Context: an optimization exercise on an open-source flow, tuned for a short achievable clock period and few clock cycles. The choices shown serve that exercise and are no tape-out recipe. At most, simulation tests tie the RTL to the original design; equivalence was not proved. The series may have gaps, and a smaller design here may also do less where the tests do not look. Only the layout flow was run in runs 2, 6 to 8, 11 and 12; the RTL was not checked for function there. The clock port is modelled as an ideal driver; clocking choices that lean on that would not hold on a real chip. No activity file was given, so power comes from the tool's default toggle rates.

### Placed cells, one color a class, run 1

Fill, decap, tap and diode cells in gray.
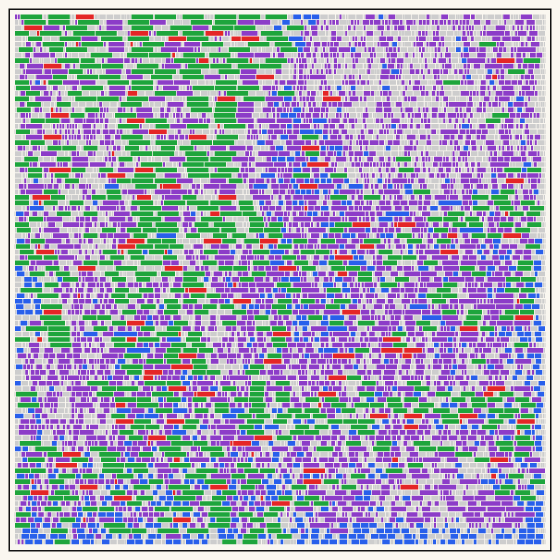
### Where the registers sit, run 1

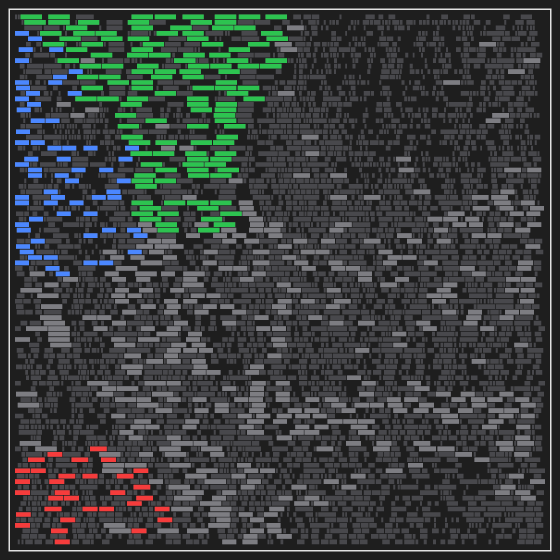
### Close-up of the layout, run 1

Scale bar: 10 µm. Region (52, 52) to (82, 82) µm. Cells in gray, sequential cells in the stronger gray; small squares are vias.
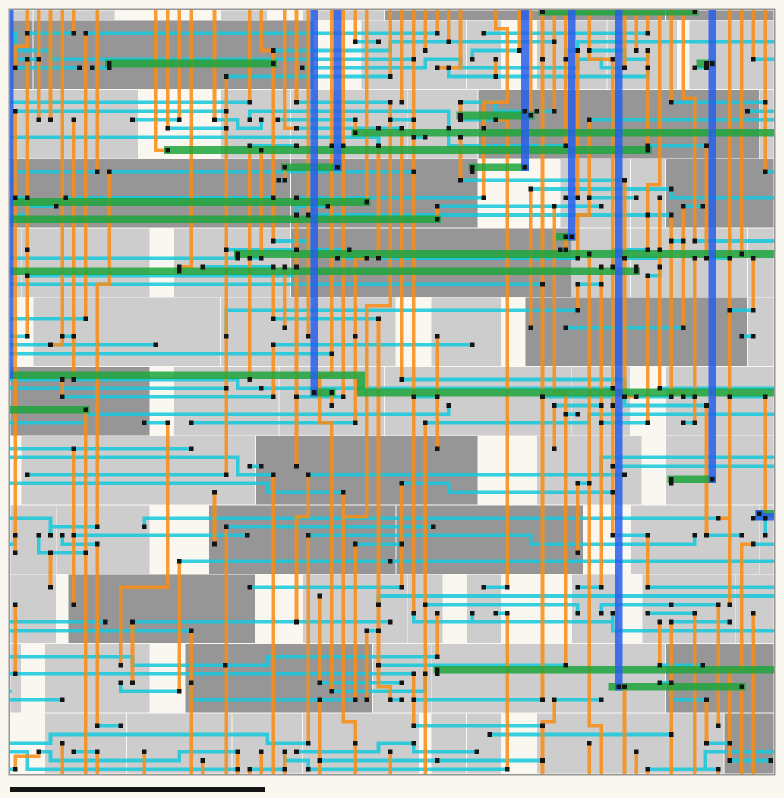
File: config.mk
export PLATFORM = sky130hd
export DESIGN_NAME = RISCV_TOP
export DESIGN_NICKNAME = RISCV_TOP
export VERILOG_FILES = /design/flow/design.v
export SDC_FILE = /design/flow/constraint.sdc
export NUM_CORES = 4
export LEC_CHECK = 0
export CAP_MARGIN = 20
export CORE_MARGIN = 2
export CORE_UTILIZATION = 55
export SLEW_MARGIN = 20
File: constraint.sdc
create_clock -name core_clock -period 10.0 [get_ports {CLK}]
set_input_delay 2.0000 -clock core_clock [delete_from_list [all_inputs] [get_ports {CLK}]]
set_output_delay 2.0000 -clock core_clock [all_outputs]
set_load 0.01 [all_outputs]
File: design.v
module RISCV_TOP (
	input wire CLK,
	input wire RSTn,
	output wire I_MEM_CSN,
	input wire [31:0] I_MEM_DI, 
	output reg [11:0] I_MEM_ADDR, 
	output wire D_MEM_CSN,
	input wire [31:0] D_MEM_DI,
	output wire [31:0] D_MEM_DOUT,
	output wire [11:0] D_MEM_ADDR, 
	output wire D_MEM_WEN,
	output wire [3:0] D_MEM_BE,
	output wire RF_WE,
	output wire [4:0] RF_RA1,
	output wire [4:0] RF_RA2,
	output wire [4:0] RF_WA1,
	input wire [31:0] RF_RD1,
	input wire [31:0] RF_RD2,
	output wire [31:0] RF_WD,
	output wire HALT,                    
	output reg [31:0] NUM_INST,          
	output wire [31:0] OUTPUT_PORT       
	);
	localparam PB = 6;	 
	reg rstq;
	reg csn;
	always @(posedge CLK) begin
		rstq <= RSTn;
		csn <= ~RSTn;
	end
	assign I_MEM_CSN = csn;
	assign D_MEM_CSN = csn;
	reg [11:2] pcF;
	reg vD;
	reg [31:0] irD;
	reg [11:2] pcD, predNextD;
	reg predTD;
	reg [31:0] opA, opB, opBI, immE;
	reg selA_M, selB_M, selS_M;
	reg mEq, mNe, mLt, mGe, mLtu, mGeu;
	reg subE, arithE;
	reg [4:0] shE;
	reg selSh_M;
	reg [11:0] jrX;
	reg rAdd, rSll, rSlt, rSltu, rXor, rSr, rOr, rAnd, rLink;
	reg [2:0] f3E;
	reg [4:0] rdE;
	reg weE, ldE, stE, brE, jalE, jrE, haltE, vE;
	reg [11:2] pcE, brTgtE, fallE, fall2E, predNextE;
	reg predTE;
	reg addiE;
	reg zeroPre;
	reg [31:0] resM, stdM;
	reg [4:0] rdM;
	reg weM, ldM, nwenM, haltM, vM;
	reg redirM;
	reg [11:2] tgtM;
	reg [31:0] resW;
	reg [4:0] rdW;
	reg weW, haltW, vW;
	reg [(1<<PB)-1:0] bp_v;
	reg [1:0] bp_c [0:(1<<PB)-1];
	reg bpUpd, bpTaken, bpHit;
	reg [1:0] bpCtr;
	reg [PB+1:2] bpIdx;
	always @(posedge CLK) begin
		if (!rstq) begin
			bp_v <= {(1<<PB){1'b0}};
		end
		else begin
			if (bpUpd) begin
				bp_v[bpIdx] <= 1'b1;
				if (!bpHit)
					bp_c[bpIdx] <= bpTaken ? 2'b11 : 2'b01;
				else if (bpTaken)
					bp_c[bpIdx] <= (bpCtr == 2'b11) ? 2'b11 : bpCtr + 2'd1;
				else
					bp_c[bpIdx] <= (bpCtr == 2'b00) ? 2'b00 : bpCtr - 2'd1;
			end
		end
	end
	wire [6:0] opD = irD[6:0];
	wire [4:0] rdD = irD[11:7];
	wire [4:0] rs1D = irD[19:15];
	wire [4:0] rs2D = irD[24:20];
	wire [2:0] f3D = irD[14:12];
	wire isRD = opD == 7'b0110011;
	wire isID = opD == 7'b0010011;
	wire isLdD = opD == 7'b0000011;
	wire isStD = opD == 7'b0100011;
	wire isBrD = opD == 7'b1100011;
	wire isJalD = opD == 7'b1101111;
	wire isJalrD = opD == 7'b1100111;
	wire wrD = isRD | isID | isLdD | isJalD | isJalrD;
	wire useRs1D = isRD | isID | isLdD | isStD | isBrD | isJalrD;
	wire useRs2D = isRD | isStD | isBrD;
	wire useImmD = isID | isLdD | isStD | isJalrD;
	wire subD = (isRD & (f3D == 3'b000) & irD[30]) | ((isRD | isID) & (f3D == 3'b010 || f3D == 3'b011));
	wire shiftD = (isRD | isID) & (f3D[1:0] == 2'b01);
	wire [31:0] immD = isStD ? {{20{irD[31]}}, irD[31:25], irD[11:7]} : {{20{irD[31]}}, irD[31:20]};
	wire [11:2] tgtBD = pcD + {irD[7], irD[30:25], irD[11:9]};
	wire [11:2] tgtJD = pcD + {irD[20], irD[30:22]};
	wire redirE, skipE;
	wire [11:2] tgtE;
	wire stall = vD & ldE & weE & ((useRs1D & (rs1D == rdE)) | (useRs2D & (rs2D == rdE)));
	wire goE = RSTn & vD & ~redirM & ~redirE & ~skipE & ~stall;
	wire fuseD = vD & isBrD & ~f3D[2] & ~f3D[1] & addiE & ~selA_M &
		(((rs2D == 5'd0) & (rs1D == rdE)) | ((rs1D == 5'd0) & (rs2D == rdE)));
	wire earlyT = f3D[0] ^ zeroPre;
	wire earlyRedir = fuseD & (earlyT ^ predTD);
	wire mA_E = weE & (rdE == rs1D);
	wire mA_M = weM & (rdM == rs1D);
	wire mB_E = weE & (rdE == rs2D);
	wire mB_M = weM & (rdM == rs2D);
	wire [31:0] resWn = ldM ? D_MEM_DI : resM;
	always @(*) I_MEM_ADDR = {pcF, 2'b00};
	wire [31:0] iw = I_MEM_DI;
	wire fJal = iw[3];
	wire fBr = iw[6] & ~iw[2];
	wire fJalr = iw[6] & iw[2] & ~iw[3];
	wire [PB+1:2] fbi = pcF[PB+1:2];
	wire [1:0] fCtr = bp_c[fbi];
	wire addiOkD = vD & isID & (f3D == 3'b000) & (rdD != 5'd0) & ~mA_E & ~mA_M;
	wire fFuse = addiOkD & (iw[14:13] == 2'b00) & (iw[24:20] == 5'd0) & (iw[19:15] == rdD);
	wire [31:0] immID = {{20{irD[31]}}, irD[31:20]};
	wire zeroF, zeroFW;
	sumzero zf (.a(RF_RD1), .b(immID), .z(zeroF));
	sumzero zw (.a(resWn), .b(immID), .z(zeroFW));
	wire fBrT = fFuse ? (iw[12] ^ zeroF) : ((rstq & bp_v[fbi]) ? fCtr[1] : iw[31]);
	wire dLink = vD & (isJalD | isJalrD) & (rdD != 5'd0);
	wire fLnk = dLink & (rdD == iw[19:15]);
	wire [11:2] fTJ = pcF + {iw[20], iw[30:22]};
	wire [11:2] fTB = pcF + {iw[7], iw[30:25], iw[11:9]};
	wire [11:2] fTR = pcD + 10'd1 + iw[31:22];
	wire fTake = fJal | (fBr & fBrT) | (fJalr & fLnk);
	wire [11:2] fTgt = fJal ? fTJ : (fBr ? fTB : fTR);
	wire [11:2] nextF = fTake ? fTgt : pcF + 10'd1;
	wire lateE = redirE & ~redirM;
	wire lateD = earlyRedir & ~redirM;
	wire [11:2] valD = earlyT ? tgtBD : pcD + 10'd1;
	always @(posedge CLK) begin
		if (!RSTn) begin
			pcF <= 10'b0;
			vD <= 1'b0;
		end
		else if (lateE) begin
			pcF <= tgtE;
			vD <= 1'b0;
		end
		else if (lateD) begin
			pcF <= valD;
			vD <= 1'b0;
		end
		else if (redirM) begin
			pcF <= tgtM;
			vD <= 1'b0;
		end
		else if (!stall) begin
			pcF <= nextF;
			vD <= 1'b1;
		end
	end
	always @(posedge CLK) begin
		if (!stall) begin
			irD <= iw;
			pcD <= pcF;
			predTD <= fBr & fBrT;
			predNextD <= nextF;
		end
	end
	always @(posedge CLK) begin
		opA <= mA_M ? resWn : RF_RD1;
		opB <= mB_M ? resWn : RF_RD2;
		opBI <= (useImmD ? immD : (mB_M ? resWn : RF_RD2)) ^ {32{subD}};
		shE <= shiftD ? (useImmD ? immD[4:0] : (mB_M ? resWn[4:0] : RF_RD2[4:0])) : 5'd0;
		selSh_M <= shiftD & ~useImmD & mB_E;
		jrX <= {predNextD, 2'b00} - immD[11:0];
		immE <= immD;
		selA_M <= mA_E;
		selB_M <= ~useImmD & mB_E;
		selS_M <= mB_E;
		mEq <= goE & isBrD & ~fuseD & (((f3D == 3'b000) & ~predTD) | ((f3D == 3'b001) & predTD));
		mNe <= goE & isBrD & ~fuseD & (((f3D == 3'b001) & ~predTD) | ((f3D == 3'b000) & predTD));
		mLt <= goE & isBrD & ~fuseD & (((f3D == 3'b100) & ~predTD) | ((f3D == 3'b101) & predTD));
		mGe <= goE & isBrD & ~fuseD & (((f3D == 3'b101) & ~predTD) | ((f3D == 3'b100) & predTD));
		mLtu <= goE & isBrD & ~fuseD & (((f3D == 3'b110) & ~predTD) | ((f3D == 3'b111) & predTD));
		mGeu <= goE & isBrD & ~fuseD & (((f3D == 3'b111) & ~predTD) | ((f3D == 3'b110) & predTD));
		subE <= subD;
		arithE <= irD[30];
		rAdd <= ((isRD | isID) & (f3D == 3'b000)) | isLdD | isStD;
		rSll <= (isRD | isID) & (f3D == 3'b001);
		rSlt <= (isRD | isID) & (f3D == 3'b010);
		rSltu <= (isRD | isID) & (f3D == 3'b011);
		rXor <= (isRD | isID) & (f3D == 3'b100);
		rSr <= (isRD | isID) & (f3D == 3'b101);
		rOr <= (isRD | isID) & (f3D == 3'b110);
		rAnd <= (isRD | isID) & (f3D == 3'b111);
		rLink <= isJalD | isJalrD;
		f3E <= f3D;
		rdE <= rdD;
		pcE <= pcD;
		brTgtE <= isJalD ? tgtJD : tgtBD;
		fallE <= pcD + 10'd1;
		fall2E <= pcD + 10'd2;
		predNextE <= predNextD;
		predTE <= fuseD ? earlyT : predTD;
		zeroPre <= mA_M ? zeroFW : zeroF;
	end
	always @(posedge CLK) begin
		if (!RSTn) begin
			vE <= 1'b0;
			weE <= 1'b0;
			ldE <= 1'b0;
			stE <= 1'b0;
			brE <= 1'b0;
			jalE <= 1'b0;
			jrE <= 1'b0;
			haltE <= 1'b0;
			addiE <= 1'b0;
		end
		else begin
			vE <= goE;
			weE <= goE & wrD & (rdD != 5'd0);
			ldE <= goE & isLdD;
			stE <= goE & isStD;
			brE <= goE & isBrD;
			jalE <= goE & isJalD;
			jrE <= goE & isJalrD;
			haltE <= goE & (irD == 32'h00008067);
			addiE <= goE & isID & (f3D == 3'b000) & (rdD != 5'd0);
		end
	end
	wire [31:0] A = selA_M ? resM : opA;
	wire [31:0] B = selB_M ? (resM ^ {32{subE}}) : opBI;
	wire [4:0] shamt = selSh_M ? resM[4:0] : shE;
	wire [31:0] S = selS_M ? resM : opB;
	wire [32:0] sum = {1'b0, A} + {1'b0, B} + {32'b0, subE};
	wire ltu = ~sum[32];
	wire lt = (A[31] == B[31]) ? A[31] : sum[31];
	wire signed [31:0] sraV = $signed(A) >>> shamt;
	wire [31:0] srlV = A >> shamt;
	wire [31:0] srv = arithE ? sraV : srlV;
	wire [12:2] linkE = {1'b0, pcE} + 11'd1;
	wire [31:0] res =
		({32{rAdd}} & sum[31:0]) |
		({32{rSll}} & (A << shamt)) |
		({32{rSlt}} & {31'b0, lt}) |
		({32{rSltu}} & {31'b0, ltu}) |
		({32{rXor}} & (A ^ B)) |
		({32{rSr}} & srv) |
		({32{rOr}} & (A | B)) |
		({32{rAnd}} & (A & B)) |
		({32{rLink}} & {19'b0, linkE, 2'b00});
	wire eqRR, ltRR, ltuRR, eqMR, ltMR, ltuMR, eqRM, ltRM, ltuRM;
	cmp32 cRR (.a(opA), .b(opB), .eq(eqRR), .lt(ltRR), .ltu(ltuRR));
	cmp32 cMR (.a(resM), .b(opB), .eq(eqMR), .lt(ltMR), .ltu(ltuMR));
	cmp32 cRM (.a(opA), .b(resM), .eq(eqRM), .lt(ltRM), .ltu(ltuRM));
	wire cmpEq = selA_M ? (selS_M | eqMR) : (selS_M ? eqRM : eqRR);
	wire cmpLt = selA_M ? (~selS_M & ltMR) : (selS_M ? ltRM : ltRR);
	wire cmpLtu = selA_M ? (~selS_M & ltuMR) : (selS_M ? ltuRM : ltuRR);
	reg taken;
	always @(*) begin
		case (f3E)
			3'b000: taken = cmpEq;
			3'b001: taken = ~cmpEq;
			3'b100: taken = cmpLt;
			3'b101: taken = ~cmpLt;
			3'b110: taken = cmpLtu;
			3'b111: taken = ~cmpLtu;
			default: taken = 1'b0;
		endcase
	end
	wire brMiss = (mEq & cmpEq) | (mNe & ~cmpEq) | (mLt & cmpLt) | (mGe & ~cmpLt) | (mLtu & cmpLtu) | (mGeu & ~cmpLtu);
	wire skipOK = ~predTE & (pcF == brTgtE);
	assign skipE = brMiss & skipOK;
	assign redirE = brMiss & ~skipOK;
	assign tgtE = predTE ? fallE : brTgtE;
	wire [11:0] jrSum = A[11:0] + immE[11:0];
	wire [11:2] jrTgt = jrSum[11:2];
	always @(posedge CLK) begin
		redirM <= RSTn & ~redirM & ((jrE & ~(selA_M ? (resM[11:0] == jrX) : (opA[11:0] == jrX))) | (jalE & (brTgtE != predNextE)));
		tgtM <= jrE ? jrTgt : brTgtE;
	end
	wire [PB+1:2] ebi = pcE[PB+1:2];
	always @(posedge CLK) begin
		bpUpd <= brE & ~redirM;
		bpIdx <= ebi;
		bpTaken <= taken;
		bpHit <= bp_v[ebi];
		bpCtr <= bp_c[ebi];
	end
	always @(posedge CLK) begin
		resM <= res;
		stdM <= S;
		rdM <= rdE;
		ldM <= ldE;
	end
	always @(posedge CLK) begin
		if (!RSTn) begin
			weM <= 1'b0;
			nwenM <= 1'b1;
			haltM <= 1'b0;
			vM <= 1'b0;
		end
		else begin
			weM <= weE & ~redirM;
			nwenM <= ~(stE & ~redirM);
			haltM <= haltE & ~redirM & (A == 32'd12);
			vM <= vE & ~redirM;
		end
	end
	assign D_MEM_ADDR = resM[11:0];
	assign D_MEM_DOUT = stdM;
	assign D_MEM_WEN = nwenM;
	assign D_MEM_BE = 4'b1111;
	always @(posedge CLK) begin
		resW <= resWn;
		rdW <= rdM;
	end
	always @(posedge CLK) begin
		if (!RSTn) begin
			weW <= 1'b0;
			haltW <= 1'b0;
			vW <= 1'b0;
		end
		else begin
			weW <= weM;
			haltW <= haltM;
			vW <= vM;
		end
	end
	assign RF_RA1 = rs1D;
	assign RF_RA2 = rs2D;
	assign RF_WE = weW;
	assign RF_WA1 = rdW;
	assign RF_WD = resW;
	assign OUTPUT_PORT = resW;
	assign HALT = haltW;
	always @(posedge CLK) begin
		if (!rstq) NUM_INST <= 32'b0;
		else NUM_INST <= NUM_INST + {31'b0, vW};
	end
endmodule
module cmp32 (
	input wire [31:0] a,
	input wire [31:0] b,
	output wire eq,
	output wire lt,
	output wire ltu
	);
	wire [30:0] g0 = ~a[30:0] & b[30:0];
	wire [30:0] e0 = ~(a[30:0] ^ b[30:0]);
	wire [15:0] g1, e1;
	wire [7:0] g2, e2;
	wire [3:0] g3, e3;
	wire [1:0] g4, e4;
	genvar i;
	generate
		for (i = 0; i < 15; i = i + 1) begin : l1
			assign g1[i] = g0[2*i+1] | (e0[2*i+1] & g0[2*i]);
			assign e1[i] = e0[2*i+1] & e0[2*i];
		end
		assign g1[15] = g0[30];
		assign e1[15] = e0[30];
		for (i = 0; i < 8; i = i + 1) begin : l2
			assign g2[i] = g1[2*i+1] | (e1[2*i+1] & g1[2*i]);
			assign e2[i] = e1[2*i+1] & e1[2*i];
		end
		for (i = 0; i < 4; i = i + 1) begin : l3
			assign g3[i] = g2[2*i+1] | (e2[2*i+1] & g2[2*i]);
			assign e3[i] = e2[2*i+1] & e2[2*i];
		end
		for (i = 0; i < 2; i = i + 1) begin : l4
			assign g4[i] = g3[2*i+1] | (e3[2*i+1] & g3[2*i]);
			assign e4[i] = e3[2*i+1] & e3[2*i];
		end
	endgenerate
	wire gLo = g4[1] | (e4[1] & g4[0]);
	wire eLo = e4[1] & e4[0];
	wire eHi = ~(a[31] ^ b[31]);
	assign eq = eHi & eLo;
	assign ltu = (~a[31] & b[31]) | (eHi & gLo);
	assign lt = (a[31] & ~b[31]) | (eHi & gLo);
endmodule
module sumzero (
	input wire [31:0] a,
	input wire [31:0] b,
	output wire z
	);
	wire [31:0] x = a ^ b;
	wire [31:0] o = a | b;
	assign z = ~x[0] & (x[31:1] == o[30:0]);
endmodule
File: flow/run.sh
#!/bin/bash
set -o pipefail
bash standard.sh SETUP_SLACK_MARGIN=7.0 TNS_END_PERCENT=100 finish > standard_flow.log 2>&1
File: standard.sh
#!/bin/bash
# synth_recipe.tcl (not shown) runs the flow's synth.tcl, then flattens the netlist and writes it again
# the make line also repeats each setting of config.mk as NAME=value (left out here)
make -C /OpenROAD-flow-scripts/flow DESIGN_CONFIG=/design/flow/config.mk WORK_HOME=/design/flow/orfs CLKGATE_MAP_FILE= SYNTH_SCRIPT=/design/flow/synth_recipe.tcl "${@:-finish}"
==> summary.txt, run 1 <==
Share of layout cells above drive strength 1 = 31.2%
Vias in the first global route = 33.5k
DRT iter0 DRCs = 3715
Via/cell ratio = 6.26
CTS max path bufs = 3
Die area = 72200 µm²
Pleak = 20.5 nW
Area Overhead vs Synth = 31.8%
Layout Utilization = 72.9%
Fin crit share = 42.4%
Pwr Total = 0.00786 W
Worst Tran Pin Value = 1.11 ns
Post-Synth XOR/XNOR Area = 7.37%
Gr usage total = 40.1%
Clock Latency Late Sink = 0.66 ns
Largest family of logic cells by synthesized area = compound AO/OA/AOI/OAI gates
Ys flop type = dfxtp_1
Unrepaired setup endpoints after global routing = true
Avg Cell Area, Syn = 9.47 µm²
Worst Skew = 0.0361 ns
Outcome = no timing/DRC/antenna violations
Count of final max-slew check failures = 0
VDD IR-drop max = 156 µV
Worst Path Required = 10.55 ns
Rows = 97
Clock root buffer = clkbuf_16
CTS tree = done
Kind of start point of the critical path = input pin
Hold WS = 0.374 ns
Post-Route WL = 150000 µm
Testbench counts for the RTL of run 1, summed over its fixed seeds: cycles 44,553.
Notes on 'Placed cells, one color a class' above:
- blue: other buffers and delay cells (cells 673; share of their area 13%)
- red: clock drivers and dummy loads (cells 137; share of their area 5.0%)
- green: flip-flops (cells 635; share of their area 30%)
- purple: all other logic (cells 3164; share of their area 52%)

Notes on 'Where the registers sit' above:
- blue: `bp_v` (sequential cells 64)
- red: `NUM_INST` (sequential cells 32; where bottom left)
- green: `bp_c` (sequential cells 128)

Notes on 'Close-up of the layout' above:
- cyan: met1
- orange: met2
- green: met3
- blue: met4
- cells with their middle in the window: 57
- sequential cells in the window: 14
- netlist names of flops here include: `predNextD` (4), `brTgtE` (3), `fallE` (3)
- most frequent: dfxtp_1 (8), mux2_2 (5), edfxtp_1 (4)

-- run 1: kinds of logic (layout without fill, tap and decap cells) --
family	Yosys count	in the layout
and+or+nand+nor	1098	1098
AOI/OAI and AO/OA	850	850
DFF	635	635
buffers and inverters	539	1079
xor gates and xnor gates	324	324
muxes	321	321
adders and majority gates	296	296
other	2	7
-- run 1: cell type report --
| cell class | instances | area, µm² | area share [%] |
|---|---|---|---|
| clock buffers | 109 | 2100 | 4.13 |
| flip-flops and latches | 635 | 14900 | 29.3 |
| diodes | 1 | 2.50 | 0.00493 |
| well taps | 940 | 1180 | 2.32 |
| repair buffers | 673 | 6570 | 12.9 |
| clock inverters | 28 | 372 | 0.732 |
| inverters | 269 | 1070 | 2.12 |
| multi-input cells | 2895 | 24600 | 48.5 |
-- run 1: critical path, stage by stage --
cell	delay [ns]
buf_8	0.10
inv_4	0.05
ha_4	0.20
xnor2_2	0.13
nor4_2	0.33
nand4_1	0.21
nor4_4	0.26
buf_6	0.17
xnor2_4	0.14
nor3_4	0.07
a211oi_4	0.23
buf_12	0.19
buf_12	0.13
mux2i_4	0.24
a221oi_2	0.09
a211oi_1	0.25
-- run 1: power breakdown --
group	switching [W]	total, W	internal [W]
sequential	0.000252	0.00310	0.00285
combinational	0.00106	0.00200	0.000940
clock	0.00118	0.00276	0.00158
total	0.00249	0.00786	0.00537
-- run 1: sequential cells by signal, indices dropped and copies added, names as in the netlist, 11 cells and up, named ones only --
register	flops
NUM_INST	32
bp_c	128
bp_v	64
immE	11
irD	32
jrX	12
opA	32
opB	32
opBI	32
resM	32
resW	32
stdM	32
-- run 1: worst paths after layout --
kind | endpoint | cells past startpoint | startpoint | slack (ns)
max | pcF[10] | 16 | RF_RD1[30] | 5.76
min reg2reg | nwenM | 1 | stE | 0.37
min | nwenM | 1 | stE | 0.37
max reg2reg | pcF[10] | 16 | irD[31] | 5.89
-- run 1: metal layers --
metal  vias up  track usage, %  wire length (µm)
li1      15500               -                 -
met1     16700            47.9             55300
met2      1938            66.4             70100
met3       603            8.18             13200
met4         4            25.1             11400
met5         -               0                24
-- run 1: timing repair --
| item | 4_1_cts | 5_1_grt |
|---|---|---|
| buffers inserted | 243 | 71 |
| endpoints found under the hold margin | 0 | 0 |
| setup endpoints to repair | 266 | 284 |
| hold buffers | 0 | 0 |
| pin swaps | 132 | 95 |
| cloned | 7 | 3 |
| gates resized for setup | 1515 | 186 |
==> run 1 -> run 2 <==
--- a/design.v
+++ b/design.v
@@ -120,13 +120,7 @@
 	wire fJalr = iw[6] & iw[2] & ~iw[3];
 	wire [PB+1:2] fbi = pcF[PB+1:2];
 	wire [1:0] fCtr = bp_c[fbi];
-	wire addiOkD = vD & isID & (f3D == 3'b000) & (rdD != 5'd0) & ~mA_E & ~mA_M;
-	wire fFuse = addiOkD & (iw[14:13] == 2'b00) & (iw[24:20] == 5'd0) & (iw[19:15] == rdD);
-	wire [31:0] immID = {{20{irD[31]}}, irD[31:20]};
-	wire zeroF, zeroFW;
-	sumzero zf (.a(RF_RD1), .b(immID), .z(zeroF));
-	sumzero zw (.a(resWn), .b(immID), .z(zeroFW));
-	wire fBrT = fFuse ? (iw[12] ^ zeroF) : ((rstq & bp_v[fbi]) ? fCtr[1] : iw[31]);
+	wire fBrT = (rstq & bp_v[fbi]) ? fCtr[1] : iw[31];
 	wire dLink = vD & (isJalD | isJalrD) & (rdD != 5'd0);
 	wire fLnk = dLink & (rdD == iw[19:15]);
 	wire [11:2] fTJ = pcF + {iw[20], iw[30:22]};
@@ -204,7 +198,7 @@
 		fall2E <= pcD + 10'd2;
 		predNextE <= predNextD;
 		predTE <= fuseD ? earlyT : predTD;
-		zeroPre <= mA_M ? zeroFW : zeroF;
+		zeroPre <= ((mA_M ? resWn : RF_RD1) == 32'd0 - immD);
 	end
 	always @(posedge CLK) begin
 		if (!RSTn) begin
@@ -382,12 +376,3 @@
 	assign ltu = (~a[31] & b[31]) | (eHi & gLo);
 	assign lt = (a[31] & ~b[31]) | (eHi & gLo);
 endmodule
-module sumzero (
-	input wire [31:0] a,
-	input wire [31:0] b,
-	output wire z
-	);
-	wire [31:0] x = a ^ b;
-	wire [31:0] o = a | b;
-	assign z = ~x[0] & (x[31:1] == o[30:0]);
-endmodule
==> flow/run.sh (replaced) <==
#!/bin/bash
set -o pipefail
export BUFFER_PORTS_ARGS="-buffer_cell sky130_fd_sc_hd__buf_4"
export MATCH_CELL_FOOTPRINT=0
bash standard.sh SETUP_SLACK_MARGIN=7.0 TNS_END_PERCENT=100 MATCH_CELL_FOOTPRINT=0 \
	"BUFFER_PORTS_ARGS=-buffer_cell sky130_fd_sc_hd__buf_4" finish > standard_flow.log 2>&1
==> summary.txt, run 2 <==
Outcome = no timing/DRC/antenna violations
CP peak stage delay = 0.49 ns (+0.16 ns)
WHS Path Cells = 0 (-1)
Vias in the first global route = 32.2k (-4.0%)
Rows = 95 (-2.1%)
Worst Skew = 0.0278 ns (-0.00825 ns)
Pleak = 19.2 nW (-6.5%)
DRT iter0 DRCs = 3280 (-12%)
Unrepaired setup endpoints after global routing = true
Max reg flops = 128 (unchanged)
Via/cell ratio = 6.22 (-0.68%)
Biggest regs = bp_c (128), bp_v (64)
Sw Share = 30.7% (-1.0 points)
Crit path from = opA[15]
R2R cell count = 15 (-1)
Die area = 70500 µm² (-2.2%)
Buf/Inv on CP = 4 (-1)
Clock root buffer = clkbuf_16
CP Depth = 15 (-1)
Sequential group share of total power = 41.3% (+1.9 points)
Top reg by flops = bp_c
Avg Cell Area, Syn = 9.42 µm² (-0.61%)
Pwr Total = 0.00732 W (-7.0%)
Reg-to-Reg End = pcF[4]
Critical Path Slowest Stage Cell = dfxtp_1
Critical Path End = pcF[4]
Internal = 0.00507 W (-5.6%)
CP Cell Sequence = inv_1, ha_1, nand4_1, nor4_4, nand2_1, a311oi_1, nor3_1, o41ai_4, buf_4, mux2i_4, a211oi_4, buf_6, buf_4, a211o_1, a32o_2
Area Overhead vs Synth = 26.6%
Count of final max-slew check failures = 0 (unchanged)
Combinational Power Share = 22.4% (-3.1 points)
Worst Path Required = 10.51 ns (-0.04 ns)
Fin crit share = 40.3% (-2.1 points)
Post-Route WL = 135000 µm (-9.9%)
VDD IR-drop max = 204 µV (+31%)
-- run 2: per-stage QoR --
step	hold WS, ns	worst slack, ns	cells	instance area (µm²)
after floorplan	0.329	5.84	4001	38200
after global placement	0.368	5.56	4951	40600
after detailed placement	0.367	5.51	4951	40600
after CTS	0.379	6.10	5244	46300
after global routing	0.384	5.94	5328	47600
final	0.383	5.97	5331	47600
-- run 2: worst min-delay path by stage --
stage,from,end,slack [ns]
after floorplan,pcE[5],bpIdx[5],0.33
after global placement,ldE,ldM,0.37
after detailed placement,ldE,ldM,0.37
after CTS,ldE,ldM,0.38
after global routing,ldE,ldM,0.38
final,rdM[2],rdW[2],0.38
-- run 2: power groups by stage --
stage / registers [W] / clock network, W / logic, W
after floorplan: 0.00297 / 0 / 0.000991
after global placement: 0.00308 / 0 / 0.00134
after detailed placement: 0.00308 / 0 / 0.00134
after CTS: 0.00302 / 0.00267 / 0.00153
after global routing: 0.00303 / 0.00277 / 0.00175
final: 0.00302 / 0.00266 / 0.00164
-- run 2: layout make-up --
type	count	area (µm²)	share of cell area, %
Antenna cell	4	10.0	0.0210
Clock buffer	94	1920	4.04
Clock inverter	36	412	0.864
Inverter	231	891	1.87
Multi-Input combinational cell	2870	23000	48.2
Sequential cell	635	14800	31.1
Tap cell	873	1090	2.29
Timing Repair Buffer	588	5550	11.6
-- run 2: timing repair --
item	in CTS	in global routing
gates resized for setup	569	141
cloned	6	5
pin swaps	102	66
endpoints found under the hold margin	0	0
setup endpoints to repair	284	264
buffers inserted	157	78
-- run 2: kinds of logic (layout without fill, tap and decap cells) --
family	count (synthesis)	after routing	share of synthesized area [%]
compound gates	892	892	14.9
xor+xnor	266	266	6.23
fa+ha+maj	234	234	7.91
buf+inv	498	949	5.68
flops	635	635	38.6
mux	352	352	12.8
other cells	2	10	0.0200
simple gates	1118	1120	13.9
-- run 2: per-layer routing --
layer  vias up  track usage, %  part of all wire (%)
met2      1663            61.5                    47
met3       439            5.66                   7.6
met4         0            20.6                   6.8
met5         -               0                     0
met1     16000            45.7                    38
li1      15100               -                     -
### Where the registers sit, run 2

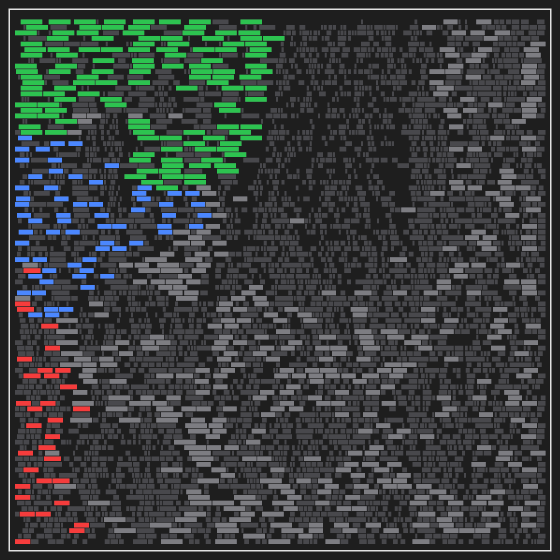
- red: `NUM_INST` (sequential cells 32)
- blue: `bp_v` (sequential cells 64; where left middle)
- green: `bp_c` (sequential cells 128)
Seq area share: 31.1%
Seq power: 0.00302 W

### Close-up of the layout, run 2

Scale bar: 10 µm. Region (51, 51) to (81, 81) µm. Cells in gray, sequential cells in the stronger gray; small squares are vias.
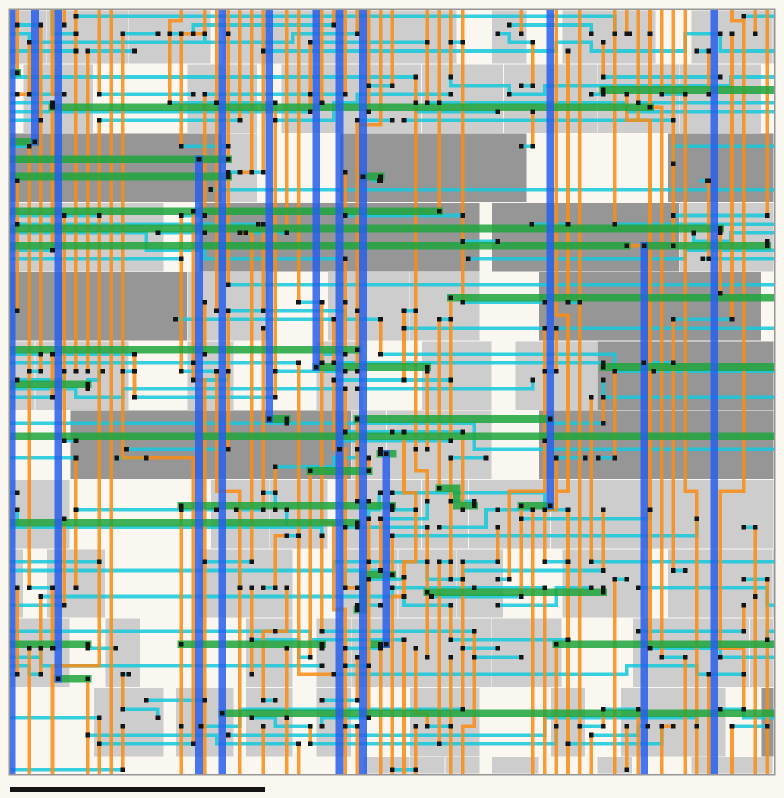
- green: met3
- cyan: met1
- blue: met4
- orange: met2
- most frequent: buf_4 (7), edfxtp_1 (6)
- netlist names of flops here include: `predNextD` (6), `fallE` (2)
- cells with their middle in the window: 67
- sequential cells in the window: 10

==> run 2 -> run 3 <==
--- a/design.v
+++ b/design.v
@@ -100,10 +100,8 @@
 	wire [31:0] immD = isStD ? {{20{irD[31]}}, irD[31:25], irD[11:7]} : {{20{irD[31]}}, irD[31:20]};
 	wire [11:2] tgtBD = pcD + {irD[7], irD[30:25], irD[11:9]};
 	wire [11:2] tgtJD = pcD + {irD[20], irD[30:22]};
-	wire redirE, skipE;
-	wire [11:2] tgtE;
 	wire stall = vD & ldE & weE & ((useRs1D & (rs1D == rdE)) | (useRs2D & (rs2D == rdE)));
-	wire goE = RSTn & vD & ~redirM & ~redirE & ~skipE & ~stall;
+	wire goE = RSTn & vD & ~redirM & ~stall;
 	wire fuseD = vD & isBrD & ~f3D[2] & ~f3D[1] & addiE & ~selA_M &
 		(((rs2D == 5'd0) & (rs1D == rdE)) | ((rs1D == 5'd0) & (rs2D == rdE)));
 	wire earlyT = f3D[0] ^ zeroPre;
@@ -129,7 +127,6 @@
 	wire fTake = fJal | (fBr & fBrT) | (fJalr & fLnk);
 	wire [11:2] fTgt = fJal ? fTJ : (fBr ? fTB : fTR);
 	wire [11:2] nextF = fTake ? fTgt : pcF + 10'd1;
-	wire lateE = redirE & ~redirM;
 	wire lateD = earlyRedir & ~redirM;
 	wire [11:2] valD = earlyT ? tgtBD : pcD + 10'd1;
 	always @(posedge CLK) begin
@@ -137,10 +134,6 @@
 			pcF <= 10'b0;
 			vD <= 1'b0;
 		end
-		else if (lateE) begin
-			pcF <= tgtE;
-			vD <= 1'b0;
-		end
 		else if (lateD) begin
 			pcF <= valD;
 			vD <= 1'b0;
@@ -265,15 +258,11 @@
 		endcase
 	end
 	wire brMiss = (mEq & cmpEq) | (mNe & ~cmpEq) | (mLt & cmpLt) | (mGe & ~cmpLt) | (mLtu & cmpLtu) | (mGeu & ~cmpLtu);
-	wire skipOK = ~predTE & (pcF == brTgtE);
-	assign skipE = brMiss & skipOK;
-	assign redirE = brMiss & ~skipOK;
-	assign tgtE = predTE ? fallE : brTgtE;
 	wire [11:0] jrSum = A[11:0] + immE[11:0];
 	wire [11:2] jrTgt = jrSum[11:2];
 	always @(posedge CLK) begin
-		redirM <= RSTn & ~redirM & ((jrE & ~(selA_M ? (resM[11:0] == jrX) : (opA[11:0] == jrX))) | (jalE & (brTgtE != predNextE)));
-		tgtM <= jrE ? jrTgt : brTgtE;
+		redirM <= RSTn & ~redirM & (brMiss | (jrE & ~(selA_M ? (resM[11:0] == jrX) : (opA[11:0] == jrX))) | (jalE & (brTgtE != predNextE)));
+		tgtM <= jrE ? jrTgt : ((brE & predTE) ? fallE : brTgtE);
 	end
 	wire [PB+1:2] ebi = pcE[PB+1:2];
 	always @(posedge CLK) begin
==> summary.txt, run 3 <==
Post-synth EDFFs = 181
FF+latch count, synth = 635
Die Ht = 264 µm
Top routing layer in use = met5
DP HPWL = 95600 µm
Unrepaired setup endpoints after global routing = true
Clock transition at path regs = 0.06 ns
Worst Skew = 0.0326 ns (+0.00482 ns)
Worst hold endpoint = ldM
Clock root buffer = clkbuf_16
Routed wire length per instance = 26.8 µm
Vias in the first global route = 33.0k (+2.6%)
Max-Slew Margin vs Limit = 27.9%
CP peak stage delay = 0.41 ns (-0.08 ns)
Pre-CTS setup slack = 5.27 ns (-0.243 ns)
Fin crit period = 3.52 ns
Max reg flops = 128 (unchanged)
Fin crit share = 35.2% (-5.2 points)
Area Overhead vs Synth = 30.4%
Grt met2 use = 64.1% (+2.7 points)
Metal2 WL = 67400 µm (+5.8%)
Max Clock Freq = 284 MHz
Final setup margin = 6.48 ns (+0.516 ns)
HP Class = reg -> reg
Detailed-route via count = 33.4k
R2R cell count = 12 (-3)
Top reg by flops = bp_c
DRT iter0 DRCs = 3351 (+2.2%)
Pwr Total = 0.00757 W (+3.4%)
Outcome = no timing/DRC/antenna violations
Count of final max-slew check failures = 0 (unchanged)
Pleak = 19.5 nW (+2.0%)
Die area = 69800 µm² (-1.0%)
Met1 track demand over resource = 45.2% (-0.59 points)
Drt first pass iters = 6
Most Crowded Layer GR = met2
# Max-Cap Violations = 0
Worst Path Required = 10.53 ns (+0.02 ns)
CP max FO = 3
CP Cell Sequence = buf_4, nand2_1, o21ai_0, mux2i_1, nand4_1, or3_1, nor3_4, o2111ai_1, a2111oi_2
Rows = 95 (unchanged)
Worst Tran Pin Value = 1.08 ns
Reg-to-Reg End = pcF[6]
Avg Cell Area, Syn = 9.63 µm² (+2.3%)
Met3 WL = 10600 µm (+3.0%)
Critical Path Slowest Stage Cell = or3_1
Wl on met1 = 51700 µm (-0.59%)
Post-Syn Instances = 3868
VDD IR-drop max = 154 µV (-25%)
Biggest regs = bp_c (128), bp_v (64)
Cell Area, Synth = 37300 µm²
Worst Hold Launch = ldE
WHS Path Cells = 0 (unchanged)
Nets = 4694
Buf/Inv on CP = 1 (-3)
Placer Congestion = 1.00
Via/cell ratio = 6.35 (+2.2%)
GR Util met3 = 7.35% (+1.7 points)
Die X-Extent = 264 µm
Testbench counts for the RTL of run 3, summed over its fixed seeds: cycles 46,499.
==> run 3: cell types whose count changed after synthesis, sizes merged, moves of 10 or more <==
cell,delta
nand2b,-11
mux2i,+51
nand2,-37
o21ai,-17
inv,+17
o21a,+17
nor2,-29
a21oi,-58
nor2b,-25
a211oi,+17
mux2,-19
a22oi,-10
xnor2,-13
==> run 3: cell families after synthesis <==
family,count (synthesis),share of synthesized area [%]
XOR/XNOR,254,5.97
AND/OR/NAND/NOR,1003,12.5
multiplexers,389,14.1
other,2,0.0202
buffers and inverters,511,5.97
flip-flops,635,39.0
AO/OA/AOI/OAI,840,14.5
adder cells (fa/ha/maj),234,7.99
==> run 3: report_power, final <==
group / internal [W] / switching, W
Combinational: 0.000875 / 0.000983
Sequential: 0.00285 / 0.000221
Clock: 0.00152 / 0.00112
Total: 0.00525 / 0.00232
==> run 3: repair_timing <==
action	CTS	global route
hold buffers	0	0
endpoints found under the setup margin	345	342
cloned	13	5
resized for setup	654	265
setup buffers	199	95
pin swaps	119	123
==> run 3: worst max path at each step <==
stage                  from  depth (start not counted)      end  slack, ns
3_3_place_gp         irD[4]                         10  zeroPre       5.35
6_report       D_MEM_DI[12]                          9  zeroPre       6.48
3_5_place_dp         irD[4]                         10  zeroPre       5.27
4_1_cts        I_MEM_DI[22]                         13  pcF[10]       6.54
2_1_floorplan  I_MEM_DI[23]                         10   pcF[9]       6.13
5_1_grt        D_MEM_DI[12]                          9  zeroPre       6.39
==> run 3: final cells by class <==
type,instances,area (µm²)
multi-input combinational,2731,23200
timing repair buffer,645,6130
timing repair inverter,1,7.51
antenna,1,2.50
fill,4753,18600
clock inverter,26,308
inverter,247,951
clock buffer,101,2020
sequential,635,14900
tap,873,1090
==> run 3: metrics by stage <==
| step | std cells | utilization, % | hold slack, ns | cell area (µm²) |
|---|---|---|---|---|
| 5_1_grt | 5259 | 72.3 | 0.355 | 48600 |
| 3_3_place_gp | 4820 | 59.8 | 0.342 | 40200 |
| 2_1_floorplan | 3872 | - | 0.325 | 37800 |
| 4_1_cts | 5159 | 69.3 | 0.345 | 46500 |
| 3_5_place_dp | 4820 | 59.8 | 0.339 | 40200 |
| 6_report | 5260 | 72.3 | 0.340 | 48600 |
### Placed cells, one color a class, run 3

Fill, decap, tap and diode cells in gray.
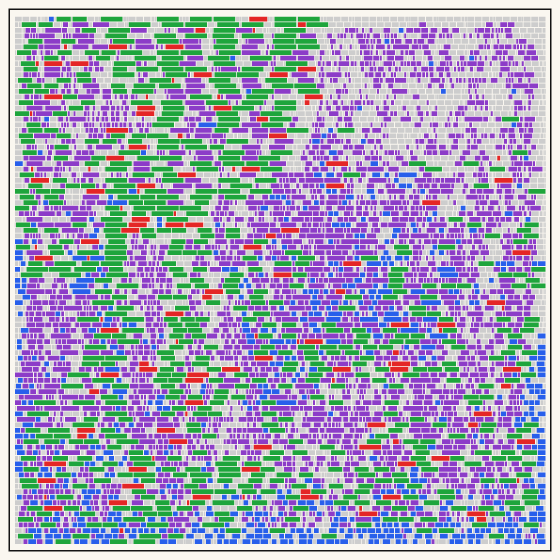
- red: clock drivers and dummy loads (cells 127; share of their area 4.9%)
- green: flip-flops (cells 635; share of their area 31%)
- blue: other buffers and delay cells (cells 645; share of their area 13%)
- purple: all other logic (cells 2979; share of their area 51%)

### The routed nets, run 3

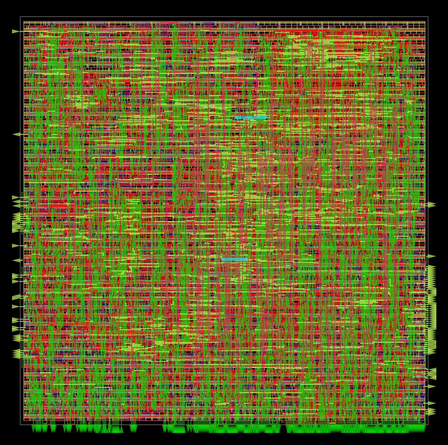
Post-Route WL: 141000 µm
gr usage total: 38.5%

==> run 3 -> run 4 <==
--- a/config.mk
+++ b/config.mk
@@ -7,5 +7,5 @@
 export LEC_CHECK = 0
 export CAP_MARGIN = 20
 export CORE_MARGIN = 2
-export CORE_UTILIZATION = 55
+export CORE_UTILIZATION = 65
 export SLEW_MARGIN = 20
==> summary.txt, run 4 <==
Post-synth EDFFs = 181 (unchanged)
Cell Area, Synth = 37300 µm² (unchanged)
Rows = 87 (-8.4%)
Post-Syn Instances = 3868 (unchanged)
Post-synth top cells = dfxtp_1, nor2_1, nand2_1, a21oi_1, inv_1
DP HPWL = 96300 µm (+0.67%)
Outcome = did not finish
DP Cell Count = 4697 (-2.6%)
Die Ht = 243 µm (-7.9%)
Gr usage total = 86.5%
FF+latch count, synth = 635 (unchanged)
Err = [ERROR GRT-0232] Routing congestion too high. Check the congestion heatmap in the GUI.
Clock root buffer = clkbuf_16
CTS sink count = 635
Sequential area share after synthesis = 39.0%
Die X-Extent = 243 µm (-7.9%)
Avg Cell Area, Syn = 9.63 µm² (unchanged)
Synth top area cells = dfxtp_1, edfxtp_1, ha_1
Failed at = global routing
Yosys cell types = 84
CTS buffer count = 67
Placer Congestion = 1.07 (+6.1%)
Most area-hungry cell type in the Yosys netlist = dfxtp_1
# IOs = 306
Global-route congestion overflow total = 721
Ys flop type = dfxtp_1
-- run 4: power groups by stage --
stage	registers, W	logic, W	clock network, W
floorplan	0.00301	0.00105	0
global placement	0.00313	0.00133	0
detailed placement	0.00314	0.00139	0
CTS	0.00309	0.00166	0.00258
-- run 4: per-stage QoR --
step                      hold slack, ns  setup WS, ns  cell area, µm²
after global placement             0.347          4.98           40000
after detailed placement           0.346          4.87           40000
after floorplan                    0.325          6.13           37800
after CTS                          0.353          6.51           46600
-- run 4: kinds of logic after synthesis --
logic type,Yosys count,share of synthesized area [%]
flops,635,39.0
simple gates,1003,12.5
mux,389,14.1
buf+inv,511,5.97
compound gates,840,14.5
other cells,2,0.0202
xor+xnor,254,5.97
fa+ha+maj,234,7.99
-- run 4: per-layer routing --
layer,overflow,global-route usage (%)
met3,42,74.8
met5,6,50.2
met4,240,87.5
met2,409,98.7
met1,24,86.3
-- run 4: how the worst min path moves through the flow --
| stage | cells after the start | slack (ns) | to |
|---|---|---|---|
| floorplan | 0 | 0.32 | ldM |
| global placement | 0 | 0.35 | ldM |
| detailed placement | 0 | 0.35 | ldM |
| CTS | 0 | 0.35 | ldM |
-- run 4: what timing repair did --
action / CTS
resized for setup: 710
gates cloned: 11
hold buffers: 0
endpoints found under the setup margin: 343
setup buffers: 207
pin swaps: 116
==> run 4 -> run 5 <==
==> flow/run.sh (replaced) <==
#!/bin/bash
set -o pipefail
export BUFFER_PORTS_ARGS="-buffer_cell sky130_fd_sc_hd__buf_4"
export MATCH_CELL_FOOTPRINT=0
bash standard.sh SETUP_SLACK_MARGIN=6.4 TNS_END_PERCENT=100 MATCH_CELL_FOOTPRINT=0 \
	"BUFFER_PORTS_ARGS=-buffer_cell sky130_fd_sc_hd__buf_4" finish > standard_flow.log 2>&1
--- a/config.mk
+++ b/config.mk
@@ -7,5 +7,5 @@
 export LEC_CHECK = 0
 export CAP_MARGIN = 20
 export CORE_MARGIN = 2
-export CORE_UTILIZATION = 65
+export CORE_UTILIZATION = 55
 export SLEW_MARGIN = 20
==> summary.txt, run 5 <==
Outcome = no timing/DRC/antenna violations
Placer Congestion = 1.03 (-3.8%)
CTS buffer count = 71 (+6.0%)
Post-synth EDFFs = 181 (unchanged)
Avg Cell Area, Syn = 9.63 µm² (unchanged)
Synth top area cells = dfxtp_1, edfxtp_1, ha_1
Clock root buffer = clkbuf_16
Ys flop type = dfxtp_1
Area of the multi-input gates = 21600 µm²
FF+latch count, synth = 635 (unchanged)
Post-synth top cells = dfxtp_1, nor2_1, nand2_1, a21oi_1, inv_1
Die X-Extent = 264 µm (+8.6%)
Crit Path Category = reg -> reg
Post-Place Cell Area = 39900 µm² (-0.28%)
Core area = 67200 µm²
DP HPWL = 95600 µm (-0.72%)
Post-synth ARST share = 0%
CTS tree = done
Post-Syn Instances = 3868 (unchanged)
Final hold vios = 0
Pre-CTS setup slack = 5.02 ns (+0.151 ns)
Via/cell ratio = 6.26
Yosys cell types = 84 (unchanged)
Sequential area share after synthesis = 39.0% (unchanged)
Biggest regs = bp_c (128), bp_v (64)
Worst Skew = 0.0243 ns
Die area = 69800 µm²
CTS sink count = 635 (unchanged)
Global-route congestion overflow total = 0
Most area-hungry cell type in the Yosys netlist = dfxtp_1
Gr usage total = 36.0%
# IOs = 306 (unchanged)
Commonest non-fill, non-tap cell in the layout = dfxtp_1
Max reg flops = 128
Final setup margin = 6.38 ns
Die Ht = 264 µm (+8.6%)
Cell Area, Synth = 37300 µm² (unchanged)
## run 5: cell counts after synthesis
Identical to the previous run, type by type.
## run 5: cells by family (layout without fill, tap and decap cells)
group,count (synthesis),after routing,share of synthesized area (%)
DFF,635,635,39.0
muxes,389,389,14.1
adders and majority gates,234,234,7.99
AOI/OAI and AO/OA,840,840,14.5
buffers and inverters,511,784,5.97
and+or+nand+nor,1003,1004,12.5
xor gates and xnor gates,254,254,5.97
other,2,6,0.0202
## run 5: final cells by class
| cell class | instances | share of cell area (%) |
|---|---|---|
| well taps | 873 | 2.49 |
| multi-input cells | 2727 | 49.2 |
| clock inverters | 36 | 1.00 |
| repair buffers | 406 | 7.51 |
| flip-flops and latches | 635 | 33.1 |
| inverters | 247 | 2.13 |
| clock buffers | 95 | 4.57 |
## run 5: per-stage QoR
stage / cells / total power, W
global placement: 4819 / 0.00449
detailed placement: 4819 / 0.00452
finish: 5019 / 0.00734
CTS: 4972 / 0.00727
floorplan: 3872 / 0.00404
global route: 5019 / 0.00760
## run 5: path summary, 6_finish.rpt
path,to,slack [ns],cells past startpoint,startpoint
min,ldM,0.37,0,ldE
max,resM[30],6.38,9,selSh_M
min reg2reg,ldM,0.37,0,ldE
max reg2reg,resM[30],6.38,9,selSh_M
## run 5: power by group
| part | total [W] | switching, W | leakage, nW | internal (W) |
|---|---|---|---|---|
| clock | 0.00275 | 0.00114 | 1.20 | 0.00161 |
| sequential | 0.00306 | 0.000216 | 5.67 | 0.00285 |
| combinational | 0.00152 | 0.000854 | 11.0 | 0.000669 |
## run 5: worst max-delay path, cell delays in order, from the launching register on
cell and delay (ns):
dfxtp_2 0.58, mux2_4 0.65, mux2i_1 0.48, nand2_1 0.09, o21ai_1 0.44, o21ai_1 0.38
o21ai_0 0.50, nand2b_1 0.18, a31oi_1 0.09, o311ai_1 0.11
## run 5: what timing repair did
item	in CTS	in global routing
gates cloned	2	5
hold buffers	0	0
hold endpoints to repair	0	0
pin swaps	5	29
setup buffers	20	42
gates resized for setup	97	127
setup endpoints to repair	70	53
## run 5: per-layer routing
metal  track usage [%]  wire length [µm]  vias up
met2              62.0             63300     1522
met4              20.3              8370        0
met5                 0                 0        -
met3              5.34              9130      398
met1              43.2             48700    15200
li1                  -                 -    14300
### Where the registers sit, run 5

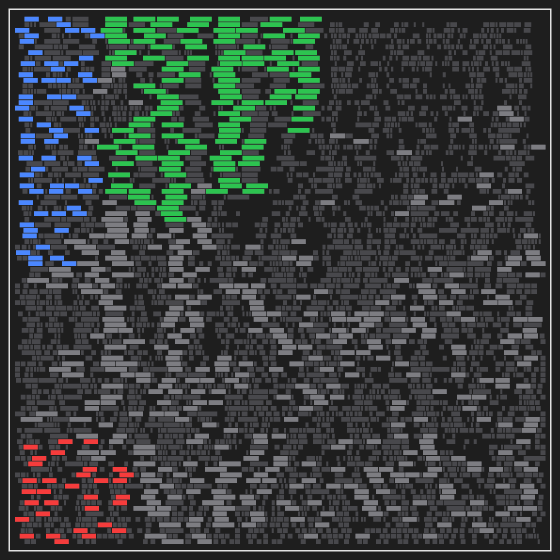
- blue: `bp_v` (sequential cells 64)
- green: `bp_c` (sequential cells 128)
- red: `NUM_INST` (sequential cells 32; where bottom left)
- not colored: 411
Layout Utilization: 65.4%
Seq. cell area: 14600 µm²
Seq power: 0.00306 W
Seq area share: 33.1%

### Placed cells, one color a class, run 5

Fill, decap, tap and diode cells in gray.
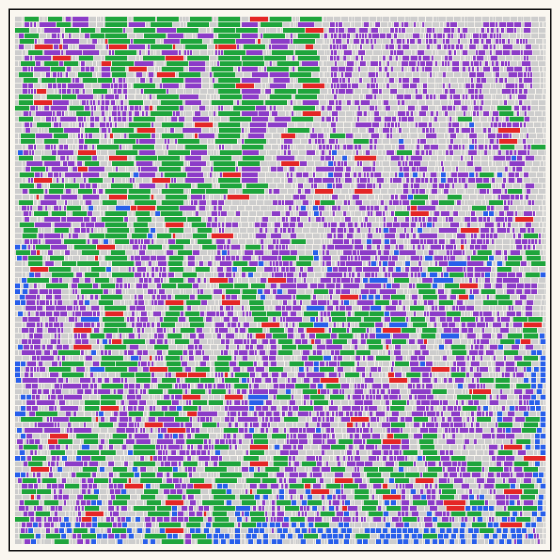
- purple: all other logic (cells 2974; share of their area 53%)
- red: clock drivers and dummy loads (cells 131; share of their area 5.7%)
- blue: other buffers and delay cells (cells 406; share of their area 7.7%)
- green: flip-flops (cells 635; share of their area 34%)
Rows: 95
design area: 43900 µm²

==> run 5 -> run 6 <==
--- a/design.v
+++ b/design.v
@@ -21,7 +21,7 @@
 	output reg [31:0] NUM_INST,          
 	output wire [31:0] OUTPUT_PORT       
 	);
-	localparam PB = 6;	 
+	localparam PB = 5;	 
 	reg rstq;
 	reg csn;
 	always @(posedge CLK) begin
@@ -49,7 +49,7 @@
 	reg [11:2] pcE, brTgtE, fallE, fall2E, predNextE;
 	reg predTE;
 	reg addiE;
-	reg zeroPre;
+	reg zeroPre, zeroOk;
 	reg [31:0] resM, stdM;
 	reg [4:0] rdM;
 	reg weM, ldM, nwenM, haltM, vM;
@@ -59,7 +59,7 @@
 	reg [4:0] rdW;
 	reg weW, haltW, vW;
 	reg [(1<<PB)-1:0] bp_v;
-	reg [1:0] bp_c [0:(1<<PB)-1];
+	reg [(1<<PB)-1:0] bp_h, bp_l;
 	reg bpUpd, bpTaken, bpHit;
 	reg [1:0] bpCtr;
 	reg [PB+1:2] bpIdx;
@@ -71,11 +71,11 @@
 			if (bpUpd) begin
 				bp_v[bpIdx] <= 1'b1;
 				if (!bpHit)
-					bp_c[bpIdx] <= bpTaken ? 2'b11 : 2'b01;
+					{bp_h[bpIdx], bp_l[bpIdx]} <= bpTaken ? 2'b11 : 2'b01;
 				else if (bpTaken)
-					bp_c[bpIdx] <= (bpCtr == 2'b11) ? 2'b11 : bpCtr + 2'd1;
+					{bp_h[bpIdx], bp_l[bpIdx]} <= (bpCtr == 2'b11) ? 2'b11 : bpCtr + 2'd1;
 				else
-					bp_c[bpIdx] <= (bpCtr == 2'b00) ? 2'b00 : bpCtr - 2'd1;
+					{bp_h[bpIdx], bp_l[bpIdx]} <= (bpCtr == 2'b00) ? 2'b00 : bpCtr - 2'd1;
 			end
 		end
 	end
@@ -102,7 +102,7 @@
 	wire [11:2] tgtJD = pcD + {irD[20], irD[30:22]};
 	wire stall = vD & ldE & weE & ((useRs1D & (rs1D == rdE)) | (useRs2D & (rs2D == rdE)));
 	wire goE = RSTn & vD & ~redirM & ~stall;
-	wire fuseD = vD & isBrD & ~f3D[2] & ~f3D[1] & addiE & ~selA_M &
+	wire fuseD = vD & isBrD & ~f3D[2] & ~f3D[1] & addiE & ~selA_M & zeroOk &
 		(((rs2D == 5'd0) & (rs1D == rdE)) | ((rs1D == 5'd0) & (rs2D == rdE)));
 	wire earlyT = f3D[0] ^ zeroPre;
 	wire earlyRedir = fuseD & (earlyT ^ predTD);
@@ -111,14 +111,17 @@
 	wire mB_E = weE & (rdE == rs2D);
 	wire mB_M = weM & (rdM == rs2D);
 	wire [31:0] resWn = ldM ? D_MEM_DI : resM;
+	wire [31:0] immID = {{20{irD[31]}}, irD[31:20]};
+	wire zeroF, zeroFM;
+	sumzero zf (.a(RF_RD1), .b(immID), .z(zeroF));
+	sumzero zm (.a(resM), .b(immID), .z(zeroFM));
 	always @(*) I_MEM_ADDR = {pcF, 2'b00};
 	wire [31:0] iw = I_MEM_DI;
 	wire fJal = iw[3];
 	wire fBr = iw[6] & ~iw[2];
 	wire fJalr = iw[6] & iw[2] & ~iw[3];
 	wire [PB+1:2] fbi = pcF[PB+1:2];
-	wire [1:0] fCtr = bp_c[fbi];
-	wire fBrT = (rstq & bp_v[fbi]) ? fCtr[1] : iw[31];
+	wire fBrT = (rstq & bp_v[fbi]) ? bp_h[fbi] : iw[31];
 	wire dLink = vD & (isJalD | isJalrD) & (rdD != 5'd0);
 	wire fLnk = dLink & (rdD == iw[19:15]);
 	wire [11:2] fTJ = pcF + {iw[20], iw[30:22]};
@@ -191,7 +194,8 @@
 		fall2E <= pcD + 10'd2;
 		predNextE <= predNextD;
 		predTE <= fuseD ? earlyT : predTD;
-		zeroPre <= ((mA_M ? resWn : RF_RD1) == 32'd0 - immD);
+		zeroPre <= mA_M ? zeroFM : zeroF;
+		zeroOk <= ~(mA_M & ldM);
 	end
 	always @(posedge CLK) begin
 		if (!RSTn) begin
@@ -270,7 +274,7 @@
 		bpIdx <= ebi;
 		bpTaken <= taken;
 		bpHit <= bp_v[ebi];
-		bpCtr <= bp_c[ebi];
+		bpCtr <= {bp_h[ebi], bp_l[ebi]};
 	end
 	always @(posedge CLK) begin
 		resM <= res;
@@ -365,3 +369,22 @@
 	assign ltu = (~a[31] & b[31]) | (eHi & gLo);
 	assign lt = (a[31] & ~b[31]) | (eHi & gLo);
 endmodule
+module sumzero (
+	input wire [31:0] a,
+	input wire [31:0] b,
+	output wire z
+	);
+	wire [31:0] x = a ^ b;
+	wire [31:0] o = a | b;
+	assign z = ~x[0] & (x[31:1] == o[30:0]);
+endmodule
+module addcs10 (
+	input wire [9:0] a,
+	input wire [9:0] b,
+	output wire [9:0] s
+	);
+	wire [5:0] lo = {1'b0, a[4:0]} + {1'b0, b[4:0]};
+	wire [4:0] hi0 = a[9:5] + b[9:5];
+	wire [4:0] hi1 = a[9:5] + b[9:5] + 5'd1;
+	assign s = {lo[5] ? hi1 : hi0, lo[4:0]};
+endmodule
==> flow/run.sh (replaced) <==
#!/bin/bash
set -o pipefail
export BUFFER_PORTS_ARGS="-buffer_cell sky130_fd_sc_hd__buf_4"
export MATCH_CELL_FOOTPRINT=0
bash standard.sh SETUP_SLACK_MARGIN=7.0 TNS_END_PERCENT=100 MATCH_CELL_FOOTPRINT=0 \
	"BUFFER_PORTS_ARGS=-buffer_cell sky130_fd_sc_hd__buf_4" finish > standard_flow.log 2>&1
==> summary.txt, run 6 <==
Post-Syn Instances = 3487 (-9.9%)
Gr usage total = 40.6% (+4.6 points)
Die Ht = 239 µm (-9.7%)
# IOs = 306 (unchanged)
Ys flop type = dfxtp_1
CP Cell Sequence = buf_12, xnor2_4, a21oi_2, inv_2, fa_2, inv_2, fa_2, a21o_1, nand4_1, a311o_1, a211oi_4, a31oi_4, o21ai_4, a311oi_2, xnor2_1, a221o_1
Critical Path Slowest Stage Cell = fa_2
Top routing layer in use = met4
Crit Path Category = reg -> reg
Post-synth top cells = dfxtp_1, a21oi_1, nor2_1, ha_1, inv_1
Sequential area share after synthesis = 32.3% (-6.7 points)
Clock root buffer = clkbuf_16
Placer Congestion = 1.05 (+2.1%)
Post-synth ARST share = 0% (unchanged)
CTS sink count = 462 (-27%)
Global-route congestion overflow total = 0 (unchanged)
Rows = 86 (-9.5%)
DP HPWL = 86000 µm (-10%)
First-pass GRT wire length = 175000 µm
CTS tree = done
Worst Path Required = 10.51 ns
CTS buffer count = 49 (-31%)
Yosys cell types = 87 (+3.6%)
FF+latch count, synth = 462 (-27%)
Post-synth EDFFs = 53 (-71%)
Hold WS = 0.356 ns
Die X-Extent = 239 µm (-9.7%)
Worst reg-to-reg setup slack = 6.35 ns (-0.03 ns)
Pwr Total = 0.00548 W (-25%)
Hold buffer count at CTS = 0 (unchanged)
Worst Skew = 0.0332 ns (+0.00884 ns)
Avg Cell Area, Syn = 8.69 µm² (-9.8%)
Cell Area, Synth = 30300 µm² (-19%)
Outcome = no timing/DRC/antenna violations
Wl on met1 = 45500 µm (-6.4%)
CP peak stage delay = 0.38 ns (-0.27 ns)
Most area-hungry cell type in the Yosys netlist = dfxtp_1
==> run 6: stage by stage <==
step	worst slack (ns)	std cells	area, µm²
final	6.35	4604	38700
after global placement	5.64	4308	33100
after floorplan	5.99	3491	30800
after detailed placement	5.65	4308	33100
after CTS	6.34	4543	37700
after global routing	6.23	4604	38700
==> run 6: final cells by class <==
cell class | count | area (µm²)
Antenna cell | 1 | 2.50
Fill cell | 4084 | 16100
Timing Repair Buffer | 541 | 5090
Clock inverter | 19 | 269
Tap cell | 704 | 881
Sequential cell | 462 | 10100
Inverter | 278 | 1060
Clock buffer | 69 | 1420
Multi-Input combinational cell | 2530 | 19900
==> run 6: power by group <==
part	total, W	internal (W)	switching [W]
registers	0.00219	0.00203	0.000154
logic	0.00136	0.000611	0.000747
clock network	0.00193	0.00110	0.000831
==> run 6: path summary, 6_finish.rpt <==
kind / startpoint / end / cells after the start
worst max-delay path: subE / resM[24] / 16
worst min-delay path: pcE[3] / bpIdx[3] / 0
worst max register to register: subE / resM[24] / 16
worst min register to register: pcE[3] / bpIdx[3] / 0
==> run 6: per-layer routing <==
layer	vias to the layer above	track usage, %
met5	-	0
met4	0	27.9
met3	529	6.82
met2	1640	67.8
met1	14000	47.7
li1	13000	-
==> run 6: repair_timing <==
| action | CTS | global route |
|---|---|---|
| pin swaps | 68 | 75 |
| endpoints found under the setup margin | 246 | 275 |
| buffers inserted | 141 | 57 |
| resized for setup | 494 | 126 |
| cloned | 6 | 3 |
==> run 6: cells by family after synthesis <==
kind of cell | Yosys count | synth area share (%)
fa+ha+maj | 294 | 12.3
mux | 268 | 9.61
simple gates | 860 | 13.3
xor+xnor | 308 | 8.91
other cells | 2 | 0.0248
compound gates | 793 | 16.4
buf+inv | 500 | 7.12
flops | 462 | 32.3
==> run 6: critical path: cells and delay by family, from the launching register on <==
family | cells | cell delay (ns)
buffers and inverters | 3 | 0.29
XOR/XNOR | 2 | 0.28
flip-flops | 1 | 0.35
AO/OA/AOI/OAI | 8 | 1.86
adder cells (fa/ha/maj) | 2 | 0.59
AND/OR/NAND/NOR | 1 | 0.13
### Placement density heat map, run 6

24 x 24 tiles, from black (low) to pale yellow (high), 0 to 100% covered.
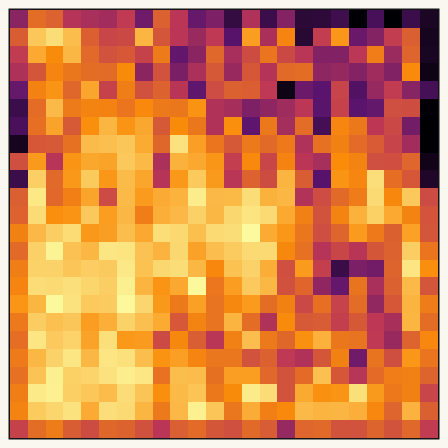
- nearly empty tiles: 0.90%
- mean over tiles: 66%
- fullest tile: 99%
- tiles over 75% full: 39%
- emptiest ninth of the die: top right
Layout Utilization: 70.7%
core area: 54800 µm²

### Placed cells, one color a class, run 6

Fill, decap, tap and diode cells in gray.
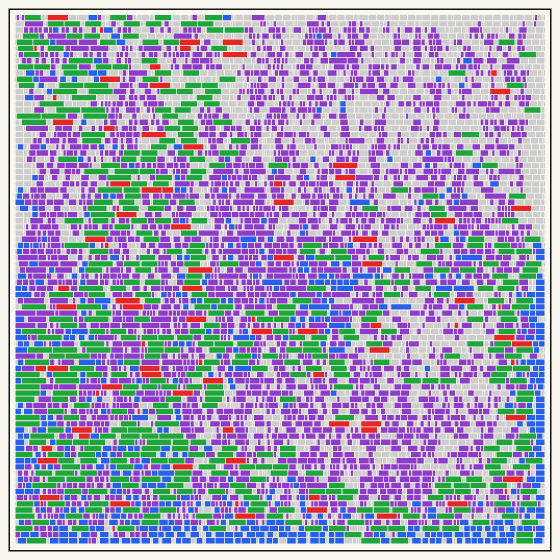
- red: clock drivers and dummy loads (cells 88; share of their area 4.5%)
- blue: other buffers and delay cells (cells 541; share of their area 13%)
- green: flip-flops (cells 462; share of their area 27%)
- purple: all other logic (cells 2808; share of their area 56%)

==> run 6 -> run 7 <==
--- a/design.v
+++ b/design.v
@@ -225,7 +225,10 @@
 	wire [31:0] B = selB_M ? (resM ^ {32{subE}}) : opBI;
 	wire [4:0] shamt = selSh_M ? resM[4:0] : shE;
 	wire [31:0] S = selS_M ? resM : opB;
-	wire [32:0] sum = {1'b0, A} + {1'b0, B} + {32'b0, subE};
+	wire [32:0] sumR, sumM;
+	add32 addR (.a(opA), .b(B), .ci(subE), .s(sumR));
+	add32 addM (.a(resM), .b(B), .ci(subE), .s(sumM));
+	wire [32:0] sum = selA_M ? sumM : sumR;
 	wire ltu = ~sum[32];
 	wire lt = (A[31] == B[31]) ? A[31] : sum[31];
 	wire signed [31:0] sraV = $signed(A) >>> shamt;
@@ -378,13 +381,60 @@
 	wire [31:0] o = a | b;
 	assign z = ~x[0] & (x[31:1] == o[30:0]);
 endmodule
-module addcs10 (
-	input wire [9:0] a,
-	input wire [9:0] b,
-	output wire [9:0] s
+module add32 (
+	input wire [31:0] a,
+	input wire [31:0] b,
+	input wire ci,
+	output wire [32:0] s
 	);
-	wire [5:0] lo = {1'b0, a[4:0]} + {1'b0, b[4:0]};
-	wire [4:0] hi0 = a[9:5] + b[9:5];
-	wire [4:0] hi1 = a[9:5] + b[9:5] + 5'd1;
-	assign s = {lo[5] ? hi1 : hi0, lo[4:0]};
+	wire [32:0] g0 = {a & b, ci};
+	wire [32:0] p0 = {a ^ b, 1'b0};
+	wire [32:0] g1, p1, g2, p2, g3, p3, g4, p4, g5, p5, g6;
+	genvar i;
+	generate
+		for (i = 0; i < 33; i = i + 1) begin : lv
+			if (i >= 1) begin : a1
+				assign g1[i] = g0[i] | (p0[i] & g0[i-1]);
+				assign p1[i] = p0[i] & p0[i-1];
+			end else begin : b1
+				assign g1[i] = g0[i];
+				assign p1[i] = p0[i];
+			end
+			if (i >= 2) begin : a2
+				assign g2[i] = g1[i] | (p1[i] & g1[i-2]);
+				assign p2[i] = p1[i] & p1[i-2];
+			end else begin : b2
+				assign g2[i] = g1[i];
+				assign p2[i] = p1[i];
+			end
+			if (i >= 4) begin : a3
+				assign g3[i] = g2[i] | (p2[i] & g2[i-4]);
+				assign p3[i] = p2[i] & p2[i-4];
+			end else begin : b3
+				assign g3[i] = g2[i];
+				assign p3[i] = p2[i];
+			end
+			if (i >= 8) begin : a4
+				assign g4[i] = g3[i] | (p3[i] & g3[i-8]);
+				assign p4[i] = p3[i] & p3[i-8];
+			end else begin : b4
+				assign g4[i] = g3[i];
+				assign p4[i] = p3[i];
+			end
+			if (i >= 16) begin : a5
+				assign g5[i] = g4[i] | (p4[i] & g4[i-16]);
+				assign p5[i] = p4[i] & p4[i-16];
+			end else begin : b5
+				assign g5[i] = g4[i];
+				assign p5[i] = p4[i];
+			end
+			if (i >= 32) begin : a6
+				assign g6[i] = g5[i] | (p5[i] & g5[i-32]);
+			end else begin : b6
+				assign g6[i] = g5[i];
+			end
+		end
+	endgenerate
+	assign s[31:0] = p0[32:1] ^ g6[31:0];
+	assign s[32] = g6[32];
 endmodule
==> summary.txt, run 7 <==
Worst Skew = 0.0545 ns (+0.0214 ns)
Post-synth top cells = dfxtp_1, ha_1, a21oi_1, inv_1, nor2_1
Final setup margin = 6.34 ns (-0.0149 ns)
CTS sink count = 462 (unchanged)
R2R cell count = 13 (-3)
CTS tree = done
Crit path from = selB_M
CP peak stage delay = 0.49 ns (+0.11 ns)
Placer Congestion = 0.999 (-4.6%)
Compound-gate portion of the synthesized area = 17.3% (+0.94 points)
Post-synth ARST share = 0% (unchanged)
Cell Area, Synth = 32800 µm² (+8.4%)
Most area-hungry cell type in the Yosys netlist = dfxtp_1
Post-synth EDFFs = 53 (unchanged)
Hold WS = 0.395 ns (+0.0388 ns)
DP HPWL = 95600 µm (+11%)
Die X-Extent = 248 µm (+4.0%)
Post-Syn Instances = 3788 (+8.6%)
Hold buffer count at CTS = 0 (unchanged)
Die Ht = 248 µm (+4.0%)
Ys flop type = dfxtp_1
Post-synthesis mux area share = 10.1% (+0.49 points)
Gr usage total = 41.6% (+0.96 points)
Worst reg-to-reg setup slack = 6.34 ns (about the same)
Post-Synth XOR/XNOR Area = 8.81% (-0.10 points)
Pre-CTS setup slack = 5.63 ns (-0.0244 ns)
Fillers = 4246 (+4.0%)
Outcome = no timing/DRC/antenna violations
Crit Reg-Reg Startpoint = selB_M
FF+latch count, synth = 462 (unchanged)
## run 7: cell types whose count changed after synthesis, moves of 25 or more
cell and change:
nand2_1 +33, nor2_1 -29, xor2_1 +25, o21ai_0 +32, a21o_1 +38, ha_1 +65
## run 7: kinds of logic after synthesis
logic type,after synthesis
and+or+nand+nor,924
AOI/OAI and AO/OA,897
buffers and inverters,511
DFF,462
adders and majority gates,359
xor gates and xnor gates,330
muxes,303
other,2
## run 7: worst max path at each step
stage | slack, ns | depth (start not counted) | end
final | 6.34 | 13 | resM[0]
after global routing | 6.23 | 13 | resM[0]
after CTS | 6.47 | 15 | resM[31]
after detailed placement | 5.63 | 13 | resM[30]
after global placement | 5.71 | 12 | pcF[10]
after floorplan | 6.15 | 9 | predNextD[8]
## run 7: what timing repair did
action                     4_1_cts  5_1_grt
gates cloned                    11        3
pin swaps                      143      128
setup buffers                  174       93
resized for setup              634      162
setup endpoints to repair      247      331
## run 7: power breakdown
part	internal, W	leakage, nW	switching, W	total (W)
Combinational	0.000680	14.1	0.000804	0.00148
Sequential	0.00203	4.02	0.000154	0.00218
Clock	0.00119	0.856	0.000828	0.00201
## run 7: routing by layer
metal / track usage (%) / wire (µm) / vias up
li1: - / - / 14300
met2: 70.7 / 64200 / 2026
met1: 48.0 / 49800 / 15500
met4: 27.4 / 11400 / 2
met5: 0 / 13 / -
met3: 7.25 / 11700 / 655
## run 7: metrics by stage
stage,util [%],total power (W),instances
3_3_place_gp,60.6,0.00334,4672
6_report,73.0,0.00568,5047
2_1_floorplan,-,0.00297,3792
4_1_cts,70.3,0.00552,4948
3_5_place_dp,60.6,0.00337,4672
5_1_grt,72.9,0.00586,5044
## run 7: layout make-up
cell class | instances | area [µm²] | area share [%]
antenna | 3 | 7.51 | 0.0174
clock buffer | 66 | 1380 | 3.21
clock inverter | 25 | 384 | 0.892
inverter | 280 | 1080 | 2.50
multi-input combinational | 2819 | 23400 | 54.3
sequential | 462 | 10100 | 23.4
tap | 773 | 967 | 2.25
timing repair buffer | 619 | 5810 | 13.5
## run 7: worst max-delay path, delay by kind of cell (launching register included)
kind            cells  cell delay (ns)
compound gates      6             1.51
fa+ha+maj           1             0.30
buf+inv             1             0.24
flops               1             0.49
simple gates        5             0.97
### Placement density heat map, run 7

25 x 25 tiles, from black (low) to pale yellow (high), 0 to 100% covered.
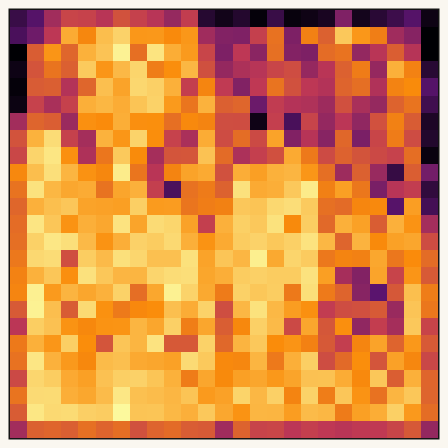
- fullest tile: 99%
- emptiest ninth of the die: top right
- tiles over 75% full: 48%
- nearly empty tiles: 0.80%
core area: 59000 µm²
Initial Util: 55.6%
Layout Utilization: 73.0%

### Placed cells, one color a class, run 7

Fill, decap, tap and diode cells in gray.
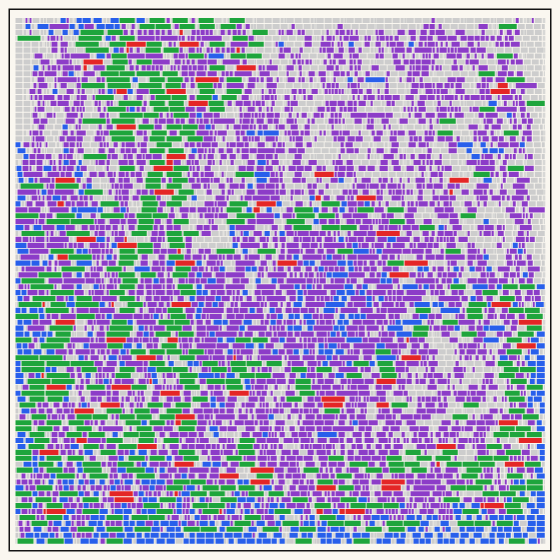
- green: flip-flops (cells 462; share of their area 24%)
- purple: all other logic (cells 3099; share of their area 58%)
- blue: other buffers and delay cells (cells 619; share of their area 14%)
- red: clock drivers and dummy loads (cells 91; share of their area 4.2%)
design area: 43100 µm²
Rows: 89
Seq area share: 23.4%

==> run 7 -> run 8 <==
==> flow/run.sh (replaced) <==
#!/bin/bash
# The standard layout (standard.sh: unchanged synthesis, floorplan, power grid,
# placement, CTS and routing) with these changes to how timing is repaired:
# - the port buffers are plain buffers (buf_4) instead of the delay cells buffer_ports
#   otherwise picks;
# - the resizer may swap a cell for one of another footprint, so it can resize them;
# - two more setup repairs: after placement (post_resize.tcl) and after CTS's own
#   repair (post_cts.tcl).
# Every tool's output goes to standard_flow.log in this folder.
set -o pipefail
here=$(pwd)
export BUFFER_PORTS_ARGS="-buffer_cell sky130_fd_sc_hd__buf_4"
export MATCH_CELL_FOOTPRINT=0
export POST_RESIZE_TCL=$here/flow/post_resize.tcl
export POST_CTS_TCL=$here/flow/post_cts.tcl
bash standard.sh SETUP_SLACK_MARGIN=7.0 TNS_END_PERCENT=100 MATCH_CELL_FOOTPRINT=0 \
	"BUFFER_PORTS_ARGS=-buffer_cell sky130_fd_sc_hd__buf_4" \
	POST_RESIZE_TCL=$here/flow/post_resize.tcl POST_CTS_TCL=$here/flow/post_cts.tcl \
	finish > standard_flow.log 2>&1
==> flow/post_cts.tcl (new file) <==
# A second setup repair after CTS's own, then legalize again.
estimate_parasitics -placement
repair_timing -setup -setup_margin $::env(SETUP_SLACK_MARGIN) -repair_tns 100 -verbose
detailed_placement
check_placement -verbose
==> flow/post_resize.tcl (new file) <==
# An extra setup repair once the design is placed, before CTS.
estimate_parasitics -placement
repair_timing -setup -setup_margin $::env(SETUP_SLACK_MARGIN) -repair_tns 100 -verbose
==> summary.txt, run 8 <==
Post-synth top cells = dfxtp_1, ha_1, a21oi_1, inv_1, nor2_1
Die Ht = 248 µm (unchanged)
Die X-Extent = 248 µm (unchanged)
Cell Area, Synth = 32800 µm² (unchanged)
Most frequent cell after synthesis = dfxtp_1
Initial Util = 55.6% (unchanged)
FF+latch count, synth = 462 (unchanged)
# port buffers = 299
Synth top area cells = dfxtp_1, ha_1, mux2i_1
Syn. warnings = 33
Failed at = placement repair
Post-Syn Instances = 3788 (unchanged)
Yosys cell types = 80
Rows = 89 (unchanged)
Sequential area share after synthesis = 29.8%
Ys flop type = dfxtp_1
Post-synth top area share = 24.9%
Outcome = did not finish
Post-synth ARST share = 0% (unchanged)
# IOs = 306
Avg Cell Area, Syn = 8.66 µm²
Post-synth EDFFs = 53 (unchanged)
Err = Error: resize.tcl, 39 can't read "::env(SETUP_SLACK_MARGIN)": no such variable
Placer Congestion = 0.999 (unchanged)
Most area-hungry cell type in the Yosys netlist = dfxtp_1
==> run 8: cell counts after synthesis <==
No cell type changed its count.
==> run 8: stage by stage <==
step | hold WS [ns] | setup slack, ns | cell area [µm²] | power (W) | instances
2_1_floorplan | 0.343 | 6.15 | 33400 | 0.00297 | 3792
3_3_place_gp | 0.361 | 5.71 | 35800 | 0.00334 | 4672
==> run 8: how the worst max path moves through the flow <==
stage	startpoint	to
after floorplan	I_MEM_DI[22]	predNextD[8]
after global placement	I_MEM_DI[22]	pcF[10]
==> run 8: power by group through the flow <==
stage             Sequential, W  Clock [W]  Combinational [W]
floorplan               0.00215          0           0.000812
global placement        0.00222          0            0.00112
==> run 8: logic make-up after synthesis <==
kind of cell,after synthesis,synth area share (%)
xor gates and xnor gates,330,8.81
and+or+nand+nor,924,13.4
DFF,462,29.8
other,2,0.0229
AOI/OAI and AO/OA,897,17.3
buffers and inverters,511,6.66
adders and majority gates,359,13.8
muxes,303,10.1
==> run 8 -> run 9 <==
--- a/design.v
+++ b/design.v
@@ -21,7 +21,7 @@
 	output reg [31:0] NUM_INST,          
 	output wire [31:0] OUTPUT_PORT       
 	);
-	localparam PB = 5;	 
+	localparam PB = 6;	 
 	reg rstq;
 	reg csn;
 	always @(posedge CLK) begin
@@ -49,7 +49,7 @@
 	reg [11:2] pcE, brTgtE, fallE, fall2E, predNextE;
 	reg predTE;
 	reg addiE;
-	reg zeroPre, zeroOk;
+	reg zeroPre;
 	reg [31:0] resM, stdM;
 	reg [4:0] rdM;
 	reg weM, ldM, nwenM, haltM, vM;
@@ -59,7 +59,7 @@
 	reg [4:0] rdW;
 	reg weW, haltW, vW;
 	reg [(1<<PB)-1:0] bp_v;
-	reg [(1<<PB)-1:0] bp_h, bp_l;
+	reg [1:0] bp_c [0:(1<<PB)-1];
 	reg bpUpd, bpTaken, bpHit;
 	reg [1:0] bpCtr;
 	reg [PB+1:2] bpIdx;
@@ -71,11 +71,11 @@
 			if (bpUpd) begin
 				bp_v[bpIdx] <= 1'b1;
 				if (!bpHit)
-					{bp_h[bpIdx], bp_l[bpIdx]} <= bpTaken ? 2'b11 : 2'b01;
+					bp_c[bpIdx] <= bpTaken ? 2'b11 : 2'b01;
 				else if (bpTaken)
-					{bp_h[bpIdx], bp_l[bpIdx]} <= (bpCtr == 2'b11) ? 2'b11 : bpCtr + 2'd1;
+					bp_c[bpIdx] <= (bpCtr == 2'b11) ? 2'b11 : bpCtr + 2'd1;
 				else
-					{bp_h[bpIdx], bp_l[bpIdx]} <= (bpCtr == 2'b00) ? 2'b00 : bpCtr - 2'd1;
+					bp_c[bpIdx] <= (bpCtr == 2'b00) ? 2'b00 : bpCtr - 2'd1;
 			end
 		end
 	end
@@ -102,7 +102,7 @@
 	wire [11:2] tgtJD = pcD + {irD[20], irD[30:22]};
 	wire stall = vD & ldE & weE & ((useRs1D & (rs1D == rdE)) | (useRs2D & (rs2D == rdE)));
 	wire goE = RSTn & vD & ~redirM & ~stall;
-	wire fuseD = vD & isBrD & ~f3D[2] & ~f3D[1] & addiE & ~selA_M & zeroOk &
+	wire fuseD = vD & isBrD & ~f3D[2] & ~f3D[1] & addiE & ~selA_M &
 		(((rs2D == 5'd0) & (rs1D == rdE)) | ((rs1D == 5'd0) & (rs2D == rdE)));
 	wire earlyT = f3D[0] ^ zeroPre;
 	wire earlyRedir = fuseD & (earlyT ^ predTD);
@@ -111,17 +111,14 @@
 	wire mB_E = weE & (rdE == rs2D);
 	wire mB_M = weM & (rdM == rs2D);
 	wire [31:0] resWn = ldM ? D_MEM_DI : resM;
-	wire [31:0] immID = {{20{irD[31]}}, irD[31:20]};
-	wire zeroF, zeroFM;
-	sumzero zf (.a(RF_RD1), .b(immID), .z(zeroF));
-	sumzero zm (.a(resM), .b(immID), .z(zeroFM));
 	always @(*) I_MEM_ADDR = {pcF, 2'b00};
 	wire [31:0] iw = I_MEM_DI;
 	wire fJal = iw[3];
 	wire fBr = iw[6] & ~iw[2];
 	wire fJalr = iw[6] & iw[2] & ~iw[3];
 	wire [PB+1:2] fbi = pcF[PB+1:2];
-	wire fBrT = (rstq & bp_v[fbi]) ? bp_h[fbi] : iw[31];
+	wire [1:0] fCtr = bp_c[fbi];
+	wire fBrT = (rstq & bp_v[fbi]) ? fCtr[1] : iw[31];
 	wire dLink = vD & (isJalD | isJalrD) & (rdD != 5'd0);
 	wire fLnk = dLink & (rdD == iw[19:15]);
 	wire [11:2] fTJ = pcF + {iw[20], iw[30:22]};
@@ -194,8 +191,7 @@
 		fall2E <= pcD + 10'd2;
 		predNextE <= predNextD;
 		predTE <= fuseD ? earlyT : predTD;
-		zeroPre <= mA_M ? zeroFM : zeroF;
-		zeroOk <= ~(mA_M & ldM);
+		zeroPre <= ((mA_M ? resWn : RF_RD1) == 32'd0 - immD);
 	end
 	always @(posedge CLK) begin
 		if (!RSTn) begin
@@ -225,10 +221,7 @@
 	wire [31:0] B = selB_M ? (resM ^ {32{subE}}) : opBI;
 	wire [4:0] shamt = selSh_M ? resM[4:0] : shE;
 	wire [31:0] S = selS_M ? resM : opB;
-	wire [32:0] sumR, sumM;
-	add32 addR (.a(opA), .b(B), .ci(subE), .s(sumR));
-	add32 addM (.a(resM), .b(B), .ci(subE), .s(sumM));
-	wire [32:0] sum = selA_M ? sumM : sumR;
+	wire [32:0] sum = {1'b0, A} + {1'b0, B} + {32'b0, subE};
 	wire ltu = ~sum[32];
 	wire lt = (A[31] == B[31]) ? A[31] : sum[31];
 	wire signed [31:0] sraV = $signed(A) >>> shamt;
@@ -277,7 +270,7 @@
 		bpIdx <= ebi;
 		bpTaken <= taken;
 		bpHit <= bp_v[ebi];
-		bpCtr <= {bp_h[ebi], bp_l[ebi]};
+		bpCtr <= bp_c[ebi];
 	end
 	always @(posedge CLK) begin
 		resM <= res;
@@ -372,69 +365,3 @@
 	assign ltu = (~a[31] & b[31]) | (eHi & gLo);
 	assign lt = (a[31] & ~b[31]) | (eHi & gLo);
 endmodule
-module sumzero (
-	input wire [31:0] a,
-	input wire [31:0] b,
-	output wire z
-	);
-	wire [31:0] x = a ^ b;
-	wire [31:0] o = a | b;
-	assign z = ~x[0] & (x[31:1] == o[30:0]);
-endmodule
-module add32 (
-	input wire [31:0] a,
-	input wire [31:0] b,
-	input wire ci,
-	output wire [32:0] s
-	);
-	wire [32:0] g0 = {a & b, ci};
-	wire [32:0] p0 = {a ^ b, 1'b0};
-	wire [32:0] g1, p1, g2, p2, g3, p3, g4, p4, g5, p5, g6;
-	genvar i;
-	generate
-		for (i = 0; i < 33; i = i + 1) begin : lv
-			if (i >= 1) begin : a1
-				assign g1[i] = g0[i] | (p0[i] & g0[i-1]);
-				assign p1[i] = p0[i] & p0[i-1];
-			end else begin : b1
-				assign g1[i] = g0[i];
-				assign p1[i] = p0[i];
-			end
-			if (i >= 2) begin : a2
-				assign g2[i] = g1[i] | (p1[i] & g1[i-2]);
-				assign p2[i] = p1[i] & p1[i-2];
-			end else begin : b2
-				assign g2[i] = g1[i];
-				assign p2[i] = p1[i];
-			end
-			if (i >= 4) begin : a3
-				assign g3[i] = g2[i] | (p2[i] & g2[i-4]);
-				assign p3[i] = p2[i] & p2[i-4];
-			end else begin : b3
-				assign g3[i] = g2[i];
-				assign p3[i] = p2[i];
-			end
-			if (i >= 8) begin : a4
-				assign g4[i] = g3[i] | (p3[i] & g3[i-8]);
-				assign p4[i] = p3[i] & p3[i-8];
-			end else begin : b4
-				assign g4[i] = g3[i];
-				assign p4[i] = p3[i];
-			end
-			if (i >= 16) begin : a5
-				assign g5[i] = g4[i] | (p4[i] & g4[i-16]);
-				assign p5[i] = p4[i] & p4[i-16];
-			end else begin : b5
-				assign g5[i] = g4[i];
-				assign p5[i] = p4[i];
-			end
-			if (i >= 32) begin : a6
-				assign g6[i] = g5[i] | (p5[i] & g5[i-32]);
-			end else begin : b6
-				assign g6[i] = g5[i];
-			end
-		end
-	endgenerate
-	assign s[31:0] = p0[32:1] ^ g6[31:0];
-	assign s[32] = g6[32];
-endmodule
--- a/flow/run.sh
+++ b/flow/run.sh
@@ -13,7 +13,7 @@
 export MATCH_CELL_FOOTPRINT=0
 export POST_RESIZE_TCL=$here/flow/post_resize.tcl
 export POST_CTS_TCL=$here/flow/post_cts.tcl
-bash standard.sh SETUP_SLACK_MARGIN=7.0 TNS_END_PERCENT=100 MATCH_CELL_FOOTPRINT=0 \
+bash standard.sh SETUP_SLACK_MARGIN=7.5 TNS_END_PERCENT=100 MATCH_CELL_FOOTPRINT=0 \
 	"BUFFER_PORTS_ARGS=-buffer_cell sky130_fd_sc_hd__buf_4" \
 	POST_RESIZE_TCL=$here/flow/post_resize.tcl POST_CTS_TCL=$here/flow/post_cts.tcl \
 	finish > standard_flow.log 2>&1
==> flow/post_cts.tcl (replaced) <==
# A second setup repair after CTS's own, then legalize again.
estimate_parasitics -placement
repair_timing -setup -setup_margin 7.5 -repair_tns 100 -verbose
detailed_placement
check_placement -verbose
==> flow/post_resize.tcl (replaced) <==
# An extra setup repair once the design is placed, before CTS.
estimate_parasitics -placement
repair_timing -setup -setup_margin 7.5 -repair_tns 100 -verbose
==> summary.txt, run 9 <==
Outcome = no timing/DRC/antenna violations
Most frequent cell after synthesis = dfxtp_1
Most Crowded Layer GR = met2
Gr usage total = 45.0%
Nets = 4947
Post-Syn Instances = 3868 (+2.1%)
FF+latch count, synth = 635 (+37%)
Initial Util = 55.5% (-0.14 points)
Hold WS = 0.392 ns
Most area-hungry cell type in the Yosys netlist = dfxtp_1
DP Cell Count = 5103
# IOs = 306 (unchanged)
Vias in the first global route = 36.7k
Post-synth ARST share = 0% (unchanged)
Setup Total Neg Slack = 0 ns
Cell Area, Synth = 37300 µm² (+13%)
Syn. warnings = 1 (-97%)
Unrepaired setup endpoints after global routing = true
Die X-Extent = 264 µm (+6.4%)
Ys flop type = dfxtp_1
Post-synth top cells = dfxtp_1, nor2_1, nand2_1, a21oi_1, inv_1
Crit Path Category = in -> reg
Met1 track demand over resource = 51.6%
Sequential group share of total power = 37.6%
Post-synth EDFFs = 181 (+240%)
# port buffers = 299 (unchanged)
Synth top area cells = dfxtp_1, edfxtp_1, ha_1
Die Ht = 264 µm (+6.4%)
Sequential area share after synthesis = 39.0% (+9.2 points)
Pleak = 22.0 nW
First-pass GRT wire length = 235000 µm
Sw Share = 32.8%
Pin count of the biggest net entering global routing = 100
Combinational Power Share = 27.0%
Post-synth top area share = 24.4% (-0.55 points)
Max-Slew Margin vs Limit = 20.4%
Clock transition at path regs = 0.08 ns
Layout Utilization = 80.6%
Die area = 69800 µm²
Rows = 95 (+6.7%)
Placer Congestion = 1.01 (+0.66%)
Yosys cell types = 84 (+5.0%)
Grt met2 use = 73.6%
Avg Cell Area, Syn = 9.63 µm² (+11%)
Post-Route WL = 177000 µm
Testbench counts for the RTL of run 9, summed over its fixed seeds: cycles 46,499.
==> run 9: cell count changes after synthesis, sizes merged, moves of 34 or more <==
| cell | change |
|---|---|
| a21oi | -74 |
| dfxtp | +45 |
| edfxtp | +128 |
| ha | -126 |
| mux4 | +85 |
| nand2 | +34 |
| nor2 | +81 |
| o21a | +56 |
| xor2 | -52 |
==> run 9: per-layer routing <==
| layer | share of wire, % | wire (µm) |
|---|---|---|
| met1 | 33 | 58900 |
| met2 | 44 | 78000 |
| met3 | 11 | 20100 |
| met4 | 11 | 19700 |
| met5 | 0.16 | 282 |
==> run 9: final timing paths <==
kind / startpoint / endpoint / cells past startpoint
worst max-delay path: I_MEM_DI[19] / pcF[2] / 8
worst min-delay path: ldE / ldM / 0
worst max register to register: opA[10] / bpTaken / 13
worst min register to register: ldE / ldM / 0
==> run 9: per-stage QoR <==
stage	power [W]	setup slack [ns]
after floorplan	0.00409	6.13
after global placement	0.00455	5.50
after detailed placement	0.00481	5.77
after global routing	0.00835	6.25
final	0.00821	6.25
==> run 9: critical path: stages <==
cell and delay [ns]:
buf_4 0.12, xnor2_1 0.18, nand4_1 0.38, nor4_4 0.51
a211o_4 0.25, mux2i_1 0.32, o21ai_1 0.14, a21oi_2 0.38
==> run 9: power groups by stage <==
stage / Sequential (W) / Combinational [W] / Clock, W
after floorplan: 0.00301 / 0.00108 / 0
after global placement: 0.00313 / 0.00142 / 0
after detailed placement: 0.00311 / 0.00169 / 0
after global routing: 0.00309 / 0.00230 / 0.00297
final: 0.00308 / 0.00222 / 0.00290
==> run 9: layout make-up <==
class	count	area [µm²]
antenna	4	10.0
clock buffer	101	2170
clock inverter	33	407
fill	3578	13000
inverter	247	970
multi-input combinational	2728	25500
sequential	635	14900
tap	873	1090
timing repair buffer	900	9090
==> run 9: cell families (layout without fill, tap and decap cells) <==
family / Yosys count / count (layout) / synth area share, %
and+or+nand+nor: 1003 / 1003 / 12.5
AOI/OAI and AO/OA: 840 / 842 / 14.5
DFF: 635 / 635 / 39.0
buffers and inverters: 511 / 1281 / 5.97
muxes: 389 / 389 / 14.1
xor gates and xnor gates: 254 / 254 / 5.97
adders and majority gates: 234 / 234 / 7.99
other: 2 / 10 / 0.0202
### Placed cells, one color a class, run 9

Fill, decap, tap and diode cells in gray.
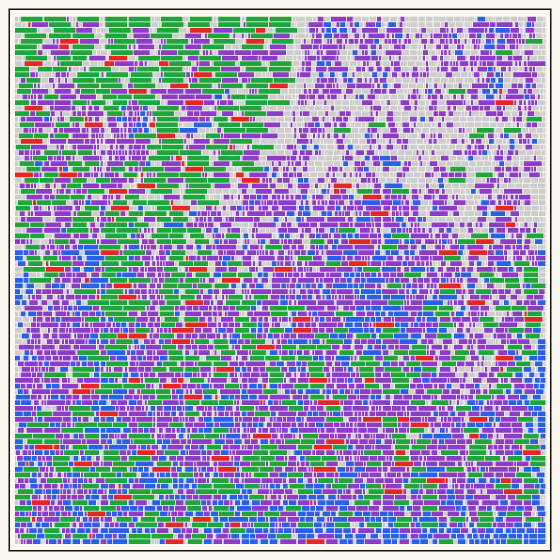
- purple: all other logic (cells 2975; share of their area 50%)
- blue: other buffers and delay cells (cells 900; share of their area 17%)
- red: clock drivers and dummy loads (cells 134; share of their area 4.9%)
- green: flip-flops (cells 635; share of their area 28%)

### Where the registers sit, run 9

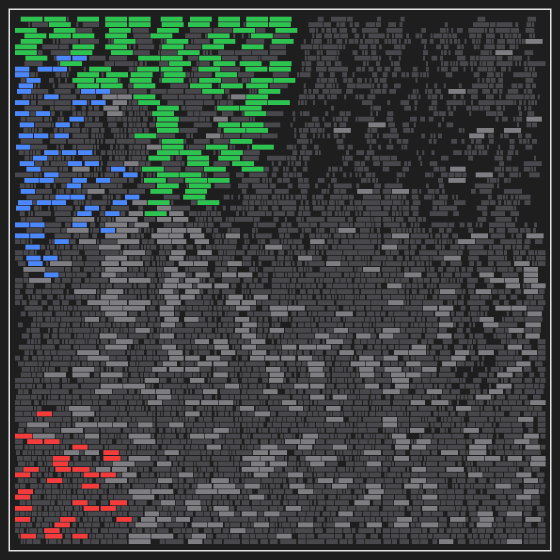
- green: `bp_c` (sequential cells 128)
- red: `NUM_INST` (sequential cells 32; where bottom left)
- blue: `bp_v` (sequential cells 64)
- not colored: 411

==> run 9 -> run 10 <==
--- a/flow/run.sh
+++ b/flow/run.sh
@@ -13,7 +13,7 @@
 export MATCH_CELL_FOOTPRINT=0
 export POST_RESIZE_TCL=$here/flow/post_resize.tcl
 export POST_CTS_TCL=$here/flow/post_cts.tcl
-bash standard.sh SETUP_SLACK_MARGIN=7.5 TNS_END_PERCENT=100 MATCH_CELL_FOOTPRINT=0 \
+bash standard.sh SETUP_SLACK_MARGIN=7.0 TNS_END_PERCENT=100 MATCH_CELL_FOOTPRINT=0 \
 	"BUFFER_PORTS_ARGS=-buffer_cell sky130_fd_sc_hd__buf_4" \
 	POST_RESIZE_TCL=$here/flow/post_resize.tcl POST_CTS_TCL=$here/flow/post_cts.tcl \
 	finish > standard_flow.log 2>&1
==> flow/post_cts.tcl (replaced) <==
# A second setup repair after CTS's own, then legalize again.
estimate_parasitics -placement
repair_timing -setup -setup_margin 7.0 -repair_tns 100 -verbose
detailed_placement
check_placement -verbose
==> flow/post_resize.tcl (replaced) <==
# An extra setup repair once the design is placed, before CTS.
estimate_parasitics -placement
repair_timing -setup -setup_margin 7.0 -repair_tns 100 -verbose
==> summary.txt, run 10 <==
Most area-hungry cell type in the Yosys netlist = dfxtp_1
Fin crit share = 35.1%
Clock transition at path regs = 0.07 ns (about the same)
Post-synth top cells = dfxtp_1, nor2_1, nand2_1, a21oi_1, inv_1
Crit Reg-Reg Startpoint = pcF[2]
Outcome = no timing/DRC/antenna violations
Hold WS = 0.350 ns (-0.0415 ns)
Post-synth top area share = 24.4% (unchanged)
DRT iter0 DRCs = 3482
Pin count of the biggest net entering global routing = 100 (unchanged)
Synth top area cells = dfxtp_1, edfxtp_1, ha_1
Post-synthesis simple-gate area fraction = 12.5% (unchanged)
Unrepaired setup endpoints after global routing = true
FF+latch count, synth = 635 (unchanged)
Routed wire length per instance = 27.1 µm
Setup Total Neg Slack = 0 ns (unchanged)
Cell Area, Synth = 37300 µm² (unchanged)
CP peak stage delay = 0.34 ns (-0.17 ns)
Crit Path Category = in -> reg
Syn. warnings = 1 (unchanged)
Post-synth EDFFs = 181 (unchanged)
Post-Route WL = 145000 µm (-18%)
Nets = 4774 (-3.5%)
Compound-gate portion of the synthesized area = 14.5% (unchanged)
Die Ht = 264 µm (unchanged)
Yosys cell types = 84 (unchanged)
Post-synthesis adder-cell area fraction = 7.99% (unchanged)
# Max-Cap Violations = 0
Most frequent cell after synthesis = dfxtp_1
Gr usage total = 39.9% (-5.0 points)
Global-route congestion overflow total = 0
Rows = 95 (unchanged)
Crit path from = I_MEM_DI[22]
Pleak = 20.2 nW (-8.3%)
First-pass GRT wire length = 211000 µm (-10%)
Post-Synth XOR/XNOR Area = 5.97% (unchanged)
Post-synthesis mux area share = 14.1% (unchanged)
Sequential area share after synthesis = 39.0% (unchanged)
Die area = 69800 µm² (unchanged)
CP Cell Sequence = buf_8, ha_4, inv_2, fa_2, nor2b_2, o21ai_1, nor3b_4, o31ai_2, a21oi_2, xnor2_1, mux2i_1, mux2i_1, o21a_1
Post-synth ARST share = 0% (unchanged)
Most frequent cell on the critical path = mux2i_1
Max-Slew Margin vs Limit = 24.1% (+3.8 points)
R2R cell count = 11 (-2)
Critical Path Slowest Stage Cell = fa_2
Pre-CTS setup slack = 5.79 ns (+0.0208 ns)
Avg Cell Area, Syn = 9.63 µm² (unchanged)
Vias in the first global route = 33.8k (-7.9%)
Ys flop type = dfxtp_1
# IOs = 306 (unchanged)
Critical Path End = pcF[8]
Post-Syn Instances = 3868 (unchanged)
Die X-Extent = 264 µm (unchanged)
## run 10: cell counts after synthesis
Identical to the previous run, type by type.
## run 10: worst min-delay path by stage
| stage | start | endpoint | depth (start not counted) |
|---|---|---|---|
| floorplan | ldE | ldM | 0 |
| global placement | ldE | ldM | 0 |
| detailed placement | ldE | ldM | 0 |
| global route | ldE | ldM | 0 |
| finish | ldE | ldM | 0 |
## run 10: power by group
group	internal, W	switching (W)	total (W)
logic	0.000885	0.000998	0.00188
registers	0.00285	0.000221	0.00307
clock network	0.00154	0.00114	0.00267
## run 10: through the flow
step | power [W] | util [%]
final | 0.00762 | 74.3
after floorplan | 0.00405 | -
after detailed placement | 0.00466 | 63.2
after global routing | 0.00786 | 74.3
after global placement | 0.00450 | 59.8
## run 10: per-layer routing
| layer | vias up | track usage, % | part of all wire (%) | wire (µm) |
|---|---|---|---|---|
| met5 | - | 0.347 | 0.0069 | 10 |
| met4 | 2 | 29.1 | 8.8 | 12700 |
| met3 | 645 | 7.21 | 8.2 | 11900 |
| met2 | 1994 | 66.0 | 47 | 68600 |
| met1 | 16500 | 46.7 | 36 | 51800 |
| li1 | 15000 | - | - | - |
## run 10: cells by family (layout without fill, tap and decap cells)
group           after synthesis  in the layout
other cells                   2              9
xor+xnor                    254            254
compound gates              840            841
mux                         389            389
buf+inv                     511           1102
simple gates               1003           1006
fa+ha+maj                   234            234
flops                       635            635
## run 10: critical path, delay by kind of cell
| kind | cells | cell delay, ns |
|---|---|---|
| xor+xnor | 1 | 0.13 |
| fa+ha+maj | 2 | 0.47 |
| compound gates | 4 | 0.63 |
| buf+inv | 2 | 0.12 |
| simple gates | 2 | 0.32 |
| mux | 2 | 0.35 |
## run 10: area by class of cell
cell class                      instances  area [µm²]
Timing Repair inverter                  1        7.51
Tap cell                              873        1090
Fill cell                            4553       17300
Multi-Input combinational cell       2730       23700
Antenna cell                            3        7.51
Clock inverter                         22         317
Sequential cell                       635       14900
Timing Repair Buffer                  725        6890
Inverter                              247         951
Clock buffer                          107        2040
### Placement density heat map, run 10

26 x 26 tiles, from black (low) to pale yellow (high), 0 to 100% covered.
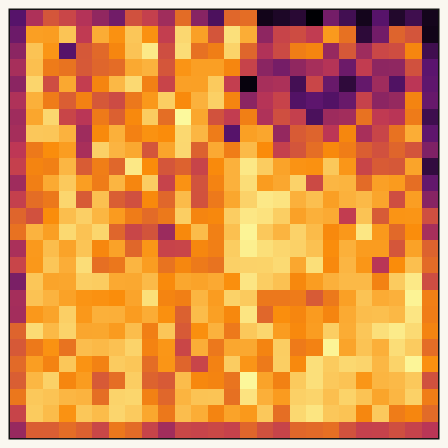
- tiles over 75% full: 49%
- fullest tile: 99%
- emptiest ninth of the die: top right
- nearly empty tiles: 0.10%
core area: 67200 µm²
Initial Util: 55.5%
Layout Utilization: 74.3%

### Where the registers sit, run 10

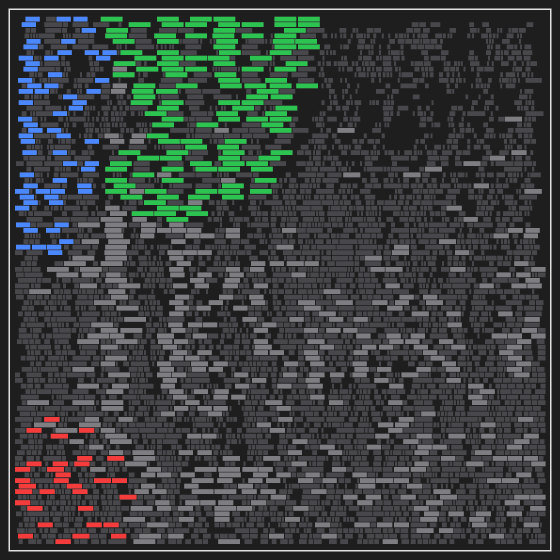
- red: `NUM_INST` (sequential cells 32; where bottom left)
- green: `bp_c` (sequential cells 128)
- blue: `bp_v` (sequential cells 64; where top left)

==> run 10 -> run 11 <==
--- a/design.v
+++ b/design.v
@@ -100,8 +100,10 @@
 	wire [31:0] immD = isStD ? {{20{irD[31]}}, irD[31:25], irD[11:7]} : {{20{irD[31]}}, irD[31:20]};
 	wire [11:2] tgtBD = pcD + {irD[7], irD[30:25], irD[11:9]};
 	wire [11:2] tgtJD = pcD + {irD[20], irD[30:22]};
+	wire redirE, skipE;
+	wire [11:2] tgtE;
 	wire stall = vD & ldE & weE & ((useRs1D & (rs1D == rdE)) | (useRs2D & (rs2D == rdE)));
-	wire goE = RSTn & vD & ~redirM & ~stall;
+	wire goE = RSTn & vD & ~redirM & ~redirE & ~skipE & ~stall;
 	wire fuseD = vD & isBrD & ~f3D[2] & ~f3D[1] & addiE & ~selA_M &
 		(((rs2D == 5'd0) & (rs1D == rdE)) | ((rs1D == 5'd0) & (rs2D == rdE)));
 	wire earlyT = f3D[0] ^ zeroPre;
@@ -118,41 +120,49 @@
 	wire fJalr = iw[6] & iw[2] & ~iw[3];
 	wire [PB+1:2] fbi = pcF[PB+1:2];
 	wire [1:0] fCtr = bp_c[fbi];
-	wire fBrT = (rstq & bp_v[fbi]) ? fCtr[1] : iw[31];
+	wire addiOkD = vD & isID & (f3D == 3'b000) & (rdD != 5'd0) & ~mA_E & ~mA_M;
+	wire fFuse = addiOkD & (iw[14:13] == 2'b00) & (iw[24:20] == 5'd0) & (iw[19:15] == rdD);
+	wire [31:0] immID = {{20{irD[31]}}, irD[31:20]};
+	wire zeroF, zeroFW;
+	sumzero zf (.a(RF_RD1), .b(immID), .z(zeroF));
+	sumzero zw (.a(resWn), .b(immID), .z(zeroFW));
+	wire fBrTn = (rstq & bp_v[fbi]) ? fCtr[1] : iw[31];
+	wire fBrT1 = fFuse ? ~iw[12] : fBrTn;
+	wire fBrT0 = fFuse ? iw[12] : fBrTn;
 	wire dLink = vD & (isJalD | isJalrD) & (rdD != 5'd0);
 	wire fLnk = dLink & (rdD == iw[19:15]);
-	wire [11:2] fTJ = pcF + {iw[20], iw[30:22]};
-	wire [11:2] fTB = pcF + {iw[7], iw[30:25], iw[11:9]};
-	wire [11:2] fTR = pcD + 10'd1 + iw[31:22];
-	wire fTake = fJal | (fBr & fBrT) | (fJalr & fLnk);
-	wire [11:2] fTgt = fJal ? fTJ : (fBr ? fTB : fTR);
-	wire [11:2] nextF = fTake ? fTgt : pcF + 10'd1;
+	wire [11:2] fallD = pcD + 10'd1;
+	wire [11:2] fBase = fJalr ? fallD : pcF;
+	wire [11:2] fImm = fJal ? {iw[20], iw[30:22]} : (fBr ? {iw[7], iw[30:25], iw[11:9]} : iw[31:22]);
+	wire [11:2] fTgt;
+	addcs10 fadd (.a(fBase), .b(fImm), .s(fTgt));
+	wire [11:2] pcInc = pcF + 10'd1;
+	wire [11:2] nextF1 = (fJal | (fBr & fBrT1) | (fJalr & fLnk)) ? fTgt : pcInc;
+	wire [11:2] nextF0 = (fJal | (fBr & fBrT0) | (fJalr & fLnk)) ? fTgt : pcInc;
+	wire lateE = redirE & ~redirM;
 	wire lateD = earlyRedir & ~redirM;
 	wire [11:2] valD = earlyT ? tgtBD : pcD + 10'd1;
+	wire redirAny = lateE | lateD | redirM;
+	wire [11:2] pcRedir = lateE ? tgtE : (lateD ? valD : tgtM);
+	wire [11:2] pcN1 = redirAny ? pcRedir : (stall ? pcF : nextF1);
+	wire [11:2] pcN0 = redirAny ? pcRedir : (stall ? pcF : nextF0);
 	always @(posedge CLK) begin
 		if (!RSTn) begin
 			pcF <= 10'b0;
 			vD <= 1'b0;
 		end
-		else if (lateD) begin
-			pcF <= valD;
-			vD <= 1'b0;
-		end
-		else if (redirM) begin
-			pcF <= tgtM;
-			vD <= 1'b0;
-		end
-		else if (!stall) begin
-			pcF <= nextF;
-			vD <= 1'b1;
+		else begin
+			pcF <= zeroF ? pcN1 : pcN0;
+			if (redirAny) vD <= 1'b0;
+			else if (!stall) vD <= 1'b1;
 		end
 	end
 	always @(posedge CLK) begin
 		if (!stall) begin
 			irD <= iw;
 			pcD <= pcF;
-			predTD <= fBr & fBrT;
-			predNextD <= nextF;
+			predTD <= zeroF ? (fBr & fBrT1) : (fBr & fBrT0);
+			predNextD <= zeroF ? nextF1 : nextF0;
 		end
 	end
 	always @(posedge CLK) begin
@@ -191,7 +201,7 @@
 		fall2E <= pcD + 10'd2;
 		predNextE <= predNextD;
 		predTE <= fuseD ? earlyT : predTD;
-		zeroPre <= ((mA_M ? resWn : RF_RD1) == 32'd0 - immD);
+		zeroPre <= mA_M ? zeroFW : zeroF;
 	end
 	always @(posedge CLK) begin
 		if (!RSTn) begin
@@ -258,11 +268,15 @@
 		endcase
 	end
 	wire brMiss = (mEq & cmpEq) | (mNe & ~cmpEq) | (mLt & cmpLt) | (mGe & ~cmpLt) | (mLtu & cmpLtu) | (mGeu & ~cmpLtu);
+	wire skipOK = ~predTE & (pcF == brTgtE);
+	assign skipE = brMiss & skipOK;
+	assign redirE = brMiss & ~skipOK;
+	assign tgtE = predTE ? fallE : brTgtE;
 	wire [11:0] jrSum = A[11:0] + immE[11:0];
 	wire [11:2] jrTgt = jrSum[11:2];
 	always @(posedge CLK) begin
-		redirM <= RSTn & ~redirM & (brMiss | (jrE & ~(selA_M ? (resM[11:0] == jrX) : (opA[11:0] == jrX))) | (jalE & (brTgtE != predNextE)));
-		tgtM <= jrE ? jrTgt : ((brE & predTE) ? fallE : brTgtE);
+		redirM <= RSTn & ~redirM & ((jrE & ~(selA_M ? (resM[11:0] == jrX) : (opA[11:0] == jrX))) | (jalE & (brTgtE != predNextE)));
+		tgtM <= jrE ? jrTgt : brTgtE;
 	end
 	wire [PB+1:2] ebi = pcE[PB+1:2];
 	always @(posedge CLK) begin
@@ -365,3 +379,22 @@
 	assign ltu = (~a[31] & b[31]) | (eHi & gLo);
 	assign lt = (a[31] & ~b[31]) | (eHi & gLo);
 endmodule
+module sumzero (
+	input wire [31:0] a,
+	input wire [31:0] b,
+	output wire z
+	);
+	wire [31:0] x = a ^ b;
+	wire [31:0] o = a | b;
+	assign z = ~x[0] & (x[31:1] == o[30:0]);
+endmodule
+module addcs10 (
+	input wire [9:0] a,
+	input wire [9:0] b,
+	output wire [9:0] s
+	);
+	wire [5:0] lo = {1'b0, a[4:0]} + {1'b0, b[4:0]};
+	wire [4:0] hi0 = a[9:5] + b[9:5];
+	wire [4:0] hi1 = a[9:5] + b[9:5] + 5'd1;
+	assign s = {lo[5] ? hi1 : hi0, lo[4:0]};
+endmodule
==> flow/run.sh (replaced) <==
#!/bin/bash
set -o pipefail
bash standard.sh SETUP_SLACK_MARGIN=7.0 TNS_END_PERCENT=100 finish > standard_flow.log 2>&1
removed: flow/post_cts.tcl
removed: flow/post_resize.tcl
==> summary.txt, run 11 <==
Outcome = no timing/DRC/antenna violations
Cell Area, Synth = 38200 µm² (+2.4%)
Die area = 71500 µm² (+2.4%)
Worst Hold Launch = ldE
Pin count of the biggest net entering global routing = 68 (-32%)
Post-synth top area share = 23.8% (-0.58 points)
Post-synth top cells = dfxtp_1, nor2_1, a21oi_1, nand2_1, ha_1
Unrepaired setup endpoints after global routing = true
Clock transition at path regs = 0.06 ns (about the same)
Hold WS = 0.350 ns (-0.000822 ns)
Syn. warnings = 1 (unchanged)
# port buffers = 299
Post-Syn Instances = 4037 (+4.4%)
WHS Path Cells = 0 (unchanged)
Setup Total Neg Slack = 0 ns (unchanged)
Synth top area cells = dfxtp_1, edfxtp_1, ha_1
Sequential area share after synthesis = 38.1% (-0.92 points)
# Max-Cap Violations = 0 (unchanged)
Worst hold endpoint = ldM
Vias in the first global route = 33.0k (-2.3%)
Initial Util = 55.6% (+0.16 points)
Die X-Extent = 267 µm (+1.2%)
Post-synth EDFFs = 181 (unchanged)
FF+latch count, synth = 635 (unchanged)
Pleak = 20.2 nW (about the same)
Rows = 96 (+1.1%)
Clock root buffer = clkbuf_16
Gr usage total = 39.5% (-0.41 points)
Fin crit share = 41.8% (+6.7 points)
Post-Route WL = 145000 µm (about the same)
Avg Cell Area, Syn = 9.45 µm² (-1.9%)
Nets = 4925 (+3.2%)
Yosys cell types = 95 (+13%)
Post-synth ARST share = 0% (unchanged)
# IOs = 306 (unchanged)
Layout Utilization = 73.1% (-1.2 points)
CP peak stage delay = 0.37 ns (+0.03 ns)
Critical Path Slowest Stage Cell = nor3_4
Crit Path Category = in -> reg
Core area = 68600 µm² (+2.1%)
Routed wire length per instance = 26.4 µm (-2.9%)
Fillers = 5006 (+9.9%)
Crit path from = RF_RD1[13]
R2R cell count = 15 (+4)
Crit Reg-Reg Startpoint = irD[31]
First-pass GRT wire length = 210000 µm (-0.52%)
CP Cell Sequence = buf_2, inv_2, ha_4, xnor2_1, nor4_2, nand4_1, nor3_4, xor2_2, o21ai_2, o21ai_4, buf_12, mux2_4, a31o_1, a21oi_2
[run 11: final cells by class]
type / instances / area (µm²) / area share (%)
Multi-Input combinational cell: 2856 / 24100 / 48.0
Sequential cell: 635 / 14900 / 29.7
Timing Repair Buffer: 671 / 6400 / 12.8
Clock buffer: 89 / 1930 / 3.84
Tap cell: 931 / 1160 / 2.32
Inverter: 277 / 1080 / 2.16
Clock inverter: 42 / 583 / 1.16
Antenna cell: 4 / 10.0 / 0.0200
[run 11: report_power, final]
part / internal [W] / total (W) / leakage [nW] / switching (W)
clock: 0.00161 / 0.00278 / 1.20 / 0.00118
sequential: 0.00289 / 0.00320 / 5.74 / 0.000316
combinational: 0.00104 / 0.00220 / 13.3 / 0.00116
total: 0.00553 / 0.00818 / 20.2 / 0.00265
[run 11: critical path: cells and delay by family]
kind,cells,cell delay (ns)
muxes,1,0.29
xor gates and xnor gates,2,0.33
AOI/OAI and AO/OA,4,0.69
adders and majority gates,1,0.20
buffers and inverters,3,0.32
and+or+nand+nor,3,0.91
[run 11: metrics by stage]
| step | worst slack, ns | total power [W] |
|---|---|---|
| after floorplan | 5.67 | 0.00439 |
| after global placement | 4.17 | 0.00500 |
| after detailed placement | 4.13 | 0.00501 |
| after CTS | 6.00 | 0.00802 |
| after global routing | 5.72 | 0.00845 |
| final | 5.82 | 0.00818 |
[run 11: logic make-up (layout without fill, tap and decap cells)]
logic type | count (synthesis) | count (layout) | share of synthesized area [%]
flip-flops | 635 | 635 | 38.1
XOR/XNOR | 313 | 313 | 7.19
buffers and inverters | 550 | 1079 | 6.27
other | 2 | 10 | 0.0197
AND/OR/NAND/NOR | 1077 | 1077 | 12.9
adder cells (fa/ha/maj) | 284 | 284 | 9.43
AO/OA/AOI/OAI | 861 | 861 | 14.4
multiplexers | 315 | 315 | 11.7
[run 11: metal layers]
| metal | share of wire, % | track usage, % | vias up |
|---|---|---|---|
| met5 | 0 | 0 | - |
| met2 | 48 | 66.7 | 1789 |
| li1 | - | - | 15300 |
| met3 | 7.9 | 7.02 | 562 |
| met4 | 7.3 | 24.3 | 0 |
| met1 | 37 | 46.9 | 16400 |
[run 11: what timing repair did]
item / in CTS / in global routing
buffers inserted: 240 / 65
gates resized for setup: 1508 / 206
cloned: 8 / 0
pin swaps: 149 / 105
hold buffers: 0 / 0
setup endpoints to repair: 273 / 328
### Close-up of the layout, run 11

Scale bar: 10 µm. Region (52, 52) to (82, 82) µm. Cells in gray, sequential cells in the stronger gray; small squares are vias.
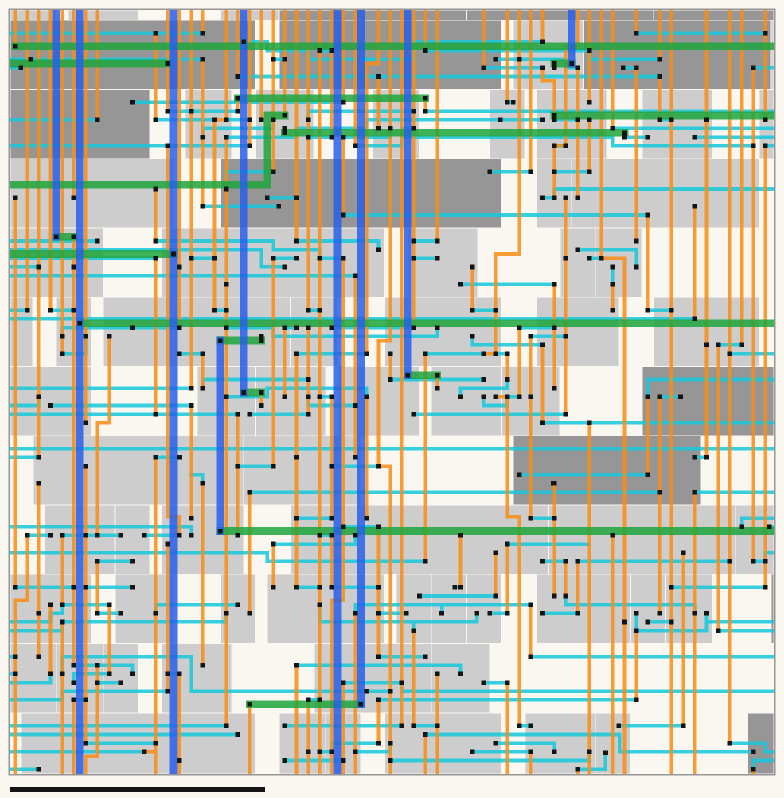
- green: met3
- orange: met2
- blue: met4
- cyan: met1
- cells with their middle in the window: 67
- netlist names of flops here include: `brTgtE` (2), `predNextD` (2)
- sequential cells in the window: 7
- most frequent: ha_1 (7), nand2_1 (6)

### Placement density heat map, run 11

27 x 27 tiles, from black (low) to pale yellow (high), 0 to 100% covered.
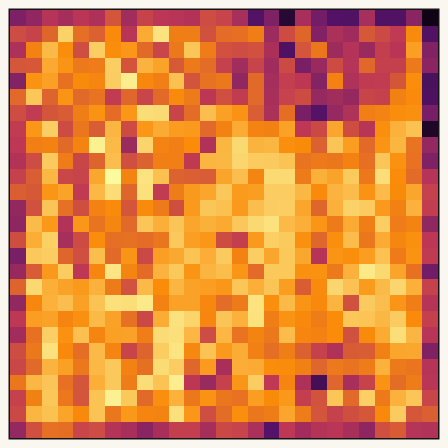
- densest ninth of the die: middle
- emptiest ninth of the die: top right
- mean over tiles: 69%
- tiles over 75% full: 41%
- fullest tile: 99%

==> run 11 -> run 12 <==
==> flow/run.sh (replaced) <==
#!/bin/bash
set -o pipefail
export BUFFER_PORTS_ARGS="-buffer_cell sky130_fd_sc_hd__buf_4"
export MATCH_CELL_FOOTPRINT=0
bash standard.sh SETUP_SLACK_MARGIN=7.0 TNS_END_PERCENT=100 MATCH_CELL_FOOTPRINT=0 \
	"BUFFER_PORTS_ARGS=-buffer_cell sky130_fd_sc_hd__buf_4" finish > standard_flow.log 2>&1
==> summary.txt, run 12 <==
Sequential area share after synthesis = 38.1% (unchanged)
Post-synth top cells = dfxtp_1, nor2_1, a21oi_1, nand2_1, ha_1
Pleak = 20.3 nW (+0.41%)
CP Cell Sequence = buf_6, inv_4, ha_4, xnor2_4, nor4_4, nand4_1, nor3_4, xor2_2, o21ai_2, o21ai_4, buf_12, buf_4, mux2_4, nand2_2, a31oi_2
Pin count of the biggest net entering global routing = 101 (+49%)
Syn. warnings = 1 (unchanged)
Clock root buffer = clkbuf_16
Avg Cell Area, Syn = 9.45 µm² (unchanged)
Final setup margin = 5.82 ns (-0.00175 ns)
Critical Path Slowest Stage Cell = nor3_4
Fin crit share = 41.8% (about the same)
Setup Total Neg Slack = 0 ns (unchanged)
First-pass GRT wire length = 206000 µm (-1.6%)
Clock share of power = 34.8% (+0.8 points)
CP peak stage delay = 0.34 ns (-0.03 ns)
Internal = 0.00561 W (+1.4%)
Post-synth EDFFs = 181 (unchanged)
Delay-heaviest family, CP = simple AND/OR/NAND/NOR gates
Post-synthesis adder-cell area fraction = 9.43% (unchanged)
Grt met2 use = 64.6% (-2.0 points)
Die area = 71500 µm² (unchanged)
Outcome = no timing/DRC/antenna violations
Met1 track demand over resource = 46.9% (about the same)
# port buffers = 299 (unchanged)
Unrepaired setup endpoints after global routing = true
Post-Syn Instances = 4037 (unchanged)
Post-synth top area share = 23.8% (unchanged)
[run 12: cell counts after synthesis]
Identical to the previous run, type by type.
[run 12: cell families (layout without fill, tap and decap cells)]
logic type	after synthesis	count (layout)
xor gates and xnor gates	313	313
DFF	635	635
buffers and inverters	550	1073
AOI/OAI and AO/OA	861	861
muxes	315	315
adders and majority gates	284	284
and+or+nand+nor	1077	1077
other	2	6
[run 12: final cells by class]
class	count	area, µm²	share of cell area [%]
tap	931	1160	2.34
sequential	635	14900	29.9
inverter	277	1090	2.18
multi-input combinational	2856	23800	47.9
timing repair buffer	663	6230	12.5
clock inverter	26	479	0.963
clock buffer	107	2100	4.21
[run 12: path summary, 6_finish.rpt]
path | from | endpoint | slack (ns) | cells past startpoint
setup / recovery | RF_RD1[29] | flop | 5.82 | 15
hold / removal | ldE | ldM | 0.37 | 0
setup reg to reg | irD[31] | flop | 5.97 | 15
hold reg to reg | ldE | ldM | 0.37 | 0
[run 12: power groups by stage]
stage	Combinational (W)	Sequential, W	Clock (W)
finish	0.00215	0.00321	0.00286
global route	0.00230	0.00322	0.00298
CTS	0.00196	0.00320	0.00287
detailed placement	0.00173	0.00326	0
global placement	0.00172	0.00326	0
floorplan	0.00131	0.00307	0
[run 12: timing repair]
action,CTS,global route
buffers inserted,183,109
setup endpoints to repair,266,296
resized for setup,600,255
cloned,9,2
pin swaps,91,118
hold endpoints to repair,0,0
hold buffers,0,0
[run 12: metrics by stage]
step	utilization [%]	area (µm²)	hold WS (ns)	cells
after floorplan	-	38800	0.329	4041
after global placement	60.3	41400	0.341	5059
after detailed placement	60.3	41400	0.345	5059
after CTS	69.8	47800	0.370	5384
after global routing	72.6	49800	0.370	5495
final	72.6	49800	0.373	5495
[run 12: per-layer routing]
| metal | vias up | wire length, µm |
|---|---|---|
| met4 | 2 | 10900 |
| met3 | 530 | 10400 |
| li1 | 15300 | - |
| met1 | 16200 | 54200 |
| met2 | 1658 | 67100 |
| met5 | - | 13 |
### Placed cells, one color a class, run 12

Fill, decap, tap and diode cells in gray.
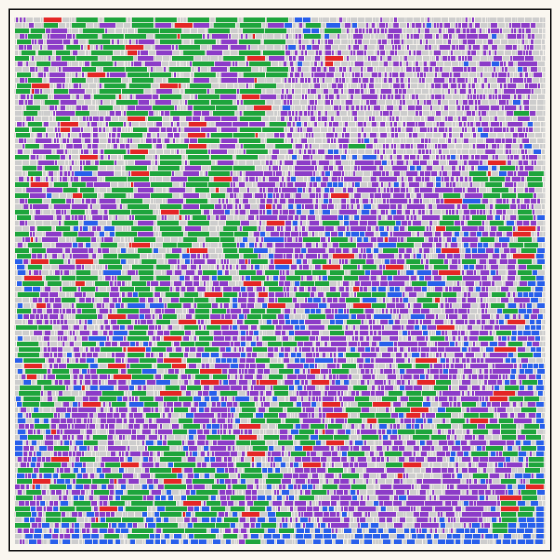
- green: flip-flops (cells 635; share of their area 31%)
- red: clock drivers and dummy loads (cells 133; share of their area 5.3%)
- blue: other buffers and delay cells (cells 663; share of their area 13%)
- purple: all other logic (cells 3133; share of their area 51%)
design area: 49800 µm²
core area: 68600 µm²
Seq area share: 29.9%
Layout Utilization: 72.6%

### Placement density heat map, run 12

27 x 27 tiles, from black (low) to pale yellow (high), 0 to 100% covered.
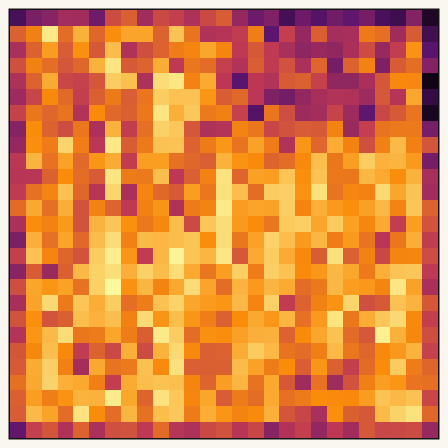
- mean over tiles: 68%
- fullest tile: 99%
- emptiest ninth of the die: top right
- tiles over 75% full: 39%


==> layout pictures side by side <==
The routed nets.
panel A
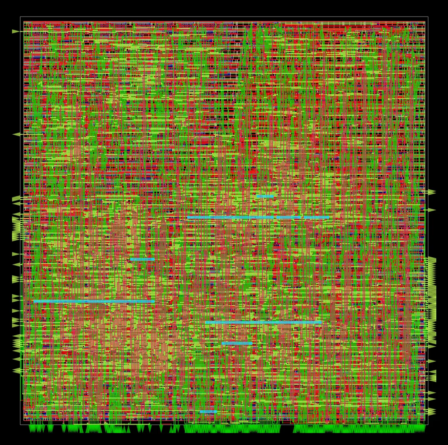
panel B
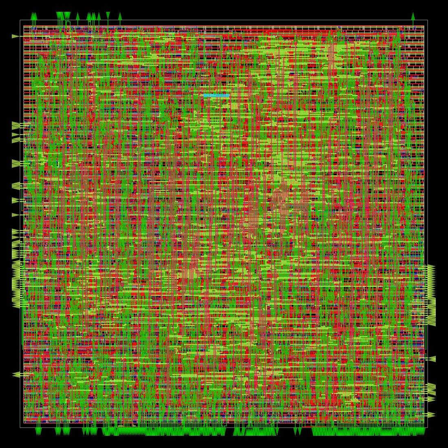
panel C
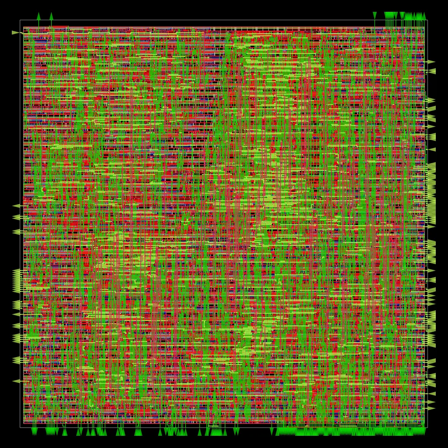
panel D
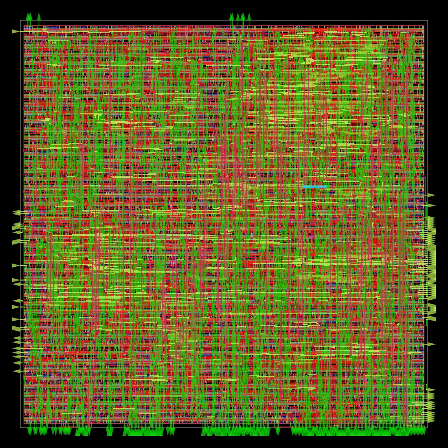
panel A: run 9
panel B: run 7
panel D: run 12
panel C: run 2
- most wire per cell: panel A
- most wire: panel A

what the ideal ports hide:
How much do the figures lean on ideal ports? The routed layouts below were timed once more, with nothing changed but the port constraints. Step 1 sets driving cells, clkbuf_16 on the clock port and buf_2 on the other inputs (assumed; they add their load-dependent delay and slew). Step 2 moves the port delays by t, midway between the first and last clock arrival at a register: inputs arrive t later, outputs are due t later. That takes back most of the time a late clock gives input paths. Slacks: no drivers / after step 1 / after step 2; pairs: no drivers / after step 1.
run	t, ns	setup slack, ns	latest minus earliest clock arrival (ns)	worst data-port slew with drivers (ns)
run 1	0.708	5.762 / 5.775 / 5.067	0.038 / 0.037	0.09
run 2	0.697	5.967 / 5.967 / 5.453	0.030 / 0.029	0.08
run 3	0.692	6.483 / 6.489 / 5.827	0.034 / 0.034	0.07
run 5	0.680	6.380 / 6.329 / 5.732	0.025 / 0.025	0.08
run 6	0.690	6.354 / 6.354 / 5.718	0.034 / 0.034	0.07
run 7	0.661	6.339 / 6.339 / 5.808	0.054 / 0.055	0.06
run 9	0.719	6.248 / 6.285 / 5.566	0.064 / 0.064	0.09
run 10	0.681	6.489 / 6.505 / 5.824	0.048 / 0.048	0.09
run 11	0.686	5.818 / 5.845 / 5.159	0.053 / 0.053	0.09
run 12	0.699	5.817 / 5.837 / 5.138	0.040 / 0.040	0.11
After both steps every run listed still meets setup and hold. The setup slack of run 1, which loses most, moves by +0.013 ns with the drivers and by -0.695 ns with both steps.
